Context: an optimization exercise on an open-source flow, tuned for small area. The choices shown serve that exercise and are no tape-out recipe.
Function was checked by simulation only, so behaviour that the tests miss may differ from the original.
Some runs may be left out. An edit can pass the tests and still lose a function that they never use.

==> run_1/wires.png <==
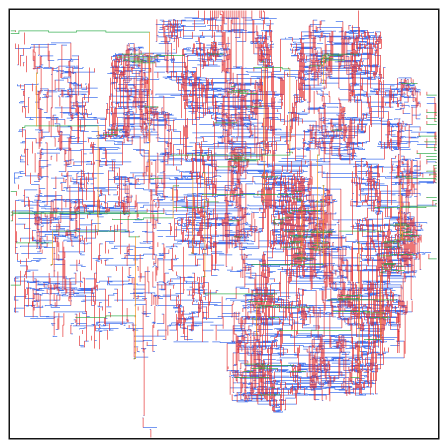
==> run_1/flops_by_reg.png <==
Other sequential cells in the stronger grey, the rest of the logic in the fainter grey.
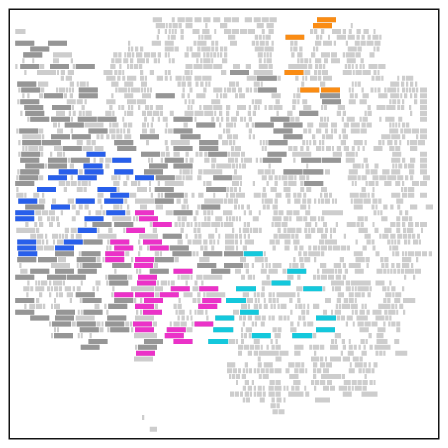
==> run_1/placement_by_type.png <==
Scale bar: 50 um.
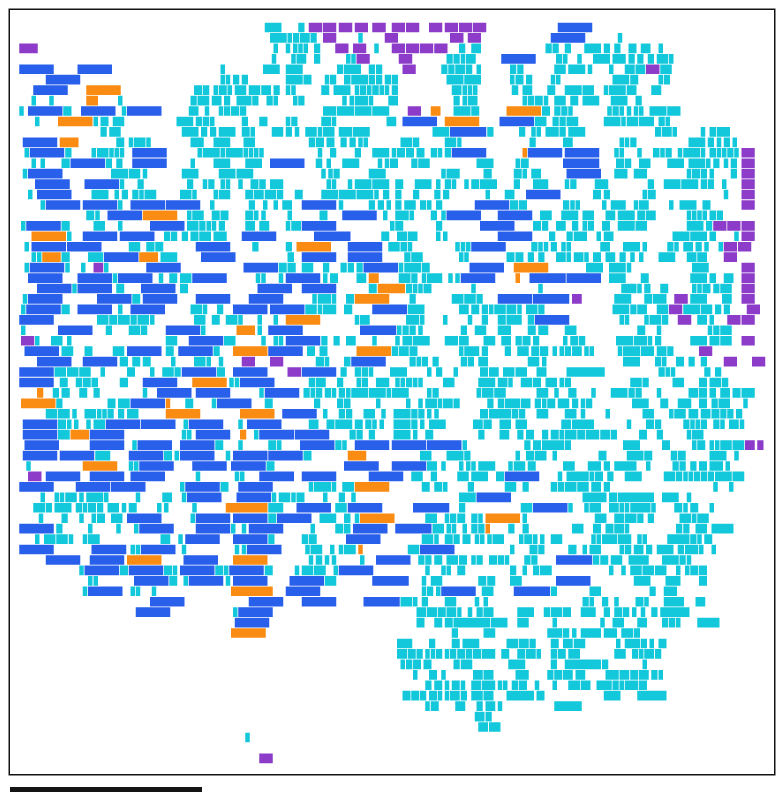
==> run_1/congestion.png <==
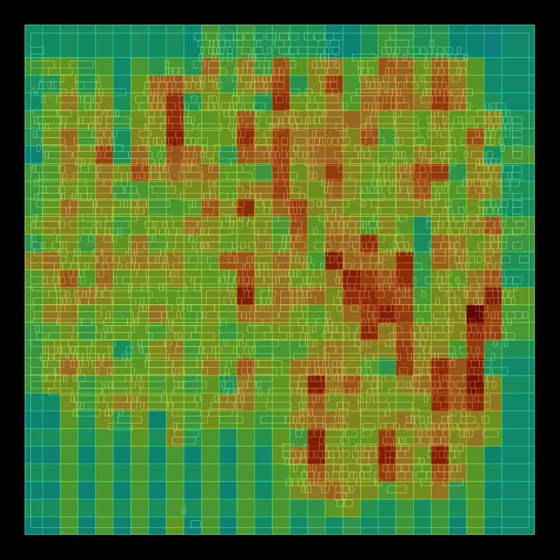
==> flow/design.v <==
module clock_divider_1s #(parameter integer CLK_HZ = 50000000)(
    input wire clk, 
    input wire rst_n,
    output reg clk_1s 
);
reg [25:0] cnt;   
always @(posedge clk or negedge rst_n) begin
    if(!rst_n) begin
        cnt <= 26'd0;
        clk_1s <= 1'b0;
    end
    else begin
        clk_1s <= 1'b0;          
        if(cnt != CLK_HZ - 1)   
            cnt <= cnt + 1'b1;
        else begin
            cnt <= 26'd0;
            clk_1s <= 1'b1;   
        end
    end
end
endmodule
module btn_onepulse #(
    parameter integer CLK_HZ = 50_000_000,
    parameter integer DEBOUNCE_MS = 20
)(
    input  wire clk,
    input  wire rst_n,
    input  wire btn_n,   
    output reg  pulse    
);
    localparam integer N = (CLK_HZ/1000)*DEBOUNCE_MS;
    reg [1:0] sync;
    always @(posedge clk or negedge rst_n) begin
        if (!rst_n) begin
            sync <= 2'b00;
        end else begin
            sync <= {sync[0], ~btn_n};
        end
    end
    reg [31:0] cnt;
    reg db, db_d;
    always @(posedge clk or negedge rst_n) begin
        if (!rst_n) begin
            cnt   <= 32'd0;
            db    <= 1'b0;
            db_d  <= 1'b0;
            pulse <= 1'b0;
        end else begin
            if (sync[1] == db) begin
                cnt <= 32'd0;
            end else begin
                if (cnt >= N[31:0]) begin
                    db  <= sync[1];
                    cnt <= 32'd0;
                end else begin
                    cnt <= cnt + 32'd1;
                end
            end
            db_d <= db;
            if (db == 1'b1) begin
                if (db_d == 1'b0) pulse <= 1'b1;
                else              pulse <= 1'b0;
            end else begin
                pulse <= 1'b0;
            end
        end
    end
endmodule
module adjust_select(
    input  wire clk,
    input  wire rst_n,
    input  wire sw_mode,      
    input  wire sel_pulse,    
    input  wire up_pulse,     
    input  wire down_pulse,   
    output reg [1:0] idx,      
    output reg en_sec,  
    output reg en_min,
    output reg en_hour,
    output reg en_day,
    output reg en_mon,
    output reg en_year,
    output reg adj_sec_up,  output reg adj_sec_down,
    output reg adj_min_up,  output reg adj_min_down,
    output reg adj_hour_up, output reg adj_hour_down,
    output reg adj_day_up,  output reg adj_day_down,
    output reg adj_mon_up,  output reg adj_mon_down,
    output reg adj_year_up, output reg adj_year_down
);
    reg sw_mode_d;
    always @(posedge clk or negedge rst_n) begin
        if (!rst_n) begin
            sw_mode_d <= 1'b0;
            idx       <= 2'd0;     
        end else begin
            if (sw_mode != sw_mode_d) begin
                sw_mode_d <= sw_mode;
                idx       <= 2'd0;   
            end else begin
                sw_mode_d <= sw_mode_d;
                if (sel_pulse == 1'b1) begin
                    if (idx == 2'd2) begin
                        idx <= 2'd0;
                    end else begin
                        idx <= idx + 2'd1;
                    end
                end else begin
                    idx <= idx;  
                end
            end
        end
    end
    always @(posedge clk or negedge rst_n) begin
        if (!rst_n) begin
            en_sec  <= 1'b0; en_min  <= 1'b0; en_hour <= 1'b0;
            en_day  <= 1'b0; en_mon  <= 1'b0; en_year <= 1'b0;
        end else begin
            en_sec  <= 1'b0; en_min  <= 1'b0; en_hour <= 1'b0;
            en_day  <= 1'b0; en_mon  <= 1'b0; en_year <= 1'b0;
            if (!(up_pulse || down_pulse)) begin
            end else if (sw_mode == 1'b0) begin
                if (idx == 2'd0) begin
                    en_hour <= 1'b1;
                end else if (idx == 2'd1) begin
                    en_min  <= 1'b1;
                end else begin
                    en_sec  <= 1'b1;
                end
            end else begin
                if (idx == 2'd0) begin
                    en_day  <= 1'b1;
                end else if (idx == 2'd1) begin
                    en_mon  <= 1'b1;
                end else begin
                    en_year <= 1'b1;
                end
            end
        end
    end
    always @(posedge clk or negedge rst_n) begin
        if (!rst_n) begin
            adj_sec_up  <= 1'b0; adj_sec_down  <= 1'b0;
            adj_min_up  <= 1'b0; adj_min_down  <= 1'b0;
            adj_hour_up <= 1'b0; adj_hour_down <= 1'b0;
            adj_day_up  <= 1'b0; adj_day_down  <= 1'b0;
            adj_mon_up  <= 1'b0; adj_mon_down  <= 1'b0;
            adj_year_up <= 1'b0; adj_year_down <= 1'b0;
        end else begin
            adj_sec_up  <= 1'b0; adj_sec_down  <= 1'b0;
            adj_min_up  <= 1'b0; adj_min_down  <= 1'b0;
            adj_hour_up <= 1'b0; adj_hour_down <= 1'b0;
            adj_day_up  <= 1'b0; adj_day_down  <= 1'b0;
            adj_mon_up  <= 1'b0; adj_mon_down  <= 1'b0;
            adj_year_up <= 1'b0; adj_year_down <= 1'b0;
            if (sw_mode == 1'b0) begin
                if (idx == 2'd0) begin
                    if (up_pulse == 1'b1) begin
                        adj_hour_up <= 1'b1;
                    end else begin
                        if (down_pulse == 1'b1) begin
                            adj_hour_down <= 1'b1;
                        end else begin
                            adj_hour_up   <= 1'b0;
                            adj_hour_down <= 1'b0;
                        end
                    end
                end else if (idx == 2'd1) begin
                    if (up_pulse == 1'b1) begin
                        adj_min_up <= 1'b1;
                    end else begin
                        if (down_pulse == 1'b1) begin
                            adj_min_down <= 1'b1;
                        end else begin
                            adj_min_up   <= 1'b0;
                            adj_min_down <= 1'b0;
                        end
                    end
                end else begin
                    if (up_pulse == 1'b1) begin
                        adj_sec_up <= 1'b1;
                    end else begin
                        if (down_pulse == 1'b1) begin
                            adj_sec_down <= 1'b1;
                        end else begin
                            adj_sec_up   <= 1'b0;
                            adj_sec_down <= 1'b0;
                        end
                    end
                end
            end else begin
                if (idx == 2'd0) begin
                    if (up_pulse == 1'b1) begin
                        adj_day_up <= 1'b1;
                    end else begin
                        if (down_pulse == 1'b1) begin
                            adj_day_down <= 1'b1;
                        end else begin
                            adj_day_up   <= 1'b0;
                            adj_day_down <= 1'b0;
                        end
                    end
                end else if (idx == 2'd1) begin
                    if (up_pulse == 1'b1) begin
                        adj_mon_up <= 1'b1;
                    end else begin
                        if (down_pulse == 1'b1) begin
                            adj_mon_down <= 1'b1;
                        end else begin
                            adj_mon_up   <= 1'b0;
                            adj_mon_down <= 1'b0;
                        end
                    end
                end else begin
                    if (up_pulse == 1'b1) begin
                        adj_year_up <= 1'b1;
                    end else begin
                        if (down_pulse == 1'b1) begin
                            adj_year_down <= 1'b1;
                        end else begin
                            adj_year_up   <= 1'b0;
                            adj_year_down <= 1'b0;
                        end
                    end
                end
            end
        end
    end
endmodule
module count_adjust_sec(
    input wire clk, 
    input wire rst_n,
    input wire t_1s,  
    input wire adj_en,
    input wire adj_up,
    input wire adj_down,
    output reg [5:0] sec,  
    output reg carry_sec  
);
always @(posedge clk or negedge rst_n) begin
    if(!rst_n) begin
        sec <= 6'd0;
        carry_sec <= 1'b0;
    end else begin
        carry_sec <= 1'b0;
        if(adj_en) begin
            if(adj_up && !adj_down) begin
                if(sec == 6'd59)
                    sec <= 6'd0;
                else 
                    sec <= sec + 6'd1;
            end else if(adj_down && !adj_up) begin
                if(sec == 6'd0)
                    sec <= 6'd59;
                else
                    sec <= sec - 6'd1;
            end else 
                sec <= sec;
        end else begin
            if(t_1s) begin
                if(sec == 6'd59) begin
                    sec <= 6'd0;  
                    carry_sec <= 1'b1;
                end else 
                    sec <= sec + 6'd1;
            end else
                sec <= sec;
        end
    end
end
endmodule 
module count_adjust_min(
    input wire clk, 
    input wire rst_n,
    input wire carry_sec,
    input wire adj_en,
    input wire adj_up,
    input wire adj_down,
    output reg [5:0] min,  
    output reg carry_min  
);
always @(posedge clk or negedge rst_n) begin
    if(!rst_n) begin
        carry_min <= 1'b0;
        min <= 6'd0;
    end else begin
        carry_min <= 1'b0;
        if(adj_en) begin
            if(adj_up && !adj_down) begin
                if(min == 6'd59)
                    min <= 6'd0;
                else 
                    min <= min + 6'd1;
            end else if(adj_down && !adj_up) begin
                if(min == 6'd0)
                    min <= 6'd59;
                else 
                    min <= min - 6'd1;
            end else
                min <= min;
        end else begin
            if(carry_sec) begin
                if(min == 6'd59) begin
                    min <= 6'd0;  
                    carry_min <= 1'b1;
                end else
                    min <= min + 6'd1;
            end else
                min <= min;
        end
    end
end
endmodule
module count_adjust_hour(
    input wire clk, 
    input wire rst_n,
    input wire carry_min,
    input wire adj_en,
    input wire adj_up,
    input wire adj_down,
    output reg [4:0] hour,  
    output reg carry_hour  
);
always @(posedge clk or negedge rst_n) begin
    if(!rst_n) begin
        carry_hour <= 1'b0;
        hour <= 5'd0;
    end else begin
        carry_hour <= 1'b0;
        if(adj_en) begin
            if(adj_up && !adj_down) begin
                if(hour == 5'd23)
                    hour <= 5'd0;
                else 
                    hour <= hour + 5'd1;
            end else if(adj_down && !adj_up) begin
                if(hour == 5'd0)
                    hour <= 5'd23;
                else
                    hour <= hour - 5'd1;
            end else
                hour <= hour;
        end else begin
            if(carry_min) begin
                if(hour == 5'd23) begin
                    hour <= 5'd0;  
                    carry_hour <= 1'b1;
                end else
                    hour <= hour + 5'd1;
            end else
                hour <= hour;
        end
    end
end
endmodule
module count_adjust_day(
    input wire clk,
    input wire rst_n,
    input wire carry_hour,
    input wire adj_en,
    input wire adj_up,
    input wire adj_down,
    input wire [3:0] mon,  
    input wire [13:0] year, 
    output reg [4:0] day,  
    output reg carry_day  
);
reg [4:0] max_day;
reg is_leap_year; 
always @(year) begin 
    if((year % 14'd400) == 14'd0) is_leap_year = 1'b1;
    else if ((year % 14'd100) == 14'd0) is_leap_year = 1'b0;
    else if ((year % 14'd4) == 14'd0) is_leap_year = 1'b1;
    else is_leap_year = 1'b0;
end
always @(mon or is_leap_year) begin
    case(mon)
        4'd1, 4'd3, 4'd5, 4'd7, 4'd8, 4'd10, 4'd12: max_day = 5'd31;
        4'd4, 4'd6, 4'd9, 4'd11                   : max_day = 5'd30;
        4'd2                                      : max_day = (is_leap_year ? 5'd29 : 5'd28);
        default                                   : max_day = 5'd31;
    endcase
end
always @(posedge clk or negedge rst_n) begin
    if(!rst_n) begin
        carry_day <= 1'b0;
        day <= 5'd1;
    end else begin
        carry_day <= 1'b0;
        if (day < 5'd1 || day > max_day) begin
            day <= 5'd1;
        end else begin
            if(adj_en) begin
                if(adj_up && !adj_down) begin
                    if(day == max_day) 
                        day <= 5'd1;
                    else 
                        day <= day + 5'd1;
                end else if(adj_down && !adj_up) begin
                    if(day == 5'd1)
                        day <= max_day;
                    else
                        day <= day - 5'd1;
                end else 
                    day <= day;
            end else begin
                if(carry_hour) begin
                    if(day == max_day) begin
                        day <= 5'd1;
                        carry_day <= 1'b1;
                    end else
                        day <= day + 5'd1;
                end else 
                    day <= day;
            end
        end
    end
end
endmodule
module count_adjust_month(
    input  wire clk,
    input  wire rst_n,
    input  wire carry_day,
    input  wire adj_en,    
    input  wire adj_up,    
    input  wire adj_down,    
    output reg        carry_mon,
    output reg [3:0]  mon
);
always @(posedge clk or negedge rst_n) begin
    if (!rst_n) begin
        carry_mon <= 1'b0;
        mon       <= 4'd1;
    end else begin
        carry_mon <= 1'b0;
        if (mon < 4'd1 || mon > 4'd12) begin
            mon <= 4'd1;
        end else begin
            if (adj_en) begin
                if (adj_up && !adj_down) begin
                    if (mon == 4'd12) begin
                        mon <= 4'd1;
                    end else begin
                        mon <= mon + 4'd1;
                    end
                end else begin
                    if (adj_down && !adj_up) begin
                        if (mon == 4'd1) begin
                            mon <= 4'd12;
                        end else begin
                            mon <= mon - 4'd1;
                        end
                    end else begin
                        mon <= mon;
                    end
                end
            end else begin
                if (carry_day) begin
                    if (mon == 4'd12) begin
                        mon <= 4'd1;
                        carry_mon <= 1'b1;
                    end else begin
                        mon <= mon + 4'd1;
                    end
                end else begin
                    mon <= mon;
                end
            end
        end
    end
end
endmodule
module count_adjust_year(
    input wire clk,
    input wire rst_n,
    input wire carry_mon,
    input wire adj_en,    
    input wire adj_up,   
    input wire adj_down,
    output reg [13:0] year
);
always @(posedge clk or negedge rst_n) begin
    if(!rst_n)
        year <= 14'd2000;
    else begin
        if(adj_en) begin
            if(adj_up && !adj_down)
                year <= year + 14'd1;
            else if(adj_down && !adj_up)
                year <= year - 14'd1;
            else
                year <= year;
        end else begin
            if(carry_mon)
                year <= year + 14'd1;
            else
                year <= year;
        end
    end
end
endmodule
module clock_blink #(parameter integer CLK_HZ = 50000000)(
    input wire clk, rst_n,
    input wire en,
    input wire event_clk1s,  
    output reg blink 
);
always @(posedge clk or negedge rst_n) begin
    if(!rst_n) 
        blink <= 1'b0;
    else if(en && event_clk1s) 
        blink <= ~blink;  
    else 
        blink <= blink;
end
endmodule
module bcd_0_99(
    input wire [6:0] digit,
    output reg [3:0] digit0,  
    output reg [3:0] digit1  
);
    always @(digit) begin
        if (digit > 7'd99) begin       
           digit1 = 4'd9; 
           digit0 = 4'd9;
        end
        else if(digit >= 7'd90) begin
            digit1 = 4'd9;
            digit0 = digit - 7'd90;
        end
        else if(digit >= 7'd80) begin
            digit1 = 4'd8;
            digit0 = digit - 7'd80;
        end
        else if(digit >= 7'd70) begin
            digit1 = 4'd7;
            digit0 = digit - 7'd70;
        end
        else if(digit >= 7'd60) begin
            digit1 = 4'd6;
            digit0 = digit - 7'd60;
        end
        else if(digit >= 7'd50) begin
            digit1 = 4'd5;
            digit0 = digit - 7'd50;
        end
        else if(digit >= 7'd40) begin
            digit1 = 4'd4;
            digit0 = digit - 7'd40;
        end
        else if(digit >= 7'd30) begin
            digit1 = 4'd3;
            digit0 = digit - 7'd30;
        end
        else if(digit >= 7'd20) begin
            digit1 = 4'd2;
            digit0 = digit - 7'd20;
        end
        else if(digit >= 7'd10) begin
            digit1 = 4'd1;
            digit0 = digit - 7'd10;
        end
        else begin
            digit1 = 4'd0;
            digit0 = digit;
        end
    end
endmodule
module bcd_to_7seg(
    input wire [3:0] hex_digit,
    output reg [6:0] seg_data
);
    always @(hex_digit) begin
        case (hex_digit)
            4'b0000: seg_data = 7'b1000000;  
            4'b0001: seg_data = 7'b1111001;  
            4'b0010: seg_data = 7'b0100100;  
            4'b0011: seg_data = 7'b0110000;  
            4'b0100: seg_data = 7'b0011001;  
            4'b0101: seg_data = 7'b0010010;  
            4'b0110: seg_data = 7'b0000010;  
            4'b0111: seg_data = 7'b1111000;  
            4'b1000: seg_data = 7'b0000000;  
            4'b1001: seg_data = 7'b0010000;  
            default: seg_data = 7'b1111111;  
        endcase
    end
endmodule
module top_level(
    input  wire clk,
    input  wire [3:0]  button,       
    input  wire [17:0] SW,        
    output wire [6:0]  HEX0, HEX1, HEX2, HEX3, HEX4, HEX5, HEX6, HEX7
);
    wire rst_n = button[3];           
    wire clk_1s;
    clock_divider_1s #(.CLK_HZ(32768)) u_div (
        .clk(clk), .rst_n(rst_n), .clk_1s(clk_1s)
    );
    wire sel_pulse, up_pulse, down_pulse;
    btn_onepulse #(.CLK_HZ(32768)) u_sel  (.clk(clk), .rst_n(rst_n), .btn_n(button[2]), .pulse(sel_pulse));
    btn_onepulse #(.CLK_HZ(32768)) u_up   (.clk(clk), .rst_n(rst_n), .btn_n(button[1]), .pulse(up_pulse));
    btn_onepulse #(.CLK_HZ(32768)) u_down (.clk(clk), .rst_n(rst_n), .btn_n(button[0]), .pulse(down_pulse));
    wire sw_mode = SW[0];   
    wire [1:0] idx;
    wire adjust_active;
    wire en_sec,en_min,en_hour,en_day,en_mon,en_year;
    wire adj_sec_up,adj_sec_down,adj_min_up,adj_min_down,adj_hour_up,adj_hour_down;
    wire adj_day_up,adj_day_down,adj_mon_up,adj_mon_down,adj_year_up,adj_year_down;
    adjust_select u_adj (
        .clk(clk), .rst_n(rst_n),
        .sw_mode(sw_mode),
        .sel_pulse(sel_pulse), .up_pulse(up_pulse), .down_pulse(down_pulse),
        .idx(idx),
        .en_sec(en_sec), .en_min(en_min), .en_hour(en_hour),
        .en_day(en_day), .en_mon(en_mon), .en_year(en_year),
        .adj_sec_up(adj_sec_up),   .adj_sec_down(adj_sec_down),
        .adj_min_up(adj_min_up),   .adj_min_down(adj_min_down),
        .adj_hour_up(adj_hour_up), .adj_hour_down(adj_hour_down),
        .adj_day_up(adj_day_up),   .adj_day_down(adj_day_down),
        .adj_mon_up(adj_mon_up),   .adj_mon_down(adj_mon_down),
        .adj_year_up(adj_year_up), .adj_year_down(adj_year_down)
    );
    wire [5:0] sec, min;
    wire [4:0] hour, day;
    wire [3:0] mon;
    wire [13:0] year;
    wire carry_sec, carry_min, carry_hour, carry_day, carry_mon;
    count_adjust_sec u_sec (
        .clk(clk), .rst_n(rst_n),
        .t_1s(clk_1s),
        .adj_en(en_sec), .adj_up(adj_sec_up), .adj_down(adj_sec_down),
        .sec(sec), .carry_sec(carry_sec)
    );
    count_adjust_min u_min (
        .clk(clk), .rst_n(rst_n),
        .carry_sec(carry_sec),
        .adj_en(en_min), .adj_up(adj_min_up), .adj_down(adj_min_down),
        .min(min), .carry_min(carry_min)
    );
    count_adjust_hour u_hour (
        .clk(clk), .rst_n(rst_n),
        .carry_min(carry_min),
        .adj_en(en_hour), .adj_up(adj_hour_up), .adj_down(adj_hour_down),
        .hour(hour), .carry_hour(carry_hour)
    );
    count_adjust_day u_day (
        .clk(clk), .rst_n(rst_n),
        .carry_hour(carry_hour),
        .adj_en(en_day), .adj_up(adj_day_up), .adj_down(adj_day_down),
        .mon(mon), .year(year),
        .day(day), .carry_day(carry_day)
    );
    count_adjust_month u_mon (
        .clk(clk), .rst_n(rst_n),
        .carry_day(carry_day),
        .adj_en(en_mon), .adj_up(adj_mon_up), .adj_down(adj_mon_down),
        .carry_mon(carry_mon), .mon(mon)
    );
    count_adjust_year u_year (
        .clk(clk), .rst_n(rst_n),
        .carry_mon(carry_mon),
        .adj_en(en_year), .adj_up(adj_year_up), .adj_down(adj_year_down),
        .year(year)
    );
    wire blink;
    clock_blink u_blink (.clk(clk), .rst_n(rst_n), .en(1'b1), .event_clk1s(clk_1s), .blink(blink));
    wire [3:0] s0,s1,m0,m1,h0,h1;
    wire [3:0] d0,d1,mo0,mo1;
    bcd_0_99 u_bcd_sec  (.digit(sec),              .digit0(s0),  .digit1(s1));         
    bcd_0_99 u_bcd_min  (.digit(min),              .digit0(m0),  .digit1(m1));         
    bcd_0_99 u_bcd_hour (.digit({2'b00,hour}),     .digit0(h0),  .digit1(h1));         
    bcd_0_99 u_bcd_day  (.digit({2'b00,day}),      .digit0(d0),  .digit1(d1));         
    bcd_0_99 u_bcd_mon  (.digit({3'b000,mon}),     .digit0(mo0), .digit1(mo1));        
    reg [6:0] y_lo, y_hi;
    always @(year) begin
        y_lo = year % 14'd100;
        y_hi = year / 14'd100;
    end
    wire [3:0] y0,y1,y2,y3;
    bcd_0_99 u_bcd_ylo (.digit(y_lo), .digit0(y0), .digit1(y1));  
    bcd_0_99 u_bcd_yhi (.digit(y_hi), .digit0(y2), .digit1(y3));  
    wire [3:0] dHEX7 = (sw_mode) ? y3  : 4'd15;  
    wire [3:0] dHEX6 = (sw_mode) ? y2  : 4'd15;
    wire [3:0] dHEX5 = (sw_mode) ? y1  : h1;
    wire [3:0] dHEX4 = (sw_mode) ? y0  : h0;
    wire [3:0] dHEX3 = (sw_mode) ? mo1 : m1;
    wire [3:0] dHEX2 = (sw_mode) ? mo0 : m0;
    wire [3:0] dHEX1 = (sw_mode) ? d1  : s1;
    wire [3:0] dHEX0 = (sw_mode) ? d0  : s0;
    reg [7:0] en_mask;
    always @(posedge clk or negedge rst_n) begin
        if (!rst_n) begin
            en_mask <= 8'hFF;
        end else begin
            en_mask <= 8'hFF;
            if (blink == 1'b0) begin
                if (sw_mode == 1'b0) begin
                    if (idx == 2'd0)      en_mask[5:4] <= 2'b00;   
                    else if (idx == 2'd1) en_mask[3:2] <= 2'b00;   
                    else                  en_mask[1:0] <= 2'b00;   
                    en_mask[7:6] <= 2'b00;  
                end else begin
                    if (idx == 2'd0)      en_mask[1:0] <= 2'b00;    
                    else if (idx == 2'd1) en_mask[3:2] <= 2'b00;    
                    else                  en_mask[7:4] <= 4'b0000;  
                end
            end
        end
    end
    wire [6:0] seg7,seg6,seg5,seg4,seg3,seg2,seg1,seg0;
    wire [6:0] seg7r,seg6r,seg5r,seg4r,seg3r,seg2r,seg1r,seg0r;
    bcd_to_7seg u7 (.hex_digit(dHEX7), .seg_data(seg7r));
    bcd_to_7seg u6 (.hex_digit(dHEX6), .seg_data(seg6r));
    bcd_to_7seg u5 (.hex_digit(dHEX5), .seg_data(seg5r));
    bcd_to_7seg u4 (.hex_digit(dHEX4), .seg_data(seg4r));
    bcd_to_7seg u3 (.hex_digit(dHEX3), .seg_data(seg3r));
    bcd_to_7seg u2 (.hex_digit(dHEX2), .seg_data(seg2r));
    bcd_to_7seg u1 (.hex_digit(dHEX1), .seg_data(seg1r));
    bcd_to_7seg u0 (.hex_digit(dHEX0), .seg_data(seg0r));
    wire [6:0] blank = 7'b1111111;
    assign HEX7 = en_mask[7] ? seg7r : blank;
    assign HEX6 = en_mask[6] ? seg6r : blank;
    assign HEX5 = en_mask[5] ? seg5r : blank;
    assign HEX4 = en_mask[4] ? seg4r : blank;
    assign HEX3 = en_mask[3] ? seg3r : blank;
    assign HEX2 = en_mask[2] ? seg2r : blank;
    assign HEX1 = en_mask[1] ? seg1r : blank;
    assign HEX0 = en_mask[0] ? seg0r : blank;
endmodule
==> flow/run.sh <==
#!/bin/bash
# synth_recipe.tcl (not shown) runs the flow's synth.tcl, then flattens the netlist and writes it again
# the make line also repeats each setting of config.mk as NAME=value (left out here)
make -C /OpenROAD-flow-scripts/flow DESIGN_CONFIG=/design/flow/config.mk WORK_HOME=/design/flow/orfs CLKGATE_MAP_FILE= SYNTH_SCRIPT=/design/flow/synth_recipe.tcl finish
==> flow/config.mk <==
export PLATFORM = sky130hd
export DESIGN_NAME = top_level
export DESIGN_NICKNAME = top_level
export VERILOG_FILES = /design/flow/design.v
export SDC_FILE = /design/flow/constraint.sdc
export NUM_CORES = 8
export LEC_CHECK = 0
export CAP_MARGIN = 20
export CORE_MARGIN = 2
export CORE_UTILIZATION = 40
export SLEW_MARGIN = 20
==> flow/constraint.sdc <==
create_clock -name core_clock -period 15.0 [get_ports {clk}]
set_input_delay 3.0000 -clock core_clock [delete_from_list [all_inputs] [get_ports {clk}]]
set_output_delay 3.0000 -clock core_clock [all_outputs]
set_load 0.01 [all_outputs]
==> parameters.txt, run 1 <==
Parameter                              Value

Status
  Outcome    finished clean

Clocking
  Clock tree root buffer cell    clkbuf_16
  Htree depth    1
  Cts-stage hold buffer count    0
  CTS-repair resized insts    0

Setup path
  CP delay by family, top    compound AO/OA/AOI/OAI gates
  Worst r2r dst    u_day.day[0]
  CP Data Arrival Time    around 11000 ps

Yosys
  Synthesized netlist cell count    roughly 1800
  Count of synthesis-stage warnings from yosys    15
  Most instantiated flip-flop cell in the synthesis netlist    dfrtp_1

Die
  I/O pin count    79
  Die outline width    199 um
  Initial standard-cell utilization of the core    40.5%
  Number of well-tap cells placed    511

Min path
  Startpoint of the tightest hold check path    u_up.sync[0]
  Type of the worst min-delay path    reg2reg

STA
  Unrepaired setup endpoints after global routing    false
  Number of hold-slack violations in the final timing report    0

Layout
  Ratio of cells with drive above 1 in the final layout    between 7 and 8%
  Most common cell after layout, fill and taps aside    dfrtp_1
  Final clock-cell share    4.61%
  Multi-input logic area    9520 um^2

Routing
  Initial detailed-routing violation count    951
  Wl on met1    16900 um

Place
  Final weighted congestion in routability-driven placement    0.863
  Setup slack after placement    1850 ps

GRT
  Global-route wire length before repair    a little over 60000 um
-- wires.png (at the start) --
| layer | colour | wire length |
|---|---|---|
| metal 2 | red | 16400 um |
| metal 4 | orange | 671 um |
| metal 1 | blue | 16900 um |
| metal 3 | green | 1510 um |
total via count in the routed design: 13100
drt total wl: 35500 um
overall routing resource usage: 18.2%

-- flops_by_reg.png (at the start) --
| netlist name | colour | flops |
|---|---|---|
| u_sel.cnt | magenta | 32 |
| u_min.min | orange | 6 |
| u_div.cnt | blue | 26 |
| u_year.year | cyan | 14 |
Final Core Density: 45.7%

-- placement_by_type.png (at the start) --
| class | colour | cells |
|---|---|---|
| remaining buffers and delay cells | purple | 64 |
| clock drivers and dummy loads | orange | 42 |
| combinational and other logic | cyan | 1566 |
| sequential cells | blue | 209 |
area of the placeable core: 37600 um^2
sequential portion of the cell area: 30.6%
total non-filler cell area in the finished layout: 17200 um^2
standard-cell row count: 71

-- congestion.png (at the start) --
met3 demand-to-capacity share in global routing: 2.49%
average wire per standard cell: 14.8 um
Most Crowded Layer GR: met2
GR Layer Usage met2: 29.4%

## Run 2: files that changed since run 1, shown whole
==> flow/design.v <==
module clock_divider_1s(
    input  wire clk,
    input  wire rst_n,
    output wire tick,       
    output wire first,      
    output wire tick_d1,    
    output wire [4:0] ph    
);
    reg [14:0] s;
    reg f;
    wire z13 = ~|s[13:1];
    wire fb = s[14] ^ s[13] ^ (z13 & ~s[0]);
    always @(posedge clk or negedge rst_n) begin
        if (!rst_n) begin
            s <= 15'd0;
            f <= 1'b0;
        end else begin
            s <= {s[13:0], fb};
            if (s[14] & z13 & ~s[0]) f <= 1'b1;
        end
    end
    wire zhi = ~s[14] & z13;
    assign tick    = f & zhi & ~s[0];
    assign first   = ~f & zhi & ~s[0];
    assign tick_d1 = f & zhi & s[0];
    assign ph = s[4:0];
endmodule
module btn_onepulse(
    input  wire clk,
    input  wire rst_n,
    input  wire btn_n,   
    output reg  pulse    
);
    reg [1:0] sync;
    reg [9:0] cnt;
    reg db, db_d;
    wire full = cnt[9] & cnt[6] & cnt[5] & cnt[4] & cnt[3] & cnt[2] & cnt[0];
    wire fb = ~(cnt[9] ^ cnt[2]);
    always @(posedge clk or negedge rst_n) begin
        if (!rst_n) begin
            sync  <= 2'b00;
            cnt   <= 10'd0;
            db    <= 1'b0;
            db_d  <= 1'b0;
            pulse <= 1'b0;
        end else begin
            sync <= {sync[0], ~btn_n};
            if (sync[1] == db || full)
                cnt <= 10'd0;
            else
                cnt <= {cnt[8:0], fb};
            if (sync[1] != db && full)
                db <= sync[1];
            db_d  <= db;
            pulse <= db & ~db_d;
        end
    end
endmodule
module top_level(
    input  wire clk,
    input  wire [3:0]  button,
    input  wire [17:0] SW,
    output wire [6:0]  HEX0, HEX1, HEX2, HEX3, HEX4, HEX5, HEX6, HEX7
);
    wire rst_n = button[3];
    wire sw_mode = SW[0];
    wire tick, first, tick_d1;
    wire [4:0] ph;
    clock_divider_1s u_div (.clk(clk), .rst_n(rst_n), .tick(tick), .first(first),
                            .tick_d1(tick_d1), .ph(ph));
    wire sel_pulse, up_pulse, down_pulse;
    btn_onepulse u_sel  (.clk(clk), .rst_n(rst_n), .btn_n(button[2]), .pulse(sel_pulse));
    btn_onepulse u_up   (.clk(clk), .rst_n(rst_n), .btn_n(button[1]), .pulse(up_pulse));
    btn_onepulse u_down (.clk(clk), .rst_n(rst_n), .btn_n(button[0]), .pulse(down_pulse));
    reg sw_mode_d;
    reg [1:0] idx, i_r;
    reg up_r, dn_r;
    always @(posedge clk or negedge rst_n) begin
        if (!rst_n) begin
            sw_mode_d <= 1'b0;
            idx <= 2'd0;
            i_r <= 2'd0;
            up_r <= 1'b0;
            dn_r <= 1'b0;
        end else begin
            sw_mode_d <= sw_mode;
            i_r <= idx;
            up_r <= up_pulse;
            dn_r <= down_pulse & ~up_pulse;
            if (sw_mode != sw_mode_d)
                idx <= 2'd0;
            else if (sel_pulse)
                idx <= idx[1] ? 2'd0 : idx + 2'd1;
        end
    end
    wire adj = up_r | dn_r;
    wire f0 = ~i_r[1] & ~i_r[0];
    wire f1 = ~i_r[1] &  i_r[0];
    wire f2 =  i_r[1];
    wire en_hour = adj & ~sw_mode_d & f0;
    wire en_min  = adj & ~sw_mode_d & f1;
    wire en_sec  = adj & ~sw_mode_d & f2;
    wire en_day  = adj &  sw_mode_d & f0;
    wire en_mon  = adj &  sw_mode_d & f1;
    wire en_year = adj &  sw_mode_d & f2;
    reg [2:0] s1; reg [3:0] s0;      
    reg [2:0] m1; reg [3:0] m0;      
    reg [1:0] h1; reg [3:0] h0;      
    reg [1:0] d1; reg [3:0] d0;      
    reg       o1; reg [3:0] o0;      
    reg [3:0] l1, l0;                
    reg [7:0] yh;                    
    reg c;                           
    wire carry_sec  = c & ph[0];
    wire carry_min  = c & ph[1];
    wire carry_hour = c & ph[2];
    wire carry_day  = c & ph[3];
    wire carry_mon  = c & ph[4];
    wire s59 = (s1 == 3'd5) & (s0 == 4'd9);
    wire s00 = (s1 == 3'd0) & (s0 == 4'd0);
    wire mi59 = (m1 == 3'd5) & (m0 == 4'd9);
    wire mi00 = (m1 == 3'd0) & (m0 == 4'd0);
    wire h23 = (h1 == 2'd2) & (h0 == 4'd3);
    wire h00 = (h1 == 2'd0) & (h0 == 4'd0);
    wire o12 = o1 & (o0 == 4'd2);
    wire o01 = ~o1 & (o0 == 4'd1);
    wire l_div4 = l1[0] ? (l0 == 4'd2 || l0 == 4'd6) : (l0 == 4'd0 || l0 == 4'd4 || l0 == 4'd8);
    wire yl0 = (l1 == 4'd0) & (l0 == 4'd0);
    wire leap = yl0 ? (yh[1:0] == 2'd0) : l_div4;
    wire [3:0] mon = o1 ? (o0 + 4'd10) : o0;
    wire m30 = (mon == 4'd4) | (mon == 4'd6) | (mon == 4'd9) | (mon == 4'd11);
    wire feb = (mon == 4'd2);
    wire [1:0] maxd1 = feb ? 2'd2 : 2'd3;
    wire [3:0] maxd0 = feb ? (leap ? 4'd9 : 4'd8) : (m30 ? 4'd0 : 4'd1);
    wire dmax = (d1 == maxd1) & (d0 == maxd0);
    wire d01 = (d1 == 2'd0) & (d0 == 4'd1);
    wire dbig = ({d1, d0} > {maxd1, maxd0});
    always @(posedge clk or negedge rst_n) begin
        if (!rst_n) begin
            s1 <= 3'd0; s0 <= 4'd0;
            m1 <= 3'd0; m0 <= 4'd0;
            h1 <= 2'd0; h0 <= 4'd0;
            d1 <= 2'd0; d0 <= 4'd1;
            o1 <= 1'b0; o0 <= 4'd1;
            l1 <= 4'd0; l0 <= 4'd0;
            yh <= 8'd20;
            c <= 1'b0;
        end else begin
            c <= (tick & ~en_sec & s59)
               | (carry_sec & ~en_min & mi59)
               | (carry_min & ~en_hour & h23)
               | (carry_hour & ~en_day & dmax)
               | (carry_day & ~en_mon & o12);
            if ((en_sec & up_r) | (~en_sec & tick)) begin
                if (s0 == 4'd9) begin
                    s0 <= 4'd0;
                    s1 <= (s1 == 3'd5) ? 3'd0 : s1 + 3'd1;
                end else s0 <= s0 + 4'd1;
            end else if (en_sec & dn_r) begin
                if (s0 == 4'd0) begin
                    s0 <= 4'd9;
                    s1 <= (s1 == 3'd0) ? 3'd5 : s1 - 3'd1;
                end else s0 <= s0 - 4'd1;
            end
            if ((en_min & up_r) | (~en_min & carry_sec)) begin
                if (m0 == 4'd9) begin
                    m0 <= 4'd0;
                    m1 <= (m1 == 3'd5) ? 3'd0 : m1 + 3'd1;
                end else m0 <= m0 + 4'd1;
            end else if (en_min & dn_r) begin
                if (m0 == 4'd0) begin
                    m0 <= 4'd9;
                    m1 <= (m1 == 3'd0) ? 3'd5 : m1 - 3'd1;
                end else m0 <= m0 - 4'd1;
            end
            if ((en_hour & up_r) | (~en_hour & carry_min)) begin
                if (h23) begin
                    h1 <= 2'd0; h0 <= 4'd0;
                end else if (h0 == 4'd9) begin
                    h0 <= 4'd0; h1 <= h1 + 2'd1;
                end else h0 <= h0 + 4'd1;
            end else if (en_hour & dn_r) begin
                if (h00) begin
                    h1 <= 2'd2; h0 <= 4'd3;
                end else if (h0 == 4'd0) begin
                    h0 <= 4'd9; h1 <= h1 - 2'd1;
                end else h0 <= h0 - 4'd1;
            end
            if (dbig) begin
                d1 <= 2'd0; d0 <= 4'd1;
            end else if ((en_day & up_r) | (~en_day & carry_hour)) begin
                if (dmax) begin
                    d1 <= 2'd0; d0 <= 4'd1;
                end else if (d0 == 4'd9) begin
                    d0 <= 4'd0; d1 <= d1 + 2'd1;
                end else d0 <= d0 + 4'd1;
            end else if (en_day & dn_r) begin
                if (d01) begin
                    d1 <= maxd1; d0 <= maxd0;
                end else if (d0 == 4'd0) begin
                    d0 <= 4'd9; d1 <= d1 - 2'd1;
                end else d0 <= d0 - 4'd1;
            end
            if ((en_mon & up_r) | (~en_mon & carry_day)) begin
                if (o12) begin
                    o1 <= 1'b0; o0 <= 4'd1;
                end else if (o0 == 4'd9) begin
                    o1 <= 1'b1; o0 <= 4'd0;
                end else o0 <= o0 + 4'd1;
            end else if (en_mon & dn_r) begin
                if (o01) begin
                    o1 <= 1'b1; o0 <= 4'd2;
                end else if (o0 == 4'd0) begin
                    o1 <= 1'b0; o0 <= 4'd9;
                end else o0 <= o0 - 4'd1;
            end
            if ((en_year & up_r) | (~en_year & carry_mon)) begin
                if (yh == 8'd163 && l1 == 4'd8 && l0 == 4'd3) begin
                    yh <= 8'd0; l1 <= 4'd0; l0 <= 4'd0;
                end else if (l0 == 4'd9) begin
                    l0 <= 4'd0;
                    if (l1 == 4'd9) begin
                        l1 <= 4'd0; yh <= yh + 8'd1;
                    end else l1 <= l1 + 4'd1;
                end else l0 <= l0 + 4'd1;
            end else if (en_year & dn_r) begin
                if (yh == 8'd0 && yl0) begin
                    yh <= 8'd163; l1 <= 4'd8; l0 <= 4'd3;
                end else if (l0 == 4'd0) begin
                    l0 <= 4'd9;
                    if (l1 == 4'd0) begin
                        l1 <= 4'd9; yh <= yh - 8'd1;
                    end else l1 <= l1 - 4'd1;
                end else l0 <= l0 - 4'd1;
            end
        end
    end
    reg nb;    
    always @(posedge clk or negedge rst_n) begin
        if (!rst_n) nb <= 1'b0;
        else nb <= first | (nb ^ tick_d1);
    end
    wire b = ~nb;
    wire e76 = b | (sw_mode_d & ~f2 ? 1'b1 : 1'b0);
    wire e54 = b | ~((~sw_mode_d & f0) | (sw_mode_d & f2));
    wire e32 = b | ~f1;
    wire e10 = b | ~((~sw_mode_d & f2) | (sw_mode_d & f0));
    wire [6:0] yv = yh[6:0];
    reg [3:0] y3, y2;
    always @(*) begin
        if (yv > 7'd99) begin
            y3 = 4'd9; y2 = 4'd9;
        end else begin
            y3 = yv / 7'd10;
            y2 = yv % 7'd10;
        end
    end
    wire [3:0] dg7 = y3;
    wire [3:0] dg6 = y2;
    wire [3:0] dg5 = sw_mode ? l1 : {2'b00, h1};
    wire [3:0] dg4 = sw_mode ? l0 : h0;
    wire [2:0] dg3 = sw_mode ? {2'b00, o1} : m1;
    wire [3:0] dg2 = sw_mode ? o0 : m0;
    wire [2:0] dg1 = sw_mode ? {1'b0, d1} : s1;
    wire [3:0] dg0 = sw_mode ? d0 : s0;
    function [6:0] seg;
        input [3:0] v;
        case (v)
            4'd0: seg = 7'b1000000;
            4'd1: seg = 7'b1111001;
            4'd2: seg = 7'b0100100;
            4'd3: seg = 7'b0110000;
            4'd4: seg = 7'b0011001;
            4'd5: seg = 7'b0010010;
            4'd6: seg = 7'b0000010;
            4'd7: seg = 7'b1111000;
            4'd8: seg = 7'b0000000;
            4'd9: seg = 7'b0010000;
            default: seg = 7'b1111111;
        endcase
    endfunction
    wire [6:0] blank = 7'b1111111;
    assign HEX7 = (sw_mode & e76) ? seg(dg7) : blank;
    assign HEX6 = (sw_mode & e76) ? seg(dg6) : blank;
    assign HEX5 = e54 ? seg(dg5) : blank;
    assign HEX4 = e54 ? seg(dg4) : blank;
    assign HEX3 = e32 ? seg({1'b0, dg3}) : blank;
    assign HEX2 = e32 ? seg(dg2) : blank;
    assign HEX1 = e10 ? seg({1'b0, dg1}) : blank;
    assign HEX0 = e10 ? seg(dg0) : blank;
endmodule
==> flow/config.mk <==
export PLATFORM = sky130hd
export DESIGN_NAME = top_level
export DESIGN_NICKNAME = top_level
export VERILOG_FILES = /design/flow/design.v
export SDC_FILE = /design/flow/constraint.sdc
export NUM_CORES = 8
export LEC_CHECK = 0
export ABC_AREA = 1
export CAP_MARGIN = 20
export CORE_MARGIN = 2
export CORE_UTILIZATION = 40
export SLEW_MARGIN = 20
==> run_2/wires.png <==
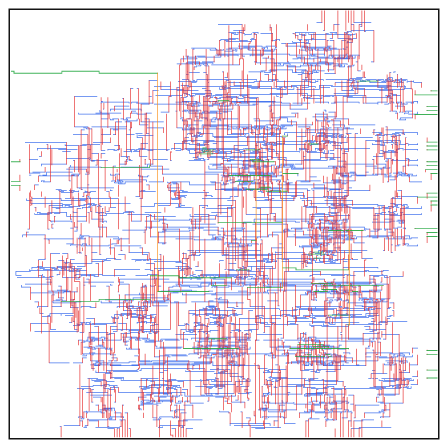
| layer | colour | wire length |
|---|---|---|
| metal 4 | orange | 188 um |
| metal 2 | red | 7810 um |
| metal 3 | green | 545 um |
| metal 1 | blue | 9070 um |
overall routing resource usage: 16.8%
total via count in the routed design: 7330
average wire per standard cell: 11.7 um

==> run_2/congestion.png <==
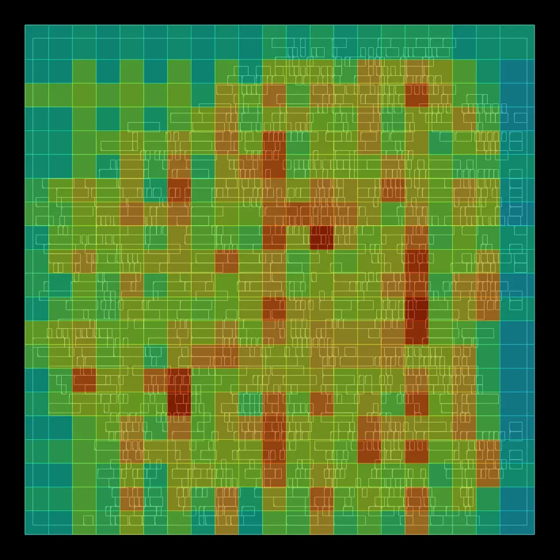
GRT met1 Usage: 23.7%
Final Core Density: 48.3%

==> parameters.txt, run 2 <==
Parameter                              Value

Die
  Standard-cell row count    52 (-27%)
  Area of the placeable core    20300 um^2 (-46%)
  Die outline width    148 um (-26%)
  Initial standard-cell utilization of the core    40.9% (+0.37 points)
  Number of well-tap cells placed    270 (-47%)

STA
  TNS Setup    0 ps
  Number of hold-slack violations in the final timing report    0 (unchanged)
  Unrepaired setup endpoints after global routing    false

Clocking
  Clock tree root buffer cell    clkbuf_16
  CTS-repair resized insts    0 (unchanged)
  Cts-stage hold buffer count    0 (unchanged)

GRT
  Met3 demand-to-capacity share in global routing    3.33% (+0.84 points)
  Most Crowded Layer GR    met2
  Global-route wire length before repair    30600 um (-49%)
  GR Layer Usage met2    26.3% (-3.1 points)

Layout
  Total non-filler cell area in the finished layout    9810 um^2 (-43%)
  Multi-input logic area    4530 um^2 (-52%)
  Final clock-cell share    6.00% (+1.4 points)

Min path
  Type of the worst min-delay path    reg2reg
  Startpoint of the tightest hold check path    u_down.sync[0]

Routing
  Initial detailed-routing violation count    377 (-60%)
  Routed vias/inst    4.89
  Wl on met1    9070 um (-46%)
  Drt total wl    17600 um (-50%)

Setup path
  Worst r2r dst    d1[1]
  CP Data Arrival Time    5670 ps (-5210 ps)
  CP delay by family, top    buffers and inverters

Yosys
  Synthesized netlist cell count    1143 (-36%)
  Most instantiated flip-flop cell in the synthesis netlist    dfrtp_1
  Cell type with the highest aggregate area in the netlist    dfrtp_1

Place
  Final weighted congestion in routability-driven placement    0.885 (+2.6%)
  Setup slack after placement    6320 ps (+4470 ps)

Status
  Outcome    finished clean
==> run_2/clk_routes.png <==
Scale bar: 50 um.
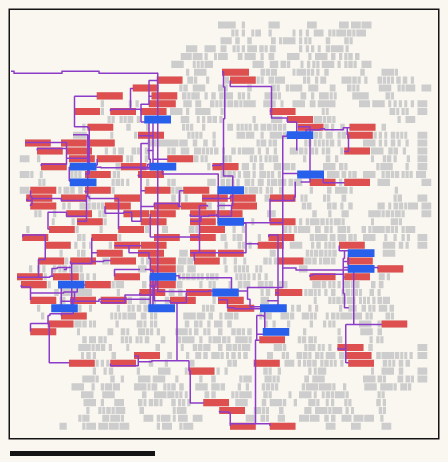
[clock drivers] blue | count: 17
[clock wires] purple | length: 1770 um
[flip-flops] red | count: 117
routed clock nets: 18
worst setup skew after layout: 12.1 ps

==> run_2/flops_by_reg.png <==
Other sequential cells in the stronger grey, the rest of the logic in the fainter grey.
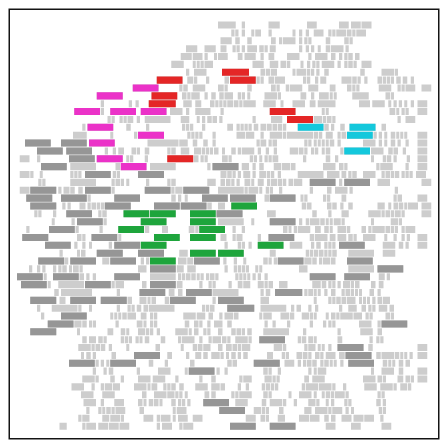
| netlist name | colour | flops | where |
|---|---|---|---|
| u_div.s | green | 15 | centre |
| u_sel.cnt | magenta | 10 | upper left |
| yh | red | 8 | top centre |
| l1 | cyan | 4 | upper right |
not coloured: 80
sequential cell area: 2930 um^2
sequential portion of the cell area: 29.9%

==> run 3: a larger rewrite; changed files in full <==
removed: flow/run.sh
==> flow/design.v <==
module clock_divider_1s(
    input  wire clk,
    input  wire rst_n,
    output wire tick,       
    output wire first,      
    output wire tick_d1,    
    output wire [4:0] ph    
);
    reg [14:0] s;
    reg f;
    wire z13 = ~|s[13:1];
    wire fb = s[14] ^ s[13] ^ (z13 & ~s[0]);
    always @(posedge clk or negedge rst_n) begin
        if (!rst_n) begin
            s <= 15'd0;
            f <= 1'b0;
        end else begin
            s <= {s[13:0], fb};
            if (s[14] & z13 & ~s[0]) f <= 1'b1;
        end
    end
    wire zhi = ~s[14] & z13;
    assign tick    = f & zhi & ~s[0];
    assign first   = ~f & zhi & ~s[0];
    assign tick_d1 = f & zhi & s[0];
    assign ph = s[4:0];
endmodule
module btn_onepulse(
    input  wire clk,
    input  wire rst_n,
    input  wire btn_n,   
    output reg  pulse    
);
    reg [1:0] sync;
    reg [9:0] cnt;
    reg db, db_d;
    wire full = cnt[9] & cnt[6] & cnt[5] & cnt[4] & cnt[3] & cnt[2] & cnt[0];
    wire fb = ~(cnt[9] ^ cnt[2]);
    always @(posedge clk or negedge rst_n) begin
        if (!rst_n) begin
            sync  <= 2'b00;
            cnt   <= 10'd0;
            db    <= 1'b0;
            db_d  <= 1'b0;
            pulse <= 1'b0;
        end else begin
            sync <= {sync[0], ~btn_n};
            if (sync[1] == db || full)
                cnt <= 10'd0;
            else
                cnt <= {cnt[8:0], fb};
            if (sync[1] != db && full)
                db <= sync[1];
            db_d  <= db;
            pulse <= db & ~db_d;
        end
    end
endmodule
module adjust_select(
    input  wire clk, rst_n,
    input  wire sw_mode,
    input  wire sel_pulse, up_pulse, down_pulse,
    input  wire first, tick_d1,
    output wire inc_sec, dec_sec, inc_min, dec_min, inc_hour, dec_hour,
    output wire inc_day, dec_day, inc_mon, dec_mon, inc_year, dec_year,
    output wire en_sec, en_min, en_hour, en_day, en_mon, en_year,
    output wire e76, e54, e32, e10         
);
    reg sw_mode_d, up_r, dn_r, nb;
    reg [1:0] idx, i_r;
    always @(posedge clk or negedge rst_n) begin
        if (!rst_n) begin
            sw_mode_d <= 1'b0;
            idx <= 2'd0;
            i_r <= 2'd0;
            up_r <= 1'b0;
            dn_r <= 1'b0;
            nb <= 1'b0;
        end else begin
            sw_mode_d <= sw_mode;
            i_r <= idx;
            up_r <= up_pulse;
            dn_r <= down_pulse & ~up_pulse;
            nb <= first | (nb ^ tick_d1);
            if (sw_mode != sw_mode_d)
                idx <= 2'd0;
            else if (sel_pulse)
                idx <= idx[1] ? 2'd0 : idx + 2'd1;
        end
    end
    wire f0 = ~i_r[1] & ~i_r[0];
    wire f1 = ~i_r[1] &  i_r[0];
    wire f2 =  i_r[1];
    wire t = ~sw_mode_d, d = sw_mode_d;
    assign inc_hour = up_r & t & f0;  assign dec_hour = dn_r & t & f0;
    assign inc_min  = up_r & t & f1;  assign dec_min  = dn_r & t & f1;
    assign inc_sec  = up_r & t & f2;  assign dec_sec  = dn_r & t & f2;
    assign inc_day  = up_r & d & f0;  assign dec_day  = dn_r & d & f0;
    assign inc_mon  = up_r & d & f1;  assign dec_mon  = dn_r & d & f1;
    assign inc_year = up_r & d & f2;  assign dec_year = dn_r & d & f2;
    wire adj = up_r | dn_r;
    assign en_hour = adj & t & f0;
    assign en_min  = adj & t & f1;
    assign en_sec  = adj & t & f2;
    assign en_day  = adj & d & f0;
    assign en_mon  = adj & d & f1;
    assign en_year = adj & d & f2;
    wire b = ~nb;
    assign e76 = b | (d & ~f2);
    assign e54 = b | ~((t & f0) | (d & f2));
    assign e32 = b | ~f1;
    assign e10 = b | ~((t & f2) | (d & f0));
endmodule
module bcd60(
    input  wire clk, rst_n,
    input  wire inc, dec,           
    output reg [2:0] q1,            
    output reg [3:0] q0,            
    output wire top                 
);
    assign top = (q1 == 3'd5) & (q0 == 4'd9);
    always @(posedge clk or negedge rst_n) begin
        if (!rst_n) begin
            q1 <= 3'd0; q0 <= 4'd0;
        end else if (inc) begin
            if (q0 == 4'd9) begin
                q0 <= 4'd0;
                q1 <= (q1 == 3'd5) ? 3'd0 : q1 + 3'd1;
            end else q0 <= q0 + 4'd1;
        end else if (dec) begin
            if (q0 == 4'd0) begin
                q0 <= 4'd9;
                q1 <= (q1 == 3'd0) ? 3'd5 : q1 - 3'd1;
            end else q0 <= q0 - 4'd1;
        end
    end
endmodule
module hour24(
    input  wire clk, rst_n,
    input  wire inc, dec,
    output reg [1:0] q1,
    output reg [3:0] q0,
    output wire top                 
);
    assign top = (q1 == 2'd2) & (q0 == 4'd3);
    wire bot = (q1 == 2'd0) & (q0 == 4'd0);
    always @(posedge clk or negedge rst_n) begin
        if (!rst_n) begin
            q1 <= 2'd0; q0 <= 4'd0;
        end else if (inc) begin
            if (top) begin
                q1 <= 2'd0; q0 <= 4'd0;
            end else if (q0 == 4'd9) begin
                q0 <= 4'd0; q1 <= q1 + 2'd1;
            end else q0 <= q0 + 4'd1;
        end else if (dec) begin
            if (bot) begin
                q1 <= 2'd2; q0 <= 4'd3;
            end else if (q0 == 4'd0) begin
                q0 <= 4'd9; q1 <= q1 - 2'd1;
            end else q0 <= q0 - 4'd1;
        end
    end
endmodule
module day31(
    input  wire clk, rst_n,
    input  wire inc, dec,
    input  wire m30, feb, leap,     
    output reg [1:0] q1,
    output reg [3:0] q0,
    output wire top                 
);
    wire [1:0] max1 = feb ? 2'd2 : 2'd3;
    wire [3:0] max0 = feb ? {3'b100, leap} : {3'b000, ~m30};
    assign top = (q1 == max1) & (q0 == max0);
    wire bot = (q1 == 2'd0) & (q0 == 4'd1);
    wire big = ({q1, q0} > {max1, max0});
    always @(posedge clk or negedge rst_n) begin
        if (!rst_n) begin
            q1 <= 2'd0; q0 <= 4'd1;
        end else if (big) begin
            q1 <= 2'd0; q0 <= 4'd1;
        end else if (inc) begin
            if (top) begin
                q1 <= 2'd0; q0 <= 4'd1;
            end else if (q0 == 4'd9) begin
                q0 <= 4'd0; q1 <= q1 + 2'd1;
            end else q0 <= q0 + 4'd1;
        end else if (dec) begin
            if (bot) begin
                q1 <= max1; q0 <= max0;
            end else if (q0 == 4'd0) begin
                q0 <= 4'd9; q1 <= q1 - 2'd1;
            end else q0 <= q0 - 4'd1;
        end
    end
endmodule
module month12(
    input  wire clk, rst_n,
    input  wire inc, dec,
    output reg       q1,
    output reg [3:0] q0,
    output wire top                 
);
    assign top = q1 & (q0 == 4'd2);
    wire bot = ~q1 & (q0 == 4'd1);
    always @(posedge clk or negedge rst_n) begin
        if (!rst_n) begin
            q1 <= 1'b0; q0 <= 4'd1;
        end else if (inc) begin
            if (top) begin
                q1 <= 1'b0; q0 <= 4'd1;
            end else if (q0 == 4'd9) begin
                q1 <= 1'b1; q0 <= 4'd0;
            end else q0 <= q0 + 4'd1;
        end else if (dec) begin
            if (bot) begin
                q1 <= 1'b1; q0 <= 4'd2;
            end else if (q0 == 4'd0) begin
                q1 <= 1'b0; q0 <= 4'd9;
            end else q0 <= q0 - 4'd1;
        end
    end
endmodule
module year16k(
    input  wire clk, rst_n,
    input  wire inc, dec,
    output reg [3:0] l1, l0,
    output reg [7:0] yh,
    output wire leap
);
    wire l00 = (l1 == 4'd0) & (l0 == 4'd0);
    wire l99 = (l1 == 4'd9) & (l0 == 4'd9);
    wire l_div4 = l1[0] ? (l0 == 4'd2 || l0 == 4'd6) : (l0 == 4'd0 || l0 == 4'd4 || l0 == 4'd8);
    assign leap = l00 ? (yh[1:0] == 2'd0) : l_div4;
    wire ymax = (yh == 8'd163) & (l1 == 4'd8) & (l0 == 4'd3);
    wire ymin = (yh == 8'd0) & l00;
    always @(posedge clk or negedge rst_n) begin
        if (!rst_n) begin
            l1 <= 4'd0; l0 <= 4'd0; yh <= 8'd20;
        end else if (inc) begin
            if (ymax) begin
                yh <= 8'd0; l1 <= 4'd0; l0 <= 4'd0;
            end else if (l0 == 4'd9) begin
                l0 <= 4'd0;
                if (l1 == 4'd9) begin
                    l1 <= 4'd0; yh <= yh + 8'd1;
                end else l1 <= l1 + 4'd1;
            end else l0 <= l0 + 4'd1;
        end else if (dec) begin
            if (ymin) begin
                yh <= 8'd163; l1 <= 4'd8; l0 <= 4'd3;
            end else if (l0 == 4'd0) begin
                l0 <= 4'd9;
                if (l1 == 4'd0) begin
                    l1 <= 4'd9; yh <= yh - 8'd1;
                end else l1 <= l1 - 4'd1;
            end else l0 <= l0 - 4'd1;
        end
    end
endmodule
module yh_digits(
    input  wire [6:0] v,
    output reg  [3:0] t, o
);
    always @(*) begin
        if (v > 7'd99) begin
            t = 4'd9; o = 4'd9;
        end else begin
            t = v / 7'd10;
            o = v % 7'd10;
        end
    end
endmodule
module seg7(
    input  wire [3:0] v,
    output wire [6:0] s
);
    assign s[0] = (~v[3] & ~v[2] & ~v[1] & v[0]) | (v[2] & ~v[1] & ~v[0]);
    assign s[1] = v[2] & (v[1] ^ v[0]);
    assign s[2] = ~v[2] & v[1] & ~v[0];
    assign s[3] = (v[2] & ~(v[1] ^ v[0])) | (~v[3] & ~v[2] & ~v[1] & v[0]);
    assign s[4] = v[0] | (v[2] & ~v[1]);
    assign s[5] = (v[1] & v[0]) | (~v[2] & v[1]) | (~v[3] & ~v[2] & v[0]);
    assign s[6] = (~v[3] & ~v[2] & ~v[1]) | (v[2] & v[1] & v[0]);
endmodule
module top_level(
    input  wire clk,
    input  wire [3:0]  button,
    input  wire [17:0] SW,
    output wire [6:0]  HEX0, HEX1, HEX2, HEX3, HEX4, HEX5, HEX6, HEX7
);
    wire rst_n = button[3];
    wire sw_mode = SW[0];
    wire tick, first, tick_d1;
    wire [4:0] ph;
    clock_divider_1s u_div (.clk(clk), .rst_n(rst_n), .tick(tick), .first(first),
                            .tick_d1(tick_d1), .ph(ph));
    wire sel_pulse, up_pulse, down_pulse;
    btn_onepulse u_sel  (.clk(clk), .rst_n(rst_n), .btn_n(button[2]), .pulse(sel_pulse));
    btn_onepulse u_up   (.clk(clk), .rst_n(rst_n), .btn_n(button[1]), .pulse(up_pulse));
    btn_onepulse u_down (.clk(clk), .rst_n(rst_n), .btn_n(button[0]), .pulse(down_pulse));
    wire inc_sec, dec_sec, inc_min, dec_min, inc_hour, dec_hour;
    wire inc_day, dec_day, inc_mon, dec_mon, inc_year, dec_year;
    wire en_sec, en_min, en_hour, en_day, en_mon, en_year;
    wire e76, e54, e32, e10;
    adjust_select u_adj (
        .clk(clk), .rst_n(rst_n), .sw_mode(sw_mode),
        .sel_pulse(sel_pulse), .up_pulse(up_pulse), .down_pulse(down_pulse),
        .first(first), .tick_d1(tick_d1),
        .inc_sec(inc_sec), .dec_sec(dec_sec), .inc_min(inc_min), .dec_min(dec_min),
        .inc_hour(inc_hour), .dec_hour(dec_hour), .inc_day(inc_day), .dec_day(dec_day),
        .inc_mon(inc_mon), .dec_mon(dec_mon), .inc_year(inc_year), .dec_year(dec_year),
        .en_sec(en_sec), .en_min(en_min), .en_hour(en_hour),
        .en_day(en_day), .en_mon(en_mon), .en_year(en_year),
        .e76(e76), .e54(e54), .e32(e32), .e10(e10));
    reg c;
    wire carry_sec  = c & ph[0];
    wire carry_min  = c & ph[1];
    wire carry_hour = c & ph[2];
    wire carry_day  = c & ph[3];
    wire carry_mon  = c & ph[4];
    wire [2:0] s1, m1; wire [3:0] s0, m0, h0, d0, o0, l1, l0;
    wire [1:0] h1, d1; wire o1; wire [7:0] yh;
    wire s_top, m_top, h_top, d_top, o_top, leap;
    bcd60 u_sec (.clk(clk), .rst_n(rst_n), .inc(inc_sec | (~en_sec & tick)), .dec(dec_sec),
                 .q1(s1), .q0(s0), .top(s_top));
    bcd60 u_min (.clk(clk), .rst_n(rst_n), .inc(inc_min | (~en_min & carry_sec)), .dec(dec_min),
                 .q1(m1), .q0(m0), .top(m_top));
    hour24 u_hour (.clk(clk), .rst_n(rst_n), .inc(inc_hour | (~en_hour & carry_min)), .dec(dec_hour),
                   .q1(h1), .q0(h0), .top(h_top));
    wire m30 = ~o1 ? (o0 == 4'd4 || o0 == 4'd6 || o0 == 4'd9) : (o0 == 4'd1);
    wire feb = ~o1 & (o0 == 4'd2);
    day31 u_day (.clk(clk), .rst_n(rst_n), .inc(inc_day | (~en_day & carry_hour)), .dec(dec_day),
                 .m30(m30), .feb(feb), .leap(leap), .q1(d1), .q0(d0), .top(d_top));
    month12 u_mon (.clk(clk), .rst_n(rst_n), .inc(inc_mon | (~en_mon & carry_day)), .dec(dec_mon),
                   .q1(o1), .q0(o0), .top(o_top));
    year16k u_year (.clk(clk), .rst_n(rst_n), .inc(inc_year | (~en_year & carry_mon)), .dec(dec_year),
                    .l1(l1), .l0(l0), .yh(yh), .leap(leap));
    always @(posedge clk or negedge rst_n) begin
        if (!rst_n) c <= 1'b0;
        else c <= (tick & ~en_sec & s_top)
                | (carry_sec & ~en_min & m_top)
                | (carry_min & ~en_hour & h_top)
                | (carry_hour & ~en_day & d_top)
                | (carry_day & ~en_mon & o_top);
    end
    wire [3:0] y3, y2;
    yh_digits u_yh (.v(yh[6:0]), .t(y3), .o(y2));
    wire [3:0] dg7 = y3;
    wire [3:0] dg6 = y2;
    wire [3:0] dg5 = sw_mode ? l1 : {2'b00, h1};
    wire [3:0] dg4 = sw_mode ? l0 : h0;
    wire [3:0] dg3 = sw_mode ? {3'b000, o1} : {1'b0, m1};
    wire [3:0] dg2 = sw_mode ? o0 : m0;
    wire [3:0] dg1 = sw_mode ? {2'b00, d1} : {1'b0, s1};
    wire [3:0] dg0 = sw_mode ? d0 : s0;
    wire [6:0] g7, g6, g5, g4, g3, g2, g1, g0;
    seg7 u7 (.v(dg7), .s(g7));
    seg7 u6 (.v(dg6), .s(g6));
    seg7 u5 (.v(dg5), .s(g5));
    seg7 u4 (.v(dg4), .s(g4));
    seg7 u3 (.v(dg3), .s(g3));
    seg7 u2 (.v(dg2), .s(g2));
    seg7 u1 (.v(dg1), .s(g1));
    seg7 u0 (.v(dg0), .s(g0));
    assign HEX7 = g7 | {7{~(sw_mode & e76)}};
    assign HEX6 = g6 | {7{~(sw_mode & e76)}};
    assign HEX5 = g5 | {7{~e54}};
    assign HEX4 = g4 | {7{~e54}};
    assign HEX3 = g3 | {7{~e32}};
    assign HEX2 = g2 | {7{~e32}};
    assign HEX1 = g1 | {7{~e10}};
    assign HEX0 = g0 | {7{~e10}};
endmodule
==> flow/flow/run.sh <==
#!/bin/bash
# Layout flow: the standard flow (standard.sh) with these changes
#  - synthesis maps the logic with an area-oriented ABC script (flow/area.abc)
#    and without extracting half/full adder cells;
#  - ports are buffered with buf_1 cells;
#  - clock tree built with small clock buffers.
set -euo pipefail
export FLOW_WORK=$PWD
export FLOW_ABC_SCRIPT=$PWD/flow/area.abc
bash standard.sh \
  SYNTH_SCRIPT=$PWD/flow/synth.tcl \
  ADDER_MAP_FILE= \
  "BUFFER_PORTS_ARGS=-buffer_cell sky130_fd_sc_hd__buf_1" \
  finish > flow.log 2>&1
==> flow/flow/area.abc <==
strash
&get -n
&fraig -x
&put
scorr
dc2
strash
&get -n
&deepsyn -T 60
&dch -f
&nf -R 1000 -p
&put
==> flow/flow/synth.tcl <==
# The standard flow's synthesis (synth_recipe.tcl, which runs ORFS's synth.tcl) with one
# change: ABC maps the logic with flow/area.abc, an area-oriented script, in
# place of ORFS's abc_area.script.  Registers are mapped before ABC runs and
# are not touched by it.
proc abc {args} {
  set i [lsearch -exact $args -script]
  if {$i >= 0} {
    lset args [expr {$i + 1}] $::env(FLOW_ABC_SCRIPT)
  }
  yosys abc {*}$args
}
source $::env(FLOW_WORK)/synth_recipe.tcl
==> flow/standard.sh <==
#!/bin/bash
# synth_recipe.tcl (not shown) runs the flow's synth.tcl, then flattens the netlist and writes it again
# the make line also repeats each setting of config.mk as NAME=value (left out here)
make -C /OpenROAD-flow-scripts/flow DESIGN_CONFIG=/design/flow/config.mk WORK_HOME=/design/flow/orfs CLKGATE_MAP_FILE= SYNTH_SCRIPT=/design/flow/synth_recipe.tcl "${@:-finish}"
==> flow/config.mk <==
export PLATFORM = sky130hd
export DESIGN_NAME = top_level
export DESIGN_NICKNAME = top_level
export VERILOG_FILES = /design/flow/design.v
export SDC_FILE = /design/flow/constraint.sdc
export NUM_CORES = 8
export LEC_CHECK = 0
export ABC_AREA = 1
export CAP_MARGIN = 20
export CORE_MARGIN = 2
export CORE_UTILIZATION = 40
export CTS_BUF_LIST = sky130_fd_sc_hd__clkbuf_4
export SLEW_MARGIN = 20
==> run_3/congestion.png <==
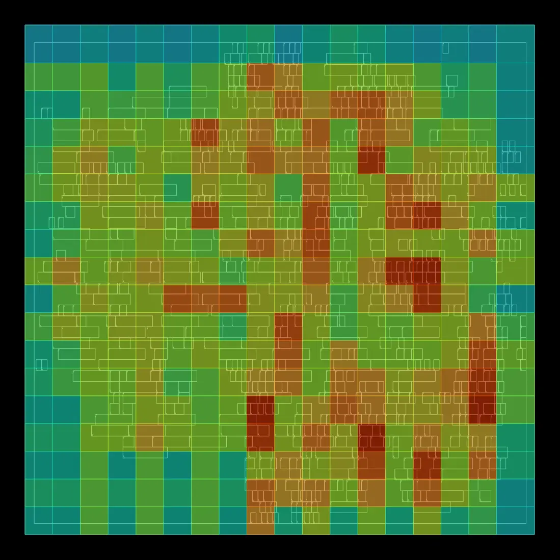
average wire per standard cell: 13.8 um
met3 demand-to-capacity share in global routing: 4.39%
GR Layer Usage met2: 28.6%
overall routing resource usage: 17.6%
GRT met1 Usage: 23.1%

==> run_3/placement_by_type.png <==
Scale bar: 50 um.
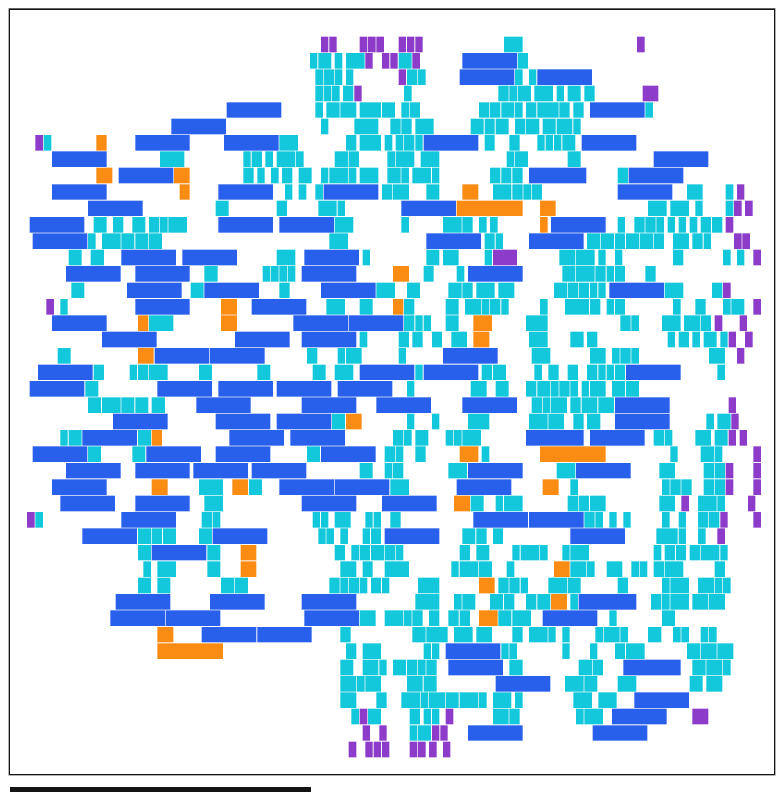
| class | colour | cells |
|---|---|---|
| combinational and other logic | cyan | 551 |
| clock drivers and dummy loads | orange | 32 |
| remaining buffers and delay cells | purple | 63 |
| sequential cells | blue | 117 |
standard-cell row count: 44
Final Core Density: 46.5%
sequential portion of the cell area: 43.1%

==> parameters.txt, run 3 <==
Parameter                              Value

Status
  Outcome    finished clean

Setup path
  Reg-to-reg slack, setup    10260 ps
  Worst r2r dst    u_year.yh[4]
  Critical path endpoint    HEX6[2]
  CP delay by family, top    buffers and inverters
  CP startpoint    SW[0]
  CP Data Arrival Time    5170 ps (-500 ps)

Min path
  Hold Crit Depth    0
  Type of the worst min-delay path    reg2reg
  Startpoint of the tightest hold check path    u_up.sync[0]

Place
  Dpl cell area    around 6500 um^2
  Post-DP HPWL    9410 um
  Final weighted congestion in routability-driven placement    0.902 (+1.9%)
  Setup slack after placement    6800 ps (+479 ps)

Layout
  Commonest non-fill, non-tap cells in the layout    dfrtp_1 (113), nand2_1 (91), nor2_1 (72)
  Total non-filler cell area in the finished layout    6810 um^2 (-31%)
  Final clock-cell share    4.34% (-1.7 points)
  Area-dominant class    multi-input gates
  Share of final layout cell area taken by non-clock buffers    3.69%
  Multi-input logic area    3010 um^2 (-34%)
  Most common cell after layout, fill and taps aside    dfrtp_1
  Sequential cell area    2930 um^2 (unchanged)
  Multi-input combinational cell count    528

Die
  Area of the placeable core    14600 um^2 (-28%)
  Initial standard-cell utilization of the core    41.2% (+0.29 points)
  Die outline width    127 um (-14%)
  Number of well-tap cells placed    184 (-32%)

Routing
  Initial detailed-routing violation count    407 (+8.0%)
  Wire length on met2    6320 um
  Drt total wl    13100 um (-26%)
  Wl on met1    6010 um (-34%)
  Routed vias/inst    5.48 (+12%)
  Total via count in the routed design    5196 (-29%)

STA
  Count of final setup violators    0
  TNS Setup    0 ps (unchanged)
  Number of hold-slack violations in the final timing report    0 (unchanged)
  Unrepaired setup endpoints after global routing    false
  Post-route clock period utilization    54.4%

Clocking
  Cts-stage hold buffer count    0 (unchanged)
  Clock tree root buffer cell    clkbuf_4
  CTS-repair resized insts    0 (unchanged)

Yosys
  Mux share of post-synthesis cell area    2.14%
  Most instantiated flip-flop cell in the synthesis netlist    dfrtp_1
  Synthesized area    6030 um^2
  Top cells by area in the synthesized netlist    dfrtp_1 (47%), nand2_1 (5.7%), nor2_1 (4.5%)
  Cell type with the highest aggregate area in the netlist    dfrtp_1
  Synthesized netlist cell count    668 (-42%)

GRT
  Global-route wire length before repair    23200 um (-24%)
  Largest net degree at the start of global routing    85
  Total gr overflow    0
  Most Crowded Layer GR    met2
==> run_3/flops_by_reg.png <==
Other sequential cells in the stronger grey, the rest of the logic in the fainter grey.
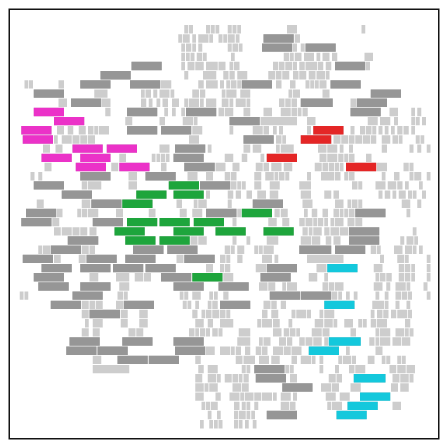
| netlist name | colour | flops |
|---|---|---|
| u_min.q0 | red | 4 |
| u_sel.cnt | magenta | 10 |
| u_year.yh | cyan | 8 |
| u_div.s | green | 15 |
not coloured: 80

==> run_3/clk_routes.png <==
Scale bar: 50 um.
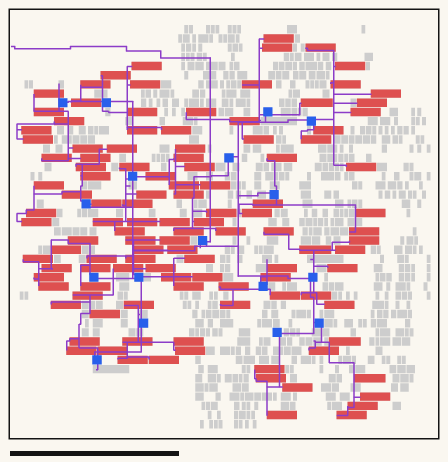
[flip-flops] red | count: 117
[clock drivers] blue | count: 17
[clock wires] purple | length: 1460 um
routed clock nets: 18
Clk Latency, worst-skew pair: 510 ps
worst setup skew after layout: 12.3 ps

==> run_3/wires.png <==
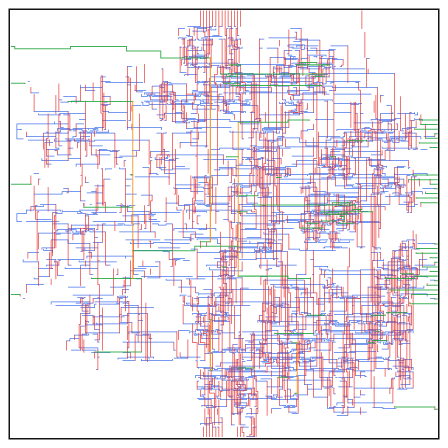

## Run 4: files that changed since run 3, shown whole
==> flow/design.v <==
module clock_divider_1s(
    input  wire clk,
    input  wire rst_n,
    output wire tick,       
    output wire first,      
    output wire tick_d1,    
    output wire [4:0] ph    
);
    reg [14:0] s;
    reg f;
    wire z13 = ~|s[13:1];
    wire fb = s[14] ^ s[13] ^ (z13 & ~s[0]);
    always @(posedge clk or negedge rst_n) begin
        if (!rst_n) begin
            s <= 15'd0;
            f <= 1'b0;
        end else begin
            s <= {s[13:0], fb};
            if (s[14] & z13 & ~s[0]) f <= 1'b1;
        end
    end
    wire zhi = ~s[14] & z13;
    assign tick    = f & zhi & ~s[0];
    assign first   = ~f & zhi & ~s[0];
    assign tick_d1 = f & zhi & s[0];
    assign ph = s[4:0];
endmodule
module btn_onepulse(
    input  wire clk,
    input  wire rst_n,
    input  wire btn_n,   
    output reg  pulse    
);
    localparam [9:0] MASK = 10'b1010101010;
    reg s0, s1;                  
    reg [9:0] q;
    reg db, db_d;
    wire [9:0] cnt = q ^ MASK;
    wire lvl = ~s1;              
    wire diff = lvl ^ db;
    wire full = cnt[9] & cnt[6] & cnt[5] & cnt[4] & cnt[3] & cnt[2] & cnt[0];
    wire fb = ~(cnt[9] ^ cnt[2]);
    wire run = diff & ~full;
    always @(posedge clk or negedge rst_n) begin
        if (!rst_n) begin
            s0    <= 1'b1;
            s1    <= 1'b1;
            q     <= MASK;
            db    <= 1'b0;
            db_d  <= 1'b0;
            pulse <= 1'b0;
        end else begin
            s0 <= btn_n;
            s1 <= s0;
            q  <= ({10{run}} & {cnt[8:0], fb}) ^ MASK;
            if (diff & full)
                db <= ~db;
            db_d  <= db;
            pulse <= db & ~db_d;
        end
    end
endmodule
module adjust_select(
    input  wire clk, rst_n,
    input  wire sw_mode,
    input  wire sel_pulse, up_pulse, down_pulse,
    input  wire first, tick_d1,
    output wire inc_sec, dec_sec, inc_min, dec_min, inc_hour, dec_hour,
    output wire inc_day, dec_day, inc_mon, dec_mon, inc_year, dec_year,
    output wire en_sec, en_min, en_hour, en_day, en_mon, en_year,
    output wire e76, e54, e32, e10         
);
    reg sw_mode_d, up_r, dn_r, nb;
    reg [1:0] idx, i_r;
    always @(posedge clk or negedge rst_n) begin
        if (!rst_n) begin
            sw_mode_d <= 1'b0;
            idx <= 2'd0;
            i_r <= 2'd0;
            up_r <= 1'b0;
            dn_r <= 1'b0;
            nb <= 1'b0;
        end else begin
            sw_mode_d <= sw_mode;
            i_r <= idx;
            up_r <= up_pulse;
            dn_r <= down_pulse & ~up_pulse;
            nb <= first | (nb ^ tick_d1);
            if (sw_mode != sw_mode_d)
                idx <= 2'd0;
            else if (sel_pulse)
                idx <= idx[1] ? 2'd0 : idx + 2'd1;
        end
    end
    wire f0 = ~i_r[1] & ~i_r[0];
    wire f1 = ~i_r[1] &  i_r[0];
    wire f2 =  i_r[1];
    wire t = ~sw_mode_d, d = sw_mode_d;
    assign inc_hour = up_r & t & f0;  assign dec_hour = dn_r & t & f0;
    assign inc_min  = up_r & t & f1;  assign dec_min  = dn_r & t & f1;
    assign inc_sec  = up_r & t & f2;  assign dec_sec  = dn_r & t & f2;
    assign inc_day  = up_r & d & f0;  assign dec_day  = dn_r & d & f0;
    assign inc_mon  = up_r & d & f1;  assign dec_mon  = dn_r & d & f1;
    assign inc_year = up_r & d & f2;  assign dec_year = dn_r & d & f2;
    wire adj = up_r | dn_r;
    assign en_hour = adj & t & f0;
    assign en_min  = adj & t & f1;
    assign en_sec  = adj & t & f2;
    assign en_day  = adj & d & f0;
    assign en_mon  = adj & d & f1;
    assign en_year = adj & d & f2;
    wire b = ~nb;
    assign e76 = b | (d & ~f2);
    assign e54 = b | ~((t & f0) | (d & f2));
    assign e32 = b | ~f1;
    assign e10 = b | ~((t & f2) | (d & f0));
endmodule
module bcd60(
    input  wire clk, rst_n,
    input  wire inc, dec,           
    output reg [2:0] q1,            
    output reg [3:0] q0,            
    output wire top                 
);
    wire o9 = q0[3] & q0[0];
    wire o0 = ~q0[3] & ~q0[2] & ~q0[1] & ~q0[0];
    assign top = q1[2] & q1[0] & o9;
    wire [3:0] ti0 = {q0[0] & (q0[3] | q0[2] & q0[1]), q0[0] & q0[1], q0[0] & ~q0[3], 1'b1};
    wire [3:0] td0 = {~q0[0] & ~q0[1] & ~q0[2], ~q0[0] & ~q0[1] & (q0[2] | q0[3]),
                      ~q0[0] & (q0[1] | q0[2] | q0[3]), 1'b1};
    wire [2:0] ti1 = {q1[0] & (q1[1] | q1[2]), q1[0] & ~q1[2], 1'b1};
    wire [2:0] td1 = {~q1[0] & ~q1[1], ~q1[0] & (q1[1] | q1[2]), 1'b1};
    always @(posedge clk or negedge rst_n) begin
        if (!rst_n) begin
            q1 <= 3'd0; q0 <= 4'd0;
        end else begin
            q0 <= q0 ^ ({4{inc}} & ti0 | {4{dec}} & td0);
            q1 <= q1 ^ ({3{inc & o9}} & ti1 | {3{dec & o0}} & td1);
        end
    end
endmodule
module hour24(
    input  wire clk, rst_n,
    input  wire inc, dec,
    output reg [1:0] q1,
    output reg [3:0] q0,
    output wire top                 
);
    wire o9 = q0[3] & q0[0];
    wire o0 = ~q0[3] & ~q0[2] & ~q0[1] & ~q0[0];
    assign top = q1[1] & q0[1] & q0[0];           
    wire bot = ~q1[1] & ~q1[0] & o0;
    wire [3:0] ti0 = {q0[0] & (q0[3] | q0[2] & q0[1]), q0[0] & q0[1], q0[0] & ~q0[3], 1'b1};
    wire [3:0] td0 = {~q0[0] & ~q0[1] & ~q0[2], ~q0[0] & ~q0[1] & (q0[2] | q0[3]),
                      ~q0[0] & (q0[1] | q0[2] | q0[3]), 1'b1};
    always @(posedge clk or negedge rst_n) begin
        if (!rst_n) begin
            q1 <= 2'd0; q0 <= 4'd0;
        end else if (inc & top) begin
            q1 <= 2'd0; q0 <= 4'd0;
        end else if (dec & bot) begin
            q1 <= 2'd2; q0 <= 4'd3;
        end else begin
            q0 <= q0 ^ ({4{inc}} & ti0 | {4{dec}} & td0);
            if (inc & o9) q1 <= {q1[0], ~q1[0]};
            else if (dec & o0) q1 <= {1'b0, q1[1]};
        end
    end
endmodule
module day31(
    input  wire clk, rst_n,
    input  wire inc, dec,
    input  wire m30, feb, leap,     
    output reg [1:0] q1,
    output reg [3:0] q0,
    output wire top                 
);
    wire d31 = q1[1] & q1[0] & q0[0];
    wire d30 = q1[1] & q1[0] & ~q0[0];
    wire d29 = q1[1] & ~q1[0] & q0[3] & q0[0];
    wire d28 = q1[1] & ~q1[0] & q0[3] & ~q0[0];
    assign top = feb ? (leap ? d29 : d28) : (m30 ? d30 : d31);
    wire big = (d31 & (m30 | feb)) | (feb & (d30 | (d29 & ~leap)));
    wire bot = ~q1[1] & ~q1[0] & ~q0[3] & ~q0[2] & ~q0[1];
    wire o9 = q0[3] & q0[0];
    wire o0 = ~q0[3] & ~q0[2] & ~q0[1] & ~q0[0];
    wire [3:0] ti0 = {q0[0] & (q0[3] | q0[2] & q0[1]), q0[0] & q0[1], q0[0] & ~q0[3], 1'b1};
    wire [3:0] td0 = {~q0[0] & ~q0[1] & ~q0[2], ~q0[0] & ~q0[1] & (q0[2] | q0[3]),
                      ~q0[0] & (q0[1] | q0[2] | q0[3]), 1'b1};
    wire [1:0] ti1 = {q1[0], 1'b1};
    wire [1:0] td1 = {~q1[0], 1'b1};
    always @(posedge clk or negedge rst_n) begin
        if (!rst_n) begin
            q1 <= 2'd0; q0 <= 4'd1;
        end else if (big | (inc & top)) begin
            q1 <= 2'd0; q0 <= 4'd1;
        end else if (dec & bot) begin
            q1 <= feb ? 2'd2 : 2'd3;
            q0 <= feb ? {3'b100, leap} : {3'b000, ~m30};
        end else begin
            q0 <= q0 ^ ({4{inc}} & ti0 | {4{dec}} & td0);
            q1 <= q1 ^ ({2{inc & o9}} & ti1 | {2{dec & o0}} & td1);
        end
    end
endmodule
module month12(
    input  wire clk, rst_n,
    input  wire inc, dec,
    output reg       q1,
    output reg [3:0] q0,
    output wire top                 
);
    assign top = q1 & q0[1];                      
    wire bot = ~q1 & ~q0[3] & ~q0[2] & ~q0[1];    
    wire o9 = q0[3] & q0[0];
    wire o0 = ~q0[3] & ~q0[2] & ~q0[1] & ~q0[0];
    wire [3:0] ti0 = {q0[0] & (q0[3] | q0[2] & q0[1]), q0[0] & q0[1], q0[0] & ~q0[3], 1'b1};
    wire [3:0] td0 = {~q0[0] & ~q0[1] & ~q0[2], ~q0[0] & ~q0[1] & (q0[2] | q0[3]),
                      ~q0[0] & (q0[1] | q0[2] | q0[3]), 1'b1};
    always @(posedge clk or negedge rst_n) begin
        if (!rst_n) begin
            q1 <= 1'b0; q0 <= 4'd1;
        end else if (inc & top) begin
            q1 <= 1'b0; q0 <= 4'd1;
        end else if (dec & bot) begin
            q1 <= 1'b1; q0 <= 4'd2;
        end else begin
            q0 <= q0 ^ ({4{inc}} & ti0 | {4{dec}} & td0);
            if ((inc & o9) | (dec & o0)) q1 <= ~q1;
        end
    end
endmodule
module year16k(
    input  wire clk, rst_n,
    input  wire inc, dec,
    output reg [3:0] l1, l0,
    output reg [3:0] e1, e0,
    output reg [1:0] r,
    output wire leap,
    output wire [3:0] y3, y2
);
    wire a9 = l0[3] & l0[0];
    wire a0 = ~l0[3] & ~l0[2] & ~l0[1] & ~l0[0];
    wire b9 = l1[3] & l1[0];
    wire b0 = ~l1[3] & ~l1[2] & ~l1[1] & ~l1[0];
    wire l00 = a0 & b0, l99 = a9 & b9;
    wire c9 = e0[3] & e0[0];
    wire c0 = ~e0[3] & ~e0[2] & ~e0[1] & ~e0[0];
    wire d0 = ~e1[3] & ~e1[2] & ~e1[1] & ~e1[0];
    wire e00 = c0 & d0;
    wire l_div4 = ~l0[0] & (l1[0] ^ ~l0[1]);
    wire e_div4 = ~e0[0] & (e1[0] ^ ~e0[1]);
    assign leap = l00 ? e_div4 : l_div4;
    wire etop = r[1] ? (~e1[3] & e1[1] & e1[0] & ~e0[3] & e0[2] & ~e0[1] & e0[0])
              : r[0] ? (~e1[3] & e1[1] & ~e1[0] & ~e0[3] & e0[2] & e0[1] & e0[0])
              : (e1[3] & e1[0] & c9);
    wire ymax = r[1] & etop & l1[3] & ~l1[0] & ~l0[2] & l0[1] & l0[0];
    wire ymin = ~r[1] & ~r[0] & e00 & l00;
    function [3:0] ti(input [3:0] q); ti = {q[0] & (q[3] | q[2] & q[1]), q[0] & q[1], q[0] & ~q[3], 1'b1}; endfunction
    function [3:0] td(input [3:0] q); td = {~q[0] & ~q[1] & ~q[2], ~q[0] & ~q[1] & (q[2] | q[3]), ~q[0] & (q[1] | q[2] | q[3]), 1'b1}; endfunction
    wire ei = inc & l99, ed = dec & l00;
    always @(posedge clk or negedge rst_n) begin
        if (!rst_n) begin
            l1 <= 4'd0; l0 <= 4'd0; e1 <= 4'd2; e0 <= 4'd0; r <= 2'd0;
        end else if (inc & ymax) begin
            l1 <= 4'd0; l0 <= 4'd0; e1 <= 4'd0; e0 <= 4'd0; r <= 2'd0;
        end else if (dec & ymin) begin
            l1 <= 4'd8; l0 <= 4'd3; e1 <= 4'd3; e0 <= 4'd5; r <= 2'd2;
        end else begin
            l0 <= l0 ^ ({4{inc}} & ti(l0) | {4{dec}} & td(l0));
            l1 <= l1 ^ ({4{inc & a9}} & ti(l1) | {4{dec & a0}} & td(l1));
            if (ei & etop) begin
                e1 <= 4'd0; e0 <= 4'd0; r <= {r[0], ~r[0] & ~r[1]};
            end else if (ed & e00) begin
                e1 <= r[1] ? 4'd2 : 4'd9; e0 <= r[1] ? 4'd7 : 4'd9; r <= {1'b0, r[1]};
            end else begin
                e0 <= e0 ^ ({4{ei}} & ti(e0) | {4{ed}} & td(e0));
                e1 <= e1 ^ ({4{ei & c9}} & ti(e1) | {4{ed & c0}} & td(e1));
            end
        end
    end
    assign y3 = r[0] ? 4'd9 : e1;
    assign y2 = r[0] ? 4'd9 : e0;
endmodule
module seg7(
    input  wire [3:0] v,
    output wire [6:0] s
);
    assign s[0] = (~v[3] & ~v[2] & ~v[1] & v[0]) | (v[2] & ~v[1] & ~v[0]);
    assign s[1] = v[2] & (v[1] ^ v[0]);
    assign s[2] = ~v[2] & v[1] & ~v[0];
    assign s[3] = (v[2] & ~(v[1] ^ v[0])) | (~v[3] & ~v[2] & ~v[1] & v[0]);
    assign s[4] = v[0] | (v[2] & ~v[1]);
    assign s[5] = (v[1] & v[0]) | (~v[2] & v[1]) | (~v[3] & ~v[2] & v[0]);
    assign s[6] = (~v[3] & ~v[2] & ~v[1]) | (v[2] & v[1] & v[0]);
endmodule
module seg7t(
    input  wire [2:0] v,
    output wire [6:0] s
);
    assign s[0] = (v[0] & ~v[1] & ~v[2]) | (~v[0] & v[2]);
    assign s[1] = (v[0] & v[2]);
    assign s[2] = (~v[0] & v[1]);
    assign s[3] = (v[0] & ~v[1] & ~v[2]) | (~v[0] & v[2]);
    assign s[4] = ~((~v[0] & ~v[2]));
    assign s[5] = (v[0] & ~v[2]) | (v[1]);
    assign s[6] = (~v[1] & ~v[2]);
endmodule
module top_level(
    input  wire clk,
    input  wire [3:0]  button,
    input  wire [17:0] SW,
    output wire [6:0]  HEX0, HEX1, HEX2, HEX3, HEX4, HEX5, HEX6, HEX7
);
    wire rst_n = button[3];
    wire sw_mode = SW[0];
    wire tick, first, tick_d1;
    wire [4:0] ph;
    clock_divider_1s u_div (.clk(clk), .rst_n(rst_n), .tick(tick), .first(first),
                            .tick_d1(tick_d1), .ph(ph));
    wire sel_pulse, up_pulse, down_pulse;
    btn_onepulse u_sel  (.clk(clk), .rst_n(rst_n), .btn_n(button[2]), .pulse(sel_pulse));
    btn_onepulse u_up   (.clk(clk), .rst_n(rst_n), .btn_n(button[1]), .pulse(up_pulse));
    btn_onepulse u_down (.clk(clk), .rst_n(rst_n), .btn_n(button[0]), .pulse(down_pulse));
    wire inc_sec, dec_sec, inc_min, dec_min, inc_hour, dec_hour;
    wire inc_day, dec_day, inc_mon, dec_mon, inc_year, dec_year;
    wire en_sec, en_min, en_hour, en_day, en_mon, en_year;
    wire e76, e54, e32, e10;
    adjust_select u_adj (
        .clk(clk), .rst_n(rst_n), .sw_mode(sw_mode),
        .sel_pulse(sel_pulse), .up_pulse(up_pulse), .down_pulse(down_pulse),
        .first(first), .tick_d1(tick_d1),
        .inc_sec(inc_sec), .dec_sec(dec_sec), .inc_min(inc_min), .dec_min(dec_min),
        .inc_hour(inc_hour), .dec_hour(dec_hour), .inc_day(inc_day), .dec_day(dec_day),
        .inc_mon(inc_mon), .dec_mon(dec_mon), .inc_year(inc_year), .dec_year(dec_year),
        .en_sec(en_sec), .en_min(en_min), .en_hour(en_hour),
        .en_day(en_day), .en_mon(en_mon), .en_year(en_year),
        .e76(e76), .e54(e54), .e32(e32), .e10(e10));
    reg c;
    wire carry_sec  = c & ph[0];
    wire carry_min  = c & ph[1];
    wire carry_hour = c & ph[2];
    wire carry_day  = c & ph[3];
    wire carry_mon  = c & ph[4];
    wire [2:0] s1, m1; wire [3:0] s0, m0, h0, d0, o0, l1, l0;
    wire [1:0] h1, d1; wire o1;
    wire [3:0] y3, y2;
    wire s_top, m_top, h_top, d_top, o_top, leap;
    bcd60 u_sec (.clk(clk), .rst_n(rst_n), .inc(inc_sec | (~en_sec & tick)), .dec(dec_sec),
                 .q1(s1), .q0(s0), .top(s_top));
    bcd60 u_min (.clk(clk), .rst_n(rst_n), .inc(inc_min | (~en_min & carry_sec)), .dec(dec_min),
                 .q1(m1), .q0(m0), .top(m_top));
    hour24 u_hour (.clk(clk), .rst_n(rst_n), .inc(inc_hour | (~en_hour & carry_min)), .dec(dec_hour),
                   .q1(h1), .q0(h0), .top(h_top));
    wire m30 = ~o1 ? (o0 == 4'd4 || o0 == 4'd6 || o0 == 4'd9) : (o0 == 4'd1);
    wire feb = ~o1 & (o0 == 4'd2);
    day31 u_day (.clk(clk), .rst_n(rst_n), .inc(inc_day | (~en_day & carry_hour)), .dec(dec_day),
                 .m30(m30), .feb(feb), .leap(leap), .q1(d1), .q0(d0), .top(d_top));
    month12 u_mon (.clk(clk), .rst_n(rst_n), .inc(inc_mon | (~en_mon & carry_day)), .dec(dec_mon),
                   .q1(o1), .q0(o0), .top(o_top));
    year16k u_year (.clk(clk), .rst_n(rst_n), .inc(inc_year | (~en_year & carry_mon)), .dec(dec_year),
                    .l1(l1), .l0(l0), .e1(), .e0(), .r(), .leap(leap), .y3(y3), .y2(y2));
    always @(posedge clk or negedge rst_n) begin
        if (!rst_n) c <= 1'b0;
        else c <= (tick & ~en_sec & s_top)
                | (carry_sec & ~en_min & m_top)
                | (carry_min & ~en_hour & h_top)
                | (carry_hour & ~en_day & d_top)
                | (carry_day & ~en_mon & o_top);
    end
    wire [3:0] dg7 = y3;
    wire [3:0] dg6 = y2;
    wire [3:0] dg5 = sw_mode ? l1 : {2'b00, h1};
    wire [3:0] dg4 = sw_mode ? l0 : h0;
    wire [2:0] dg3 = sw_mode ? {2'b00, o1} : m1;
    wire [3:0] dg2 = sw_mode ? o0 : m0;
    wire [2:0] dg1 = sw_mode ? {1'b0, d1} : s1;
    wire [3:0] dg0 = sw_mode ? d0 : s0;
    wire [6:0] g7, g6, g5, g4, g3, g2, g1, g0;
    seg7 u7 (.v(dg7), .s(g7));
    seg7 u6 (.v(dg6), .s(g6));
    seg7 u5 (.v(dg5), .s(g5));
    seg7 u4 (.v(dg4), .s(g4));
    seg7t u3 (.v(dg3), .s(g3));
    seg7 u2 (.v(dg2), .s(g2));
    seg7t u1 (.v(dg1), .s(g1));
    seg7 u0 (.v(dg0), .s(g0));
    assign HEX7 = g7 | {7{~(sw_mode & e76)}};
    assign HEX6 = g6 | {7{~(sw_mode & e76)}};
    assign HEX5 = g5 | {7{~e54}};
    assign HEX4 = g4 | {7{~e54}};
    assign HEX3 = g3 | {7{~e32}};
    assign HEX2 = g2 | {7{~e32}};
    assign HEX1 = g1 | {7{~e10}};
    assign HEX0 = g0 | {7{~e10}};
endmodule
==> flow/flow/run.sh <==
#!/bin/bash
# Layout flow: the standard flow (standard.sh) with these changes
#  - synthesis maps the logic with an area-oriented ABC script (flow/area.abc)
#    and without extracting half/full adder cells (ADDER_MAP_FILE empty);
#  - ports are buffered with buf_1 cells;
#  - the clock tree is built from clkbuf_4 cells, without dummy loads.
# Each tool's output goes to the ORFS logs under orfs/logs; the make output
# to flow.log.
set -euo pipefail
export FLOW_WORK=$PWD
export FLOW_ABC_SCRIPT=$PWD/flow/area.abc
bash standard.sh \
  SYNTH_SCRIPT=$PWD/flow/synth.tcl \
  ADDER_MAP_FILE= \
  "BUFFER_PORTS_ARGS=-buffer_cell sky130_fd_sc_hd__buf_1" \
  "CTS_ARGS=-sink_clustering_enable -repair_clock_nets -buf_list sky130_fd_sc_hd__clkbuf_4 -dont_use_dummy_load" \
  finish > flow.log 2>&1
==> flow/flow/area.abc <==
strash
&get -n
&fraig -x
&put
scorr
dc2
strash
&get -n
&deepsyn -T 120
&dch -f
&nf -R 1000 -p -F 10 -A 10
&put
==> flow/config.mk <==
export PLATFORM = sky130hd
export DESIGN_NAME = top_level
export DESIGN_NICKNAME = top_level
export VERILOG_FILES = /design/flow/design.v
export SDC_FILE = /design/flow/constraint.sdc
export NUM_CORES = 8
export LEC_CHECK = 0
export ABC_AREA = 1
export CAP_MARGIN = 20
export CORE_MARGIN = 2
export CORE_UTILIZATION = 40
export SLEW_MARGIN = 20
==> run_4/wires.png <==
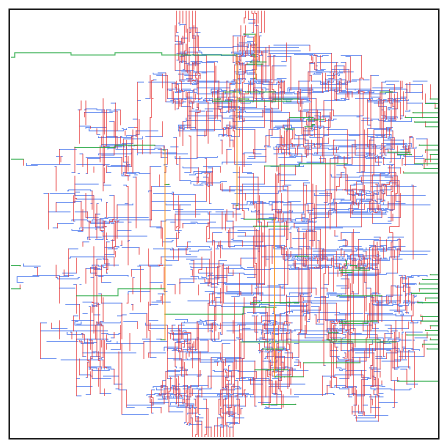
| layer | colour | wire length |
|---|---|---|
| metal 2 | red | 6010 um |
| metal 1 | blue | 5920 um |
| metal 4 | orange | 159 um |
| metal 3 | green | 634 um |
average wire per standard cell: 13.9 um
total via count in the routed design: 5062
overall routing resource usage: 16.9%
drt total wl: 12700 um

==> run_4/flops_by_reg.png <==
Other sequential cells in the stronger grey, the rest of the logic in the fainter grey.
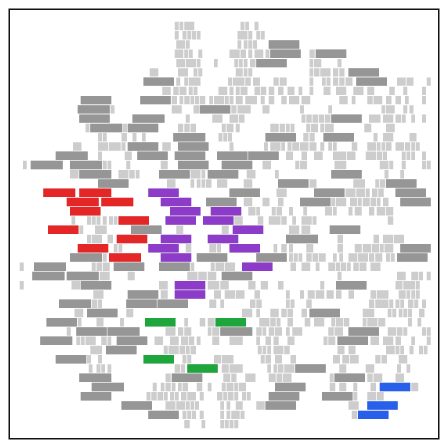
| netlist name | colour | flops |
|---|---|---|
| u_div.s | purple | 15 |
| u_up.q | red | 10 |
| u_sec.q1 | blue | 3 |
| u_min.q0 | green | 4 |
not coloured: 87
sequential portion of the cell area: 46.1%
Final Core Density: 44.9%
sequential cell area: 3010 um^2

==> parameters.txt, run 4 <==
Parameter                              Value

STA
  Count of final setup violators    0 (unchanged)
  TNS Setup    0 ps (unchanged)
  Highest achievable clock rate    127 MHz
  Post-route clock period utilization    52.4% (-2.1 points)
  Unrepaired setup endpoints after global routing    false
  Number of hold-slack violations in the final timing report    0 (unchanged)

Die
  Number of well-tap cells placed    184 (unchanged)
  Die outline width    126 um (-0.78%)
  Standard-cell row count    44 (unchanged)

Layout
  Diodes inserted    0
  Multi-input combinational cell count    518 (-1.9%)
  Final standard cell count with taps included and fillers excluded    918
  Area-dominant class    registers
  Multi-input logic area    2850 um^2 (-5.3%)
  Final clock-cell share    1.95% (-2.4 points)
  Share of final layout cell area taken by non-clock buffers    3.93% (+0.23 points)
  Most common cell after layout, fill and taps aside    nand2_1

Min path
  Startpoint of the tightest hold check path    u_sel.s0
  Type of the worst min-delay path    reg2reg
  Hold Crit Depth    0 (unchanged)

Setup path
  CP Data Arrival Time    4860 ps (-310 ps)
  CP startpoint    SW[0]
  Worst r2r dst    u_year.e0[2]
  CP delay by family, top    buffers and inverters

Place
  Dpl cell area    6400 um^2 (-1.6%)
  Post-DP HPWL    9260 um (-1.7%)

Routing
  Wl on met1    5920 um (-1.6%)
  Detail Route met3 WL    633 um
  Routed vias/inst    5.51 (+0.60%)
  Wire length on met2    6010 um (-4.8%)

Yosys
  Synthesized netlist cell count    655 (-1.9%)
  Synthesized area    5930 um^2 (-1.6%)
  Cell type with the highest aggregate area in the netlist    dfrtp_1
  Most instantiated flip-flop cell in the synthesis netlist    dfrtp_1
  Top cells by area in the synthesized netlist    dfrtp_1 (40%), dfstp_2 (11%), nand2_1 (7.5%)
  Count of synthesis-stage warnings from yosys    9
  Mux share of post-synthesis cell area    2.13% (-0.0075 points)

GRT
  Largest net degree at the start of global routing    63 (-26%)
  Global-route wire length before repair    22100 um (-4.8%)
  Most Crowded Layer GR    met2

Status
  Outcome    finished clean

Clocking
  Clk Latency, worst-skew pair    520 ps (about the same)
  Count of buffers added by post-CTS timing repair for setup    0
  Cts-stage hold buffer count    0 (unchanged)
  Clock tree root buffer cell    clkbuf_4

Run
  Max cap viols    0
==> run_4/congestion.png <==
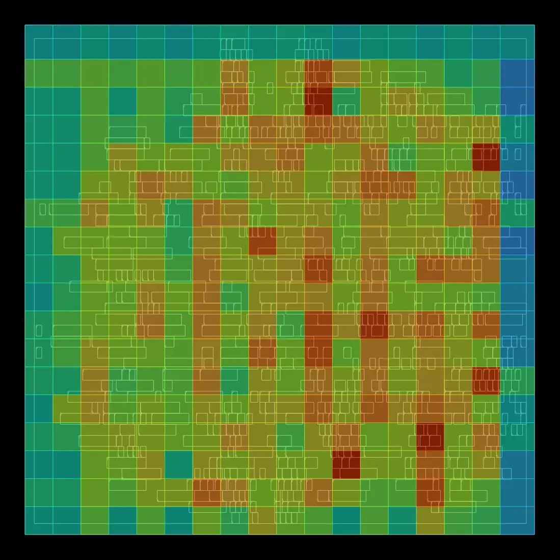
GRT met1 Usage: 22.9%
GR Layer Usage met2: 26.8%
met3 demand-to-capacity share in global routing: 4.16%

==> run_4/placement_by_type.png <==
Scale bar: 50 um.
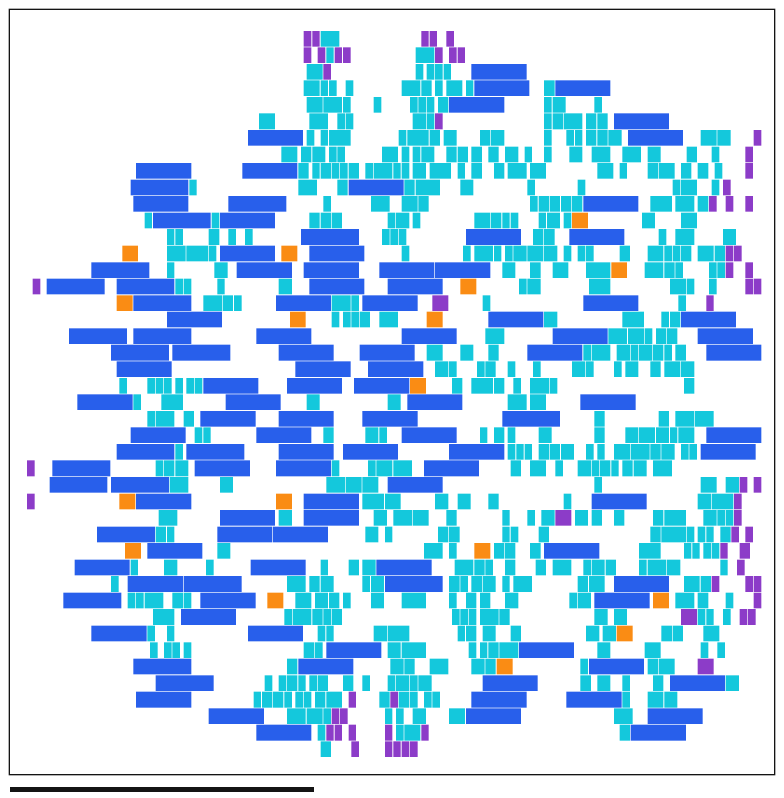
| class | colour | cells |
|---|---|---|
| clock drivers | orange | 17 |
| combinational and other logic | cyan | 534 |
| sequential cells | blue | 119 |
| remaining buffers and delay cells | purple | 64 |
total non-filler cell area in the finished layout: 6530 um^2
area of the placeable core: 14500 um^2

==> run 4 -> run 5 <==
--- a/flow/design.v
+++ b/flow/design.v
@@ -43,2 +43,6 @@
     wire run = diff & ~full;
+    always @(posedge clk) begin
+        db_d <= db;
+        q    <= ({10{run}} & {cnt[8:0], fb}) ^ MASK;
+    end
     always @(posedge clk or negedge rst_n) begin
@@ -47,5 +51,3 @@
             s1    <= 1'b1;
-            q     <= MASK;
             db    <= 1'b0;
-            db_d  <= 1'b0;
             pulse <= 1'b0;
@@ -54,6 +56,4 @@
             s1 <= s0;
-            q  <= ({10{run}} & {cnt[8:0], fb}) ^ MASK;
             if (diff & full)
                 db <= ~db;
-            db_d  <= db;
             pulse <= db & ~db_d;
@@ -74,7 +74,9 @@
     reg [1:0] idx, i_r;
+    always @(posedge clk) begin
+        sw_mode_d <= sw_mode;
+        i_r <= idx;
+    end
     always @(posedge clk or negedge rst_n) begin
         if (!rst_n) begin
-            sw_mode_d <= 1'b0;
             idx <= 2'd0;
-            i_r <= 2'd0;
             up_r <= 1'b0;
@@ -83,4 +85,2 @@
         end else begin
-            sw_mode_d <= sw_mode;
-            i_r <= idx;
             up_r <= up_pulse;
@@ -237,3 +237,3 @@
     output reg [3:0] e1, e0,
-    output reg [1:0] r,
+    output reg r,
     output wire leap,
@@ -241,11 +241,9 @@
 );
-    wire a9 = l0[3] & l0[0];
-    wire a0 = ~l0[3] & ~l0[2] & ~l0[1] & ~l0[0];
-    wire b9 = l1[3] & l1[0];
-    wire b0 = ~l1[3] & ~l1[2] & ~l1[1] & ~l1[0];
+    function [3:0] ti(input [3:0] q); ti = {q[0] & (q[3] | q[2] & q[1]), q[0] & q[1], q[0] & ~q[3], 1'b1}; endfunction
+    function [3:0] td(input [3:0] q); td = {~q[0] & ~q[1] & ~q[2], ~q[0] & ~q[1] & (q[2] | q[3]), ~q[0] & (q[1] | q[2] | q[3]), 1'b1}; endfunction
+    wire a9 = l0[3] & l0[0], a0 = ~l0[3] & ~l0[2] & ~l0[1] & ~l0[0];
+    wire b9 = l1[3] & l1[0], b0 = ~l1[3] & ~l1[2] & ~l1[1] & ~l1[0];
+    wire c9 = e0[3] & e0[0], c0 = ~e0[3] & ~e0[2] & ~e0[1] & ~e0[0];
+    wire f9 = e1[3] & e1[0], f0 = ~e1[3] & ~e1[2] & ~e1[1] & ~e1[0];
     wire l00 = a0 & b0, l99 = a9 & b9;
-    wire c9 = e0[3] & e0[0];
-    wire c0 = ~e0[3] & ~e0[2] & ~e0[1] & ~e0[0];
-    wire d0 = ~e1[3] & ~e1[2] & ~e1[1] & ~e1[0];
-    wire e00 = c0 & d0;
     wire l_div4 = ~l0[0] & (l1[0] ^ ~l0[1]);
@@ -253,32 +251,22 @@
     assign leap = l00 ? e_div4 : l_div4;
-    wire etop = r[1] ? (~e1[3] & e1[1] & e1[0] & ~e0[3] & e0[2] & ~e0[1] & e0[0])
-              : r[0] ? (~e1[3] & e1[1] & ~e1[0] & ~e0[3] & e0[2] & e0[1] & e0[0])
-              : (e1[3] & e1[0] & c9);
-    wire ymax = r[1] & etop & l1[3] & ~l1[0] & ~l0[2] & l0[1] & l0[0];
-    wire ymin = ~r[1] & ~r[0] & e00 & l00;
-    function [3:0] ti(input [3:0] q); ti = {q[0] & (q[3] | q[2] & q[1]), q[0] & q[1], q[0] & ~q[3], 1'b1}; endfunction
-    function [3:0] td(input [3:0] q); td = {~q[0] & ~q[1] & ~q[2], ~q[0] & ~q[1] & (q[2] | q[3]), ~q[0] & (q[1] | q[2] | q[3]), 1'b1}; endfunction
     wire ei = inc & l99, ed = dec & l00;
+    wire wmax = inc & r & e1[2] & e1[1] & e0[1] & e0[0] & l1[3] & ~l1[0] & ~l0[2] & l0[1] & l0[0];
+    wire wmin = dec & ~r & c0 & f0 & l00;
     always @(posedge clk or negedge rst_n) begin
         if (!rst_n) begin
-            l1 <= 4'd0; l0 <= 4'd0; e1 <= 4'd2; e0 <= 4'd0; r <= 2'd0;
-        end else if (inc & ymax) begin
-            l1 <= 4'd0; l0 <= 4'd0; e1 <= 4'd0; e0 <= 4'd0; r <= 2'd0;
-        end else if (dec & ymin) begin
-            l1 <= 4'd8; l0 <= 4'd3; e1 <= 4'd3; e0 <= 4'd5; r <= 2'd2;
+            l1 <= 4'd0; l0 <= 4'd0; e1 <= 4'd2; e0 <= 4'd0; r <= 1'b0;
         end else begin
-            l0 <= l0 ^ ({4{inc}} & ti(l0) | {4{dec}} & td(l0));
-            l1 <= l1 ^ ({4{inc & a9}} & ti(l1) | {4{dec & a0}} & td(l1));
-            if (ei & etop) begin
-                e1 <= 4'd0; e0 <= 4'd0; r <= {r[0], ~r[0] & ~r[1]};
-            end else if (ed & e00) begin
-                e1 <= r[1] ? 4'd2 : 4'd9; e0 <= r[1] ? 4'd7 : 4'd9; r <= {1'b0, r[1]};
-            end else begin
-                e0 <= e0 ^ ({4{ei}} & ti(e0) | {4{ed}} & td(e0));
-                e1 <= e1 ^ ({4{ei & c9}} & ti(e1) | {4{ed & c0}} & td(e1));
-            end
+            l0 <= l0 ^ ({4{inc}} & ti(l0) | {4{dec}} & td(l0)) ^ {wmin, wmax, wmin, 1'b0};
+            l1 <= l1 ^ ({4{inc & a9}} & ti(l1) | {4{dec & a0}} & td(l1)) ^ {wmax, 2'b00, wmin};
+            e0 <= e0 ^ ({4{ei}} & ti(e0) | {4{ed}} & td(e0)) ^ {wmin, 1'b0, wmax | wmin, wmax};
+            e1 <= e1 ^ ({4{ei & c9}} & ti(e1) | {4{ed & c0}} & td(e1)) ^ {wmin, wmax | wmin, wmax | wmin, wmin};
+            r  <= r ^ (ei & c9 & f9) ^ (ed & c0 & f0) ^ wmax;
         end
     end
-    assign y3 = r[0] ? 4'd9 : e1;
-    assign y2 = r[0] ? 4'd9 : e0;
+    wire lt28 = ~e1[2] & (~e1[1] | (~e1[0] & ~e0[3]));
+    wire bor = ~e0[3];
+    wire [3:0] o28 = bor ? e0 + 4'd2 : {3'b000, e0[0]};
+    wire [3:0] t28 = e1 - 4'd2 - {3'b000, bor};
+    assign y3 = ~r ? e1 : lt28 ? 4'd9 : t28;
+    assign y2 = ~r ? e0 : lt28 ? 4'd9 : o28;
 endmodule
@@ -354,4 +342,4 @@
                    .q1(h1), .q0(h0), .top(h_top));
-    wire m30 = ~o1 ? (o0 == 4'd4 || o0 == 4'd6 || o0 == 4'd9) : (o0 == 4'd1);
-    wire feb = ~o1 & (o0 == 4'd2);
+    wire m30 = o1 ? o0[0] : (o0[2] & ~o0[0]) | (o0[3] & o0[0]);
+    wire feb = ~o1 & ~o0[2] & o0[1] & ~o0[0];
     day31 u_day (.clk(clk), .rst_n(rst_n), .inc(inc_day | (~en_day & carry_hour)), .dec(dec_day),
@@ -362,5 +350,4 @@
                     .l1(l1), .l0(l0), .e1(), .e0(), .r(), .leap(leap), .y3(y3), .y2(y2));
-    always @(posedge clk or negedge rst_n) begin
-        if (!rst_n) c <= 1'b0;
-        else c <= (tick & ~en_sec & s_top)
+    always @(posedge clk) begin
+        c <= (tick & ~en_sec & s_top)
                 | (carry_sec & ~en_min & m_top)
==> run_5/clk_routes.png <==
Scale bar: 20 um.
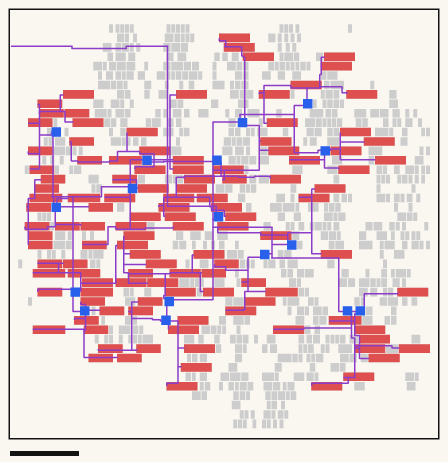
[clock drivers] blue | count: 17
[flip-flops] red | count: 118
[clock wires] purple | length: 1400 um
routed clock nets: 18
Clk Latency, worst-skew pair: 490 ps
worst setup skew after layout: 25.2 ps

==> run_5/placement_by_type.png <==
Scale bar: 20 um.
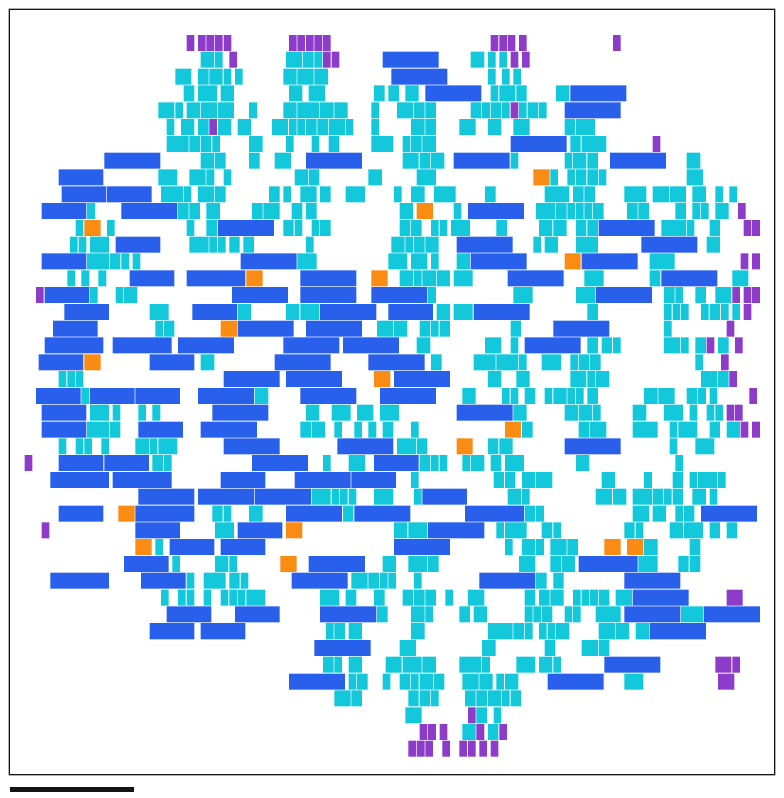
| class | colour | cells |
|---|---|---|
| combinational and other logic | cyan | 527 |
| remaining buffers and delay cells | purple | 63 |
| clock drivers | orange | 17 |
| sequential cells | blue | 118 |
area of the placeable core: 13900 um^2
standard-cell row count: 43
total non-filler cell area in the finished layout: 6310 um^2
sequential portion of the cell area: 44.0%
Final Core Density: 45.3%

==> run_5/congestion.png <==
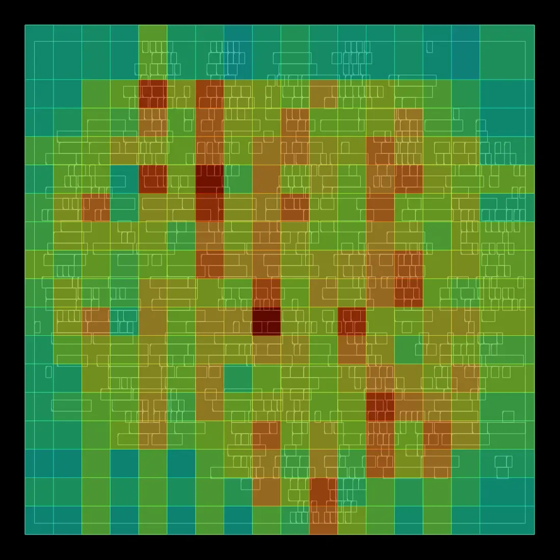
overall routing resource usage: 17.2%
GRT met1 Usage: 22.6%
average wire per standard cell: 13.6 um
GR Layer Usage met2: 28.0%
met3 demand-to-capacity share in global routing: 4.40%

==> run_5/wires.png <==
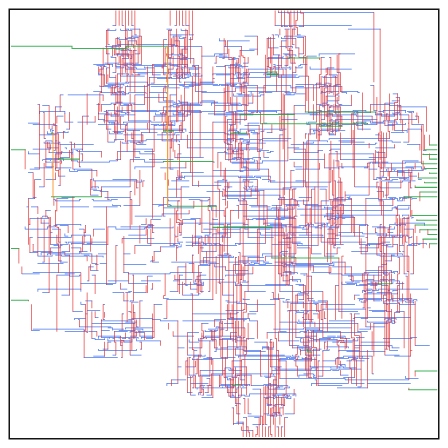
| layer | colour | wire length |
|---|---|---|
| metal 1 | blue | 5870 um |
| metal 2 | red | 6020 um |
| metal 3 | green | 343 um |
| metal 4 | orange | 64.6 um |
total via count in the routed design: 4872
drt total wl: 12300 um

==> parameters.txt, run 5 <==
Parameter                              Value

Layout
  Final clock-cell share    2.02% (+0.067 points)
  Area-dominant class    multi-input gates
  Area growth syn-to-layout    10.2%
  Fraction of area in multi-input gates    45.7%
  Sequential cell area    2780 um^2 (-7.6%)
  Share of final layout cell area taken by non-clock buffers    3.92% (-0.0041 points)
  Multi-input logic area    2890 um^2 (+1.3%)
  Diodes inserted    0 (unchanged)
  Final standard cell count with taps included and fillers excluded    905 (-1.4%)
  Most common cell after layout, fill and taps aside    nand2_1

Setup path
  Worst r2r dst    u_year.e0[1]
  CP Data Arrival Time    5830 ps (+970 ps)
  Launch instance of the worst register-to-register path    u_adj.sw_mode_d
  CP startpoint    SW[0]
  Reg-to-reg slack, setup    11300 ps
  CP delay by family, top    compound AO/OA/AOI/OAI gates

Run
  Max cap viols    0 (unchanged)

Routing
  Wl on met1    5870 um (-0.69%)
  Routed vias/inst    5.38 (-2.4%)
  Wire length on met2    6020 um (about the same)
  Detail Route met3 WL    342 um (-46%)

Min path
  Type of the worst min-delay path    reg2reg
  Startpoint of the tightest hold check path    u_sel.s0

Clocking
  Clock tree root buffer cell    clkbuf_4
  Count of buffers added by post-CTS timing repair for setup    0 (unchanged)
  Cts-stage hold buffer count    0 (unchanged)

GRT
  Most Crowded Layer GR    met2
  Largest net degree at the start of global routing    59 (-6.3%)
  Via count of the first global-routing pass    between 4000 and 5000
  Global-route wire length before repair    20700 um (-6.4%)

Die
  Number of well-tap cells placed    180 (-2.2%)
  Die outline width    124 um (-1.7%)

STA
  Setup WS post-layout    6170 ps
  TNS Setup    0 ps (unchanged)
  Count of final setup violators    0 (unchanged)
  Unrepaired setup endpoints after global routing    false
  Highest achievable clock rate    113 MHz (-11%)
  Post-route clock period utilization    58.9% (+6.5 points)
  Number of hold-slack violations in the final timing report    0 (unchanged)

Yosys
  Main combinational cell family by area after synthesis    simple AND/OR/NAND/NOR gates
  Cell type with the highest aggregate area in the netlist    dfrtp_1
  Synthesized netlist cell count    647 (-1.2%)
  Most instantiated flip-flop cell in the synthesis netlist    dfrtp_1
  Mux share of post-synthesis cell area    2.42% (+0.29 points)
  Count of synthesis-stage warnings from yosys    9 (unchanged)
  Top cells by area in the synthesized netlist    dfrtp_1 (31%), dfxtp_1 (13%), nand2_1 (6.6%)
  Adder-Cell Fraction of Synth Area    0%
  Synthesized area    5730 um^2 (-3.4%)

Place
  Dpl cell area    6190 um^2 (-3.4%)
  Post-DP HPWL    9120 um (-1.5%)

Status
  Outcome    finished clean
==> run 5 -> run 6 <==
--- a/flow/flow/run.sh
+++ b/flow/flow/run.sh
@@ -2,3 +2,4 @@
 # Layout flow: the standard flow (standard.sh) with these changes
-#  - synthesis maps the logic with an area-oriented ABC script (flow/area.abc)
+#  - synthesis maps the logic with an area-oriented ABC script (flow/area.abc),
+#    the best of several seeds (see flow/synth.tcl),
 #    and without extracting half/full adder cells (ADDER_MAP_FILE empty);
@@ -11,2 +12,3 @@
 export FLOW_ABC_SCRIPT=$PWD/flow/area.abc
+export FLOW_ABC_SEEDS="1 2 3 4 5 6"
 bash standard.sh \
==> flow/flow/area.abc (replaced) <==
strash
&get -n
&fraig -x
&put
scorr
dc2
strash
&get -n
&deepsyn -T 60 -S @SEED@
&dch -f
&nf -R 1000 -p -F 10 -A 10
&put
==> flow/flow/synth.tcl (replaced) <==
# The standard flow's synthesis (synth_recipe.tcl, which runs ORFS's synth.tcl) with one
# change: ABC maps the logic with an area-oriented script (flow/area.abc,
# which ends with &deepsyn and &nf), tried with several random seeds of
# &deepsyn; the smallest result is kept.  Registers are mapped before ABC
# runs and are not touched by it.
proc abc {args} {
  set i [lsearch -exact $args -script]
  set lib_args {}
  foreach {k v} $args { if {$k eq "-liberty"} { lappend lib_args -liberty $v } }
  set tmpl [read [open $::env(FLOW_ABC_SCRIPT)]]
  set best_area 1e99
  yosys design -save abc_in
  foreach seed $::env(FLOW_ABC_SEEDS) {
    set script $::env(FLOW_WORK)/abc_seed$seed.script
    set f [open $script w]
    puts $f [string map [list @SEED@ $seed] $tmpl]
    close $f
    yosys design -load abc_in
    lset args [expr {$i + 1}] $script
    yosys abc {*}$args
    yosys tee -q -o $::env(FLOW_WORK)/abc_seed$seed.stat stat {*}$lib_args
    set area 1e99
    regexp {Chip area for module [^:]*: ([0-9.]+)} [read [open $::env(FLOW_WORK)/abc_seed$seed.stat]] -> area
    puts "ABC seed $seed: area $area"
    if {$area < $best_area} {
      set best_area $area
      yosys design -save abc_best
    }
  }
  yosys design -load abc_best
  puts "ABC: kept area $best_area"
}
source $::env(FLOW_WORK)/synth_recipe.tcl
==> run_6/clk_routes.png <==
Scale bar: 20 um.
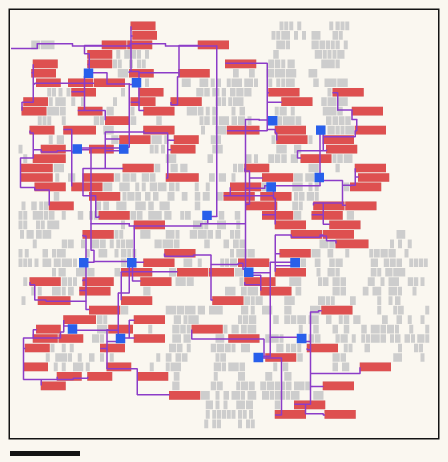
[flip-flops] red | count: 118
[clock wires] purple | length: 1350 um
[clock drivers] blue | count: 17
flops lie: all over the die
Clk Latency, worst-skew pair: 510 ps
worst setup skew after layout: 29.5 ps

==> run_6/congestion.png <==
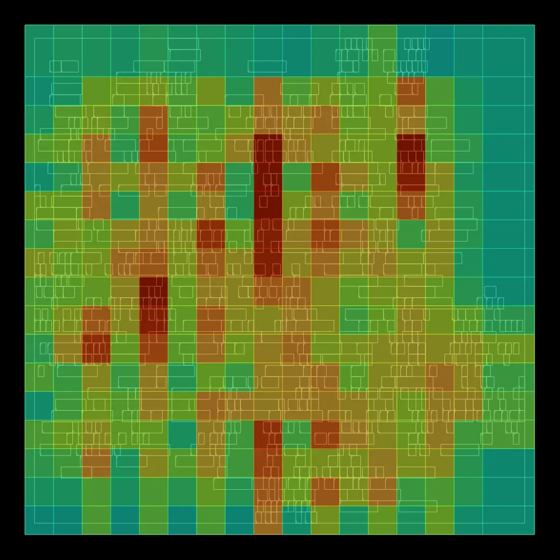
GRT met1 Usage: 23.8%
average wire per standard cell: 14.1 um
Final Core Density: 45.2%

==> run_6/flops_by_reg.png <==
Other sequential cells in the stronger grey, the rest of the logic in the fainter grey.
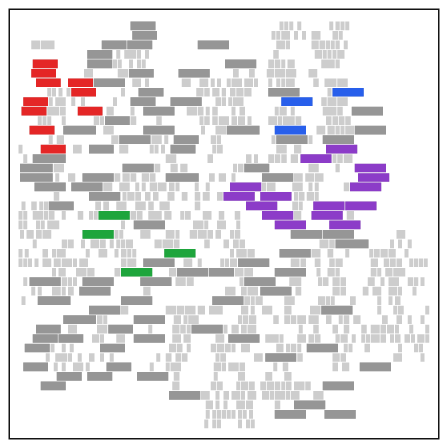
| netlist name | colour | flops |
|---|---|---|
| u_up.q | red | 10 |
| u_sec.q1 | blue | 3 |
| u_div.s | purple | 15 |
| u_min.q0 | green | 4 |
sequential cell area: 2780 um^2
sequential portion of the cell area: 44.5%

==> run_6/wires.png <==
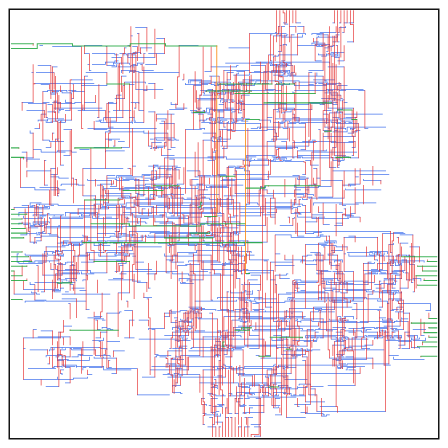
| layer | colour | wire length |
|---|---|---|
| metal 1 | blue | 6070 um |
| metal 4 | orange | 93.2 um |
| metal 3 | green | 540 um |
| metal 2 | red | 6070 um |
overall routing resource usage: 18.2%
total via count in the routed design: 4944
drt total wl: 12800 um

==> parameters.txt, run 6 <==
Parameter                              Value

Status
  Outcome    finished clean

STA
  TNS Setup    0 ps (unchanged)
  Post-route clock period utilization    54.2% (-4.7 points)
  Setup WS post-layout    6880 ps (+705 ps)
  Count of final setup violators    0 (unchanged)
  Unrepaired setup endpoints after global routing    false

Layout
  Area-dominant class    multi-input gates
  Fraction of area in multi-input gates    44.8% (-0.85 points)
  Area growth syn-to-layout    10.4%
  Total non-filler cell area in the finished layout    6240 um^2 (-1.1%)
  Multi-input logic area    2800 um^2 (-2.9%)
  Most common cell after layout, fill and taps aside    nand2_1
  Diodes inserted    0 (unchanged)

Place
  Post-DP HPWL    9270 um (+1.7%)

Setup path
  CP startpoint    SW[0]
  Worst r2r dst    u_year.e0[1]
  CP Data Arrival Time    5120 ps (-710 ps)
  CP delay by family, top    buffers and inverters

Yosys
  Top cells by area in the synthesized netlist    dfrtp_1 (32%), dfxtp_1 (13%), nand2_1 (6.8%)
  Count of synthesis-stage warnings from yosys    9 (unchanged)
  Main combinational cell family by area after synthesis    simple AND/OR/NAND/NOR gates
  Synthesized netlist cell count    647 (unchanged)
  Mux share of post-synthesis cell area    1.35% (-1.1 points)
  Adder-Cell Fraction of Synth Area    0% (unchanged)
  Most instantiated flip-flop cell in the synthesis netlist    dfrtp_1
  Cell type with the highest aggregate area in the netlist    dfrtp_1

Die
  Die outline width    123 um (-0.63%)
  Area of the placeable core    13800 um^2 (-0.77%)
  Number of well-tap cells placed    180 (unchanged)

Routing
  Detail Route met3 WL    540 um (+58%)
  Wire length on met2    6070 um (+0.98%)

GRT
  GR Layer Usage met2    29.3% (+1.4 points)
  Via count of the first global-routing pass    4678 (+4.2%)

Clocking
  Cts-stage hold buffer count    0 (unchanged)
  Clock tree root buffer cell    clkbuf_4
## Run 7: large edit since run 6, in outline
flow/design.v: 383 -> 352 lines; modules unchanged: 7
  hour24: edited, 28 -> 18 lines
  day31: edited, 36 -> 22 lines
  month12: edited, 27 -> 21 lines
  top_level: edited, 87 -> 86 lines
==> module day31 as of run 7 <==
module day31(
    input  wire clk, rst_n,
    input  wire inc, dec,
    input  wire m30, feb, leap,
    output wire [1:0] q1,
    output wire [3:0] q0,
    output wire top
);
    reg [4:0] d;
    wire [4:0] mx = feb ? {4'b1110, leap} : {4'b1111, ~m30};
    assign top = d == mx;
    wire big = d > mx;
    wire bot = d == 5'd1;
    always @(posedge clk or negedge rst_n) begin
        if (!rst_n) d <= 5'd1;
        else if (big | (inc & top)) d <= 5'd1;
        else if (inc) d <= d + 5'd1;
        else if (dec) d <= bot ? mx : d - 5'd1;
    end
    assign q1 = (d >= 5'd30) ? 2'd3 : (d >= 5'd20) ? 2'd2 : (d >= 5'd10) ? 2'd1 : 2'd0;
    assign q0 = (d >= 5'd30) ? d[3:0] - 4'd14 : (d >= 5'd20) ? d[3:0] - 4'd4 : (d >= 5'd10) ? d[3:0] - 4'd10 : d[3:0];
endmodule
==> module month12 as of run 7 <==
module month12(
    input  wire clk, rst_n,
    input  wire inc, dec,
    output wire       q1,
    output wire [3:0] q0,
    output wire top,                
    output wire m30, feb            
);
    reg [3:0] m;
    assign top = m[3] & m[2];                     
    wire bot = ~m[3] & ~m[2] & ~m[1];             
    always @(posedge clk or negedge rst_n) begin
        if (!rst_n) m <= 4'd1;
        else if (inc) m <= top ? 4'd1 : m + 4'd1;
        else if (dec) m <= bot ? 4'd12 : m - 4'd1;
    end
    assign q1 = m[3] & (m[2] | m[1]);             
    assign q0 = q1 ? m - 4'd10 : m;
    assign m30 = (m == 4'd4) | (m == 4'd6) | (m == 4'd9) | (m == 4'd11);
    assign feb = (m == 4'd2);
endmodule
==> module hour24 as of run 7 <==
module hour24(
    input  wire clk, rst_n,
    input  wire inc, dec,
    output wire [1:0] q1,
    output wire [3:0] q0,
    output wire top                 
);
    reg [4:0] h;
    assign top = h[4] & h[2] & h[1] & h[0];       
    wire bot = ~|h;
    always @(posedge clk or negedge rst_n) begin
        if (!rst_n) h <= 5'd0;
        else if (inc) h <= top ? 5'd0 : h + 5'd1;
        else if (dec) h <= bot ? 5'd23 : h - 5'd1;
    end
    assign q1 = (h >= 5'd20) ? 2'd2 : (h >= 5'd10) ? 2'd1 : 2'd0;
    assign q0 = (h >= 5'd20) ? h[3:0] - 4'd4 : (h >= 5'd10) ? h[3:0] - 4'd10 : h[3:0];
endmodule
--- a/flow/flow/run.sh
+++ b/flow/flow/run.sh
@@ -11,5 +11,5 @@
 export FLOW_WORK=$PWD
 export FLOW_ABC_SCRIPT=$PWD/flow/area.abc
-export FLOW_ABC_SEEDS="1 2 3 4 5 6"
+export FLOW_ABC_SEEDS="1 2 3 4 5 6 7 8"
 bash standard.sh \
   SYNTH_SCRIPT=$PWD/flow/synth.tcl \
==> run_7/wires.png <==
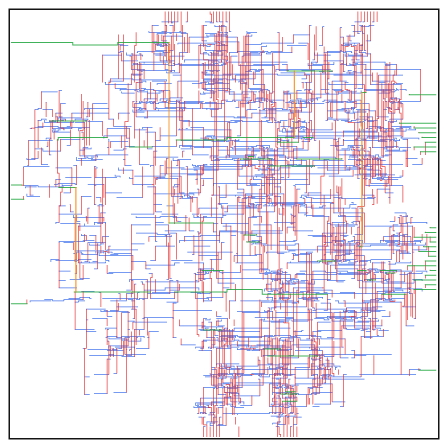
| layer | colour | wire length |
|---|---|---|
| metal 3 | green | 445 um |
| metal 1 | blue | 5800 um |
| metal 2 | red | 5690 um |
| metal 4 | orange | 145 um |
average wire per standard cell: 13.4 um
overall routing resource usage: 17.1%

==> run_7/clk_routes.png <==
Scale bar: 20 um.
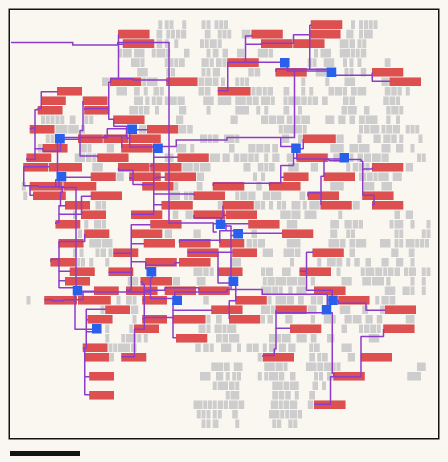
[clock wires] purple | length: 1370 um
[flip-flops] red | count: 115
[clock drivers] blue | count: 17
routed clock nets: 18
worst setup skew after layout: 39.0 ps

==> parameters.txt, run 7 <==
Parameter                              Value

Layout
  Number of nets in the layout    748
  Multi-input logic area    2830 um^2 (+1.1%)
  Count of fill cells added during filler insertion    1378
  Diodes inserted    1 (+1)
  Most common cell after layout, fill and taps aside    nand2_1
  Final standard cell count with taps included and fillers excluded    904
  Fraction of area in multi-input gates    45.6% (+0.71 points)
  Area-dominant class    multi-input gates
  Area growth syn-to-layout    10.5% (about the same)

Place
  Post-DP HPWL    8700 um (-6.2%)

Setup path
  Buf/Inv on CP    5
  CP delay by family, top    buffers and inverters
  CP Data Arrival Time    5280 ps (+160 ps)
  CP startpoint    SW[0]
  Worst stage delay on the critical path    500 ps
  Worst r2r dst    u_year.e1[0]

Yosys
  Synthesized netlist cell count    645 (-0.31%)
  Adder-Cell Fraction of Synth Area    0% (unchanged)
  Top cells by area in the synthesized netlist    dfrtp_1 (31%), dfxtp_1 (13%), nand2_1 (6.3%)
  Most instantiated flip-flop cell in the synthesis netlist    dfrtp_1
  Cell type with the highest aggregate area in the netlist    dfrtp_1
  Count of synthesis-stage warnings from yosys    9 (unchanged)

Routing
  Initial detailed-routing violation count    359
  Detail Route met3 WL    444 um (-18%)
  Wire length on met2    5690 um (-6.3%)
  Drt total wl    12100 um (-5.5%)
  Total via count in the routed design    4875 (-1.4%)

Clocking
  Cts-stage hold buffer count    0 (unchanged)
  Clk Latency, worst-skew pair    510 ps (about the same)
  Clock tree root buffer cell    clkbuf_4

Die
  Die outline width    123 um (-0.29%)
  Number of well-tap cells placed    180 (unchanged)

STA
  Count of final setup violators    0 (unchanged)
  Post-route clock period utilization    55.2% (+1.1 points)
  Setup WS post-layout    6720 ps (-160 ps)
  Unrepaired setup endpoints after global routing    false
  Final Critical Period    about 8300 ps
  TNS Setup    0 ps (unchanged)

GRT
  GR Layer Usage met2    26.9% (-2.4 points)
  GRT met1 Usage    22.2% (-1.6 points)
  Via count of the first global-routing pass    4457 (-4.7%)

Status
  Outcome    finished clean
==> run_7/placement_by_type.png <==
Scale bar: 20 um.
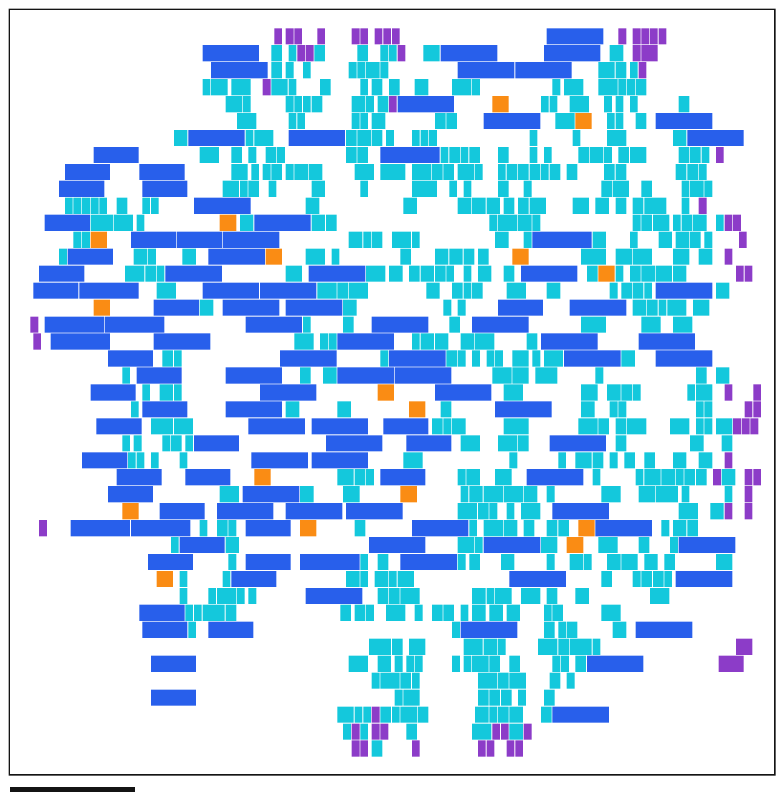
| class | colour | cells |
|---|---|---|
| combinational and other logic | cyan | 528 |
| sequential cells | blue | 115 |
| remaining buffers and delay cells | purple | 63 |
| clock drivers | orange | 17 |
Final Core Density: 44.9%
sequential portion of the cell area: 43.5%
area of the placeable core: 13800 um^2
total non-filler cell area in the finished layout: 6210 um^2

==> run_7/flops_by_reg.png <==
Other sequential cells in the stronger grey, the rest of the logic in the fainter grey.
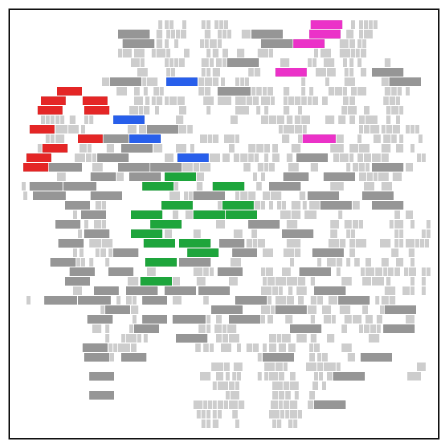
| netlist name | colour | flops |
|---|---|---|
| u_day.d | magenta | 5 |
| u_div.s | green | 15 |
| u_up.q | red | 10 |
| u_min.q0 | blue | 4 |
not coloured: 81
sequential cell area: 2700 um^2

-- re-timing with driven ports --
No port has a modelled driver above. Below, the same layouts with a new extraction and two added sets of constraints.
Step 1 assumes that a clkbuf_16 drives the clock port and a buf_2 every other input.
Step 2 times the ports against the registers' clock, not the clock port: input delays grow and output delays shrink by t, the midpoint of the rising clock arrivals with the driver on.
Three values: ideal ports, drivers, drivers and shift; two values: the first two.
| run | t (ns) | setup slack, ns | hold slack, ns | pins driven straight from the clock port |
|---|---|---|---|---|
| run 1 | 0.552 | 1.118 / 1.073 / 1.625 | 0.349 / 0.349 / 0.349 | 1 |
| run 2 | 0.453 | 6.328 / 6.305 / 6.305 | 0.347 / 0.347 / 0.347 | 1 |
| run 3 | 0.545 | 6.834 / 6.812 / 6.812 | 0.359 / 0.359 / 0.359 | 1 |
| run 4 | 0.535 | 7.144 / 7.122 / 7.122 | 0.357 / 0.357 / 0.357 | 1 |
| run 5 | 0.518 | 6.171 / 6.147 / 6.147 | 0.350 / 0.350 / 0.350 | 1 |
| run 6 | 0.536 | 6.876 / 6.854 / 6.854 | 0.338 / 0.338 / 0.338 | 1 |
| run 7 | 0.530 | 6.716 / 6.692 / 6.692 | 0.359 / 0.359 / 0.359 | 1 |
After both steps setup and hold are still met in every run listed.
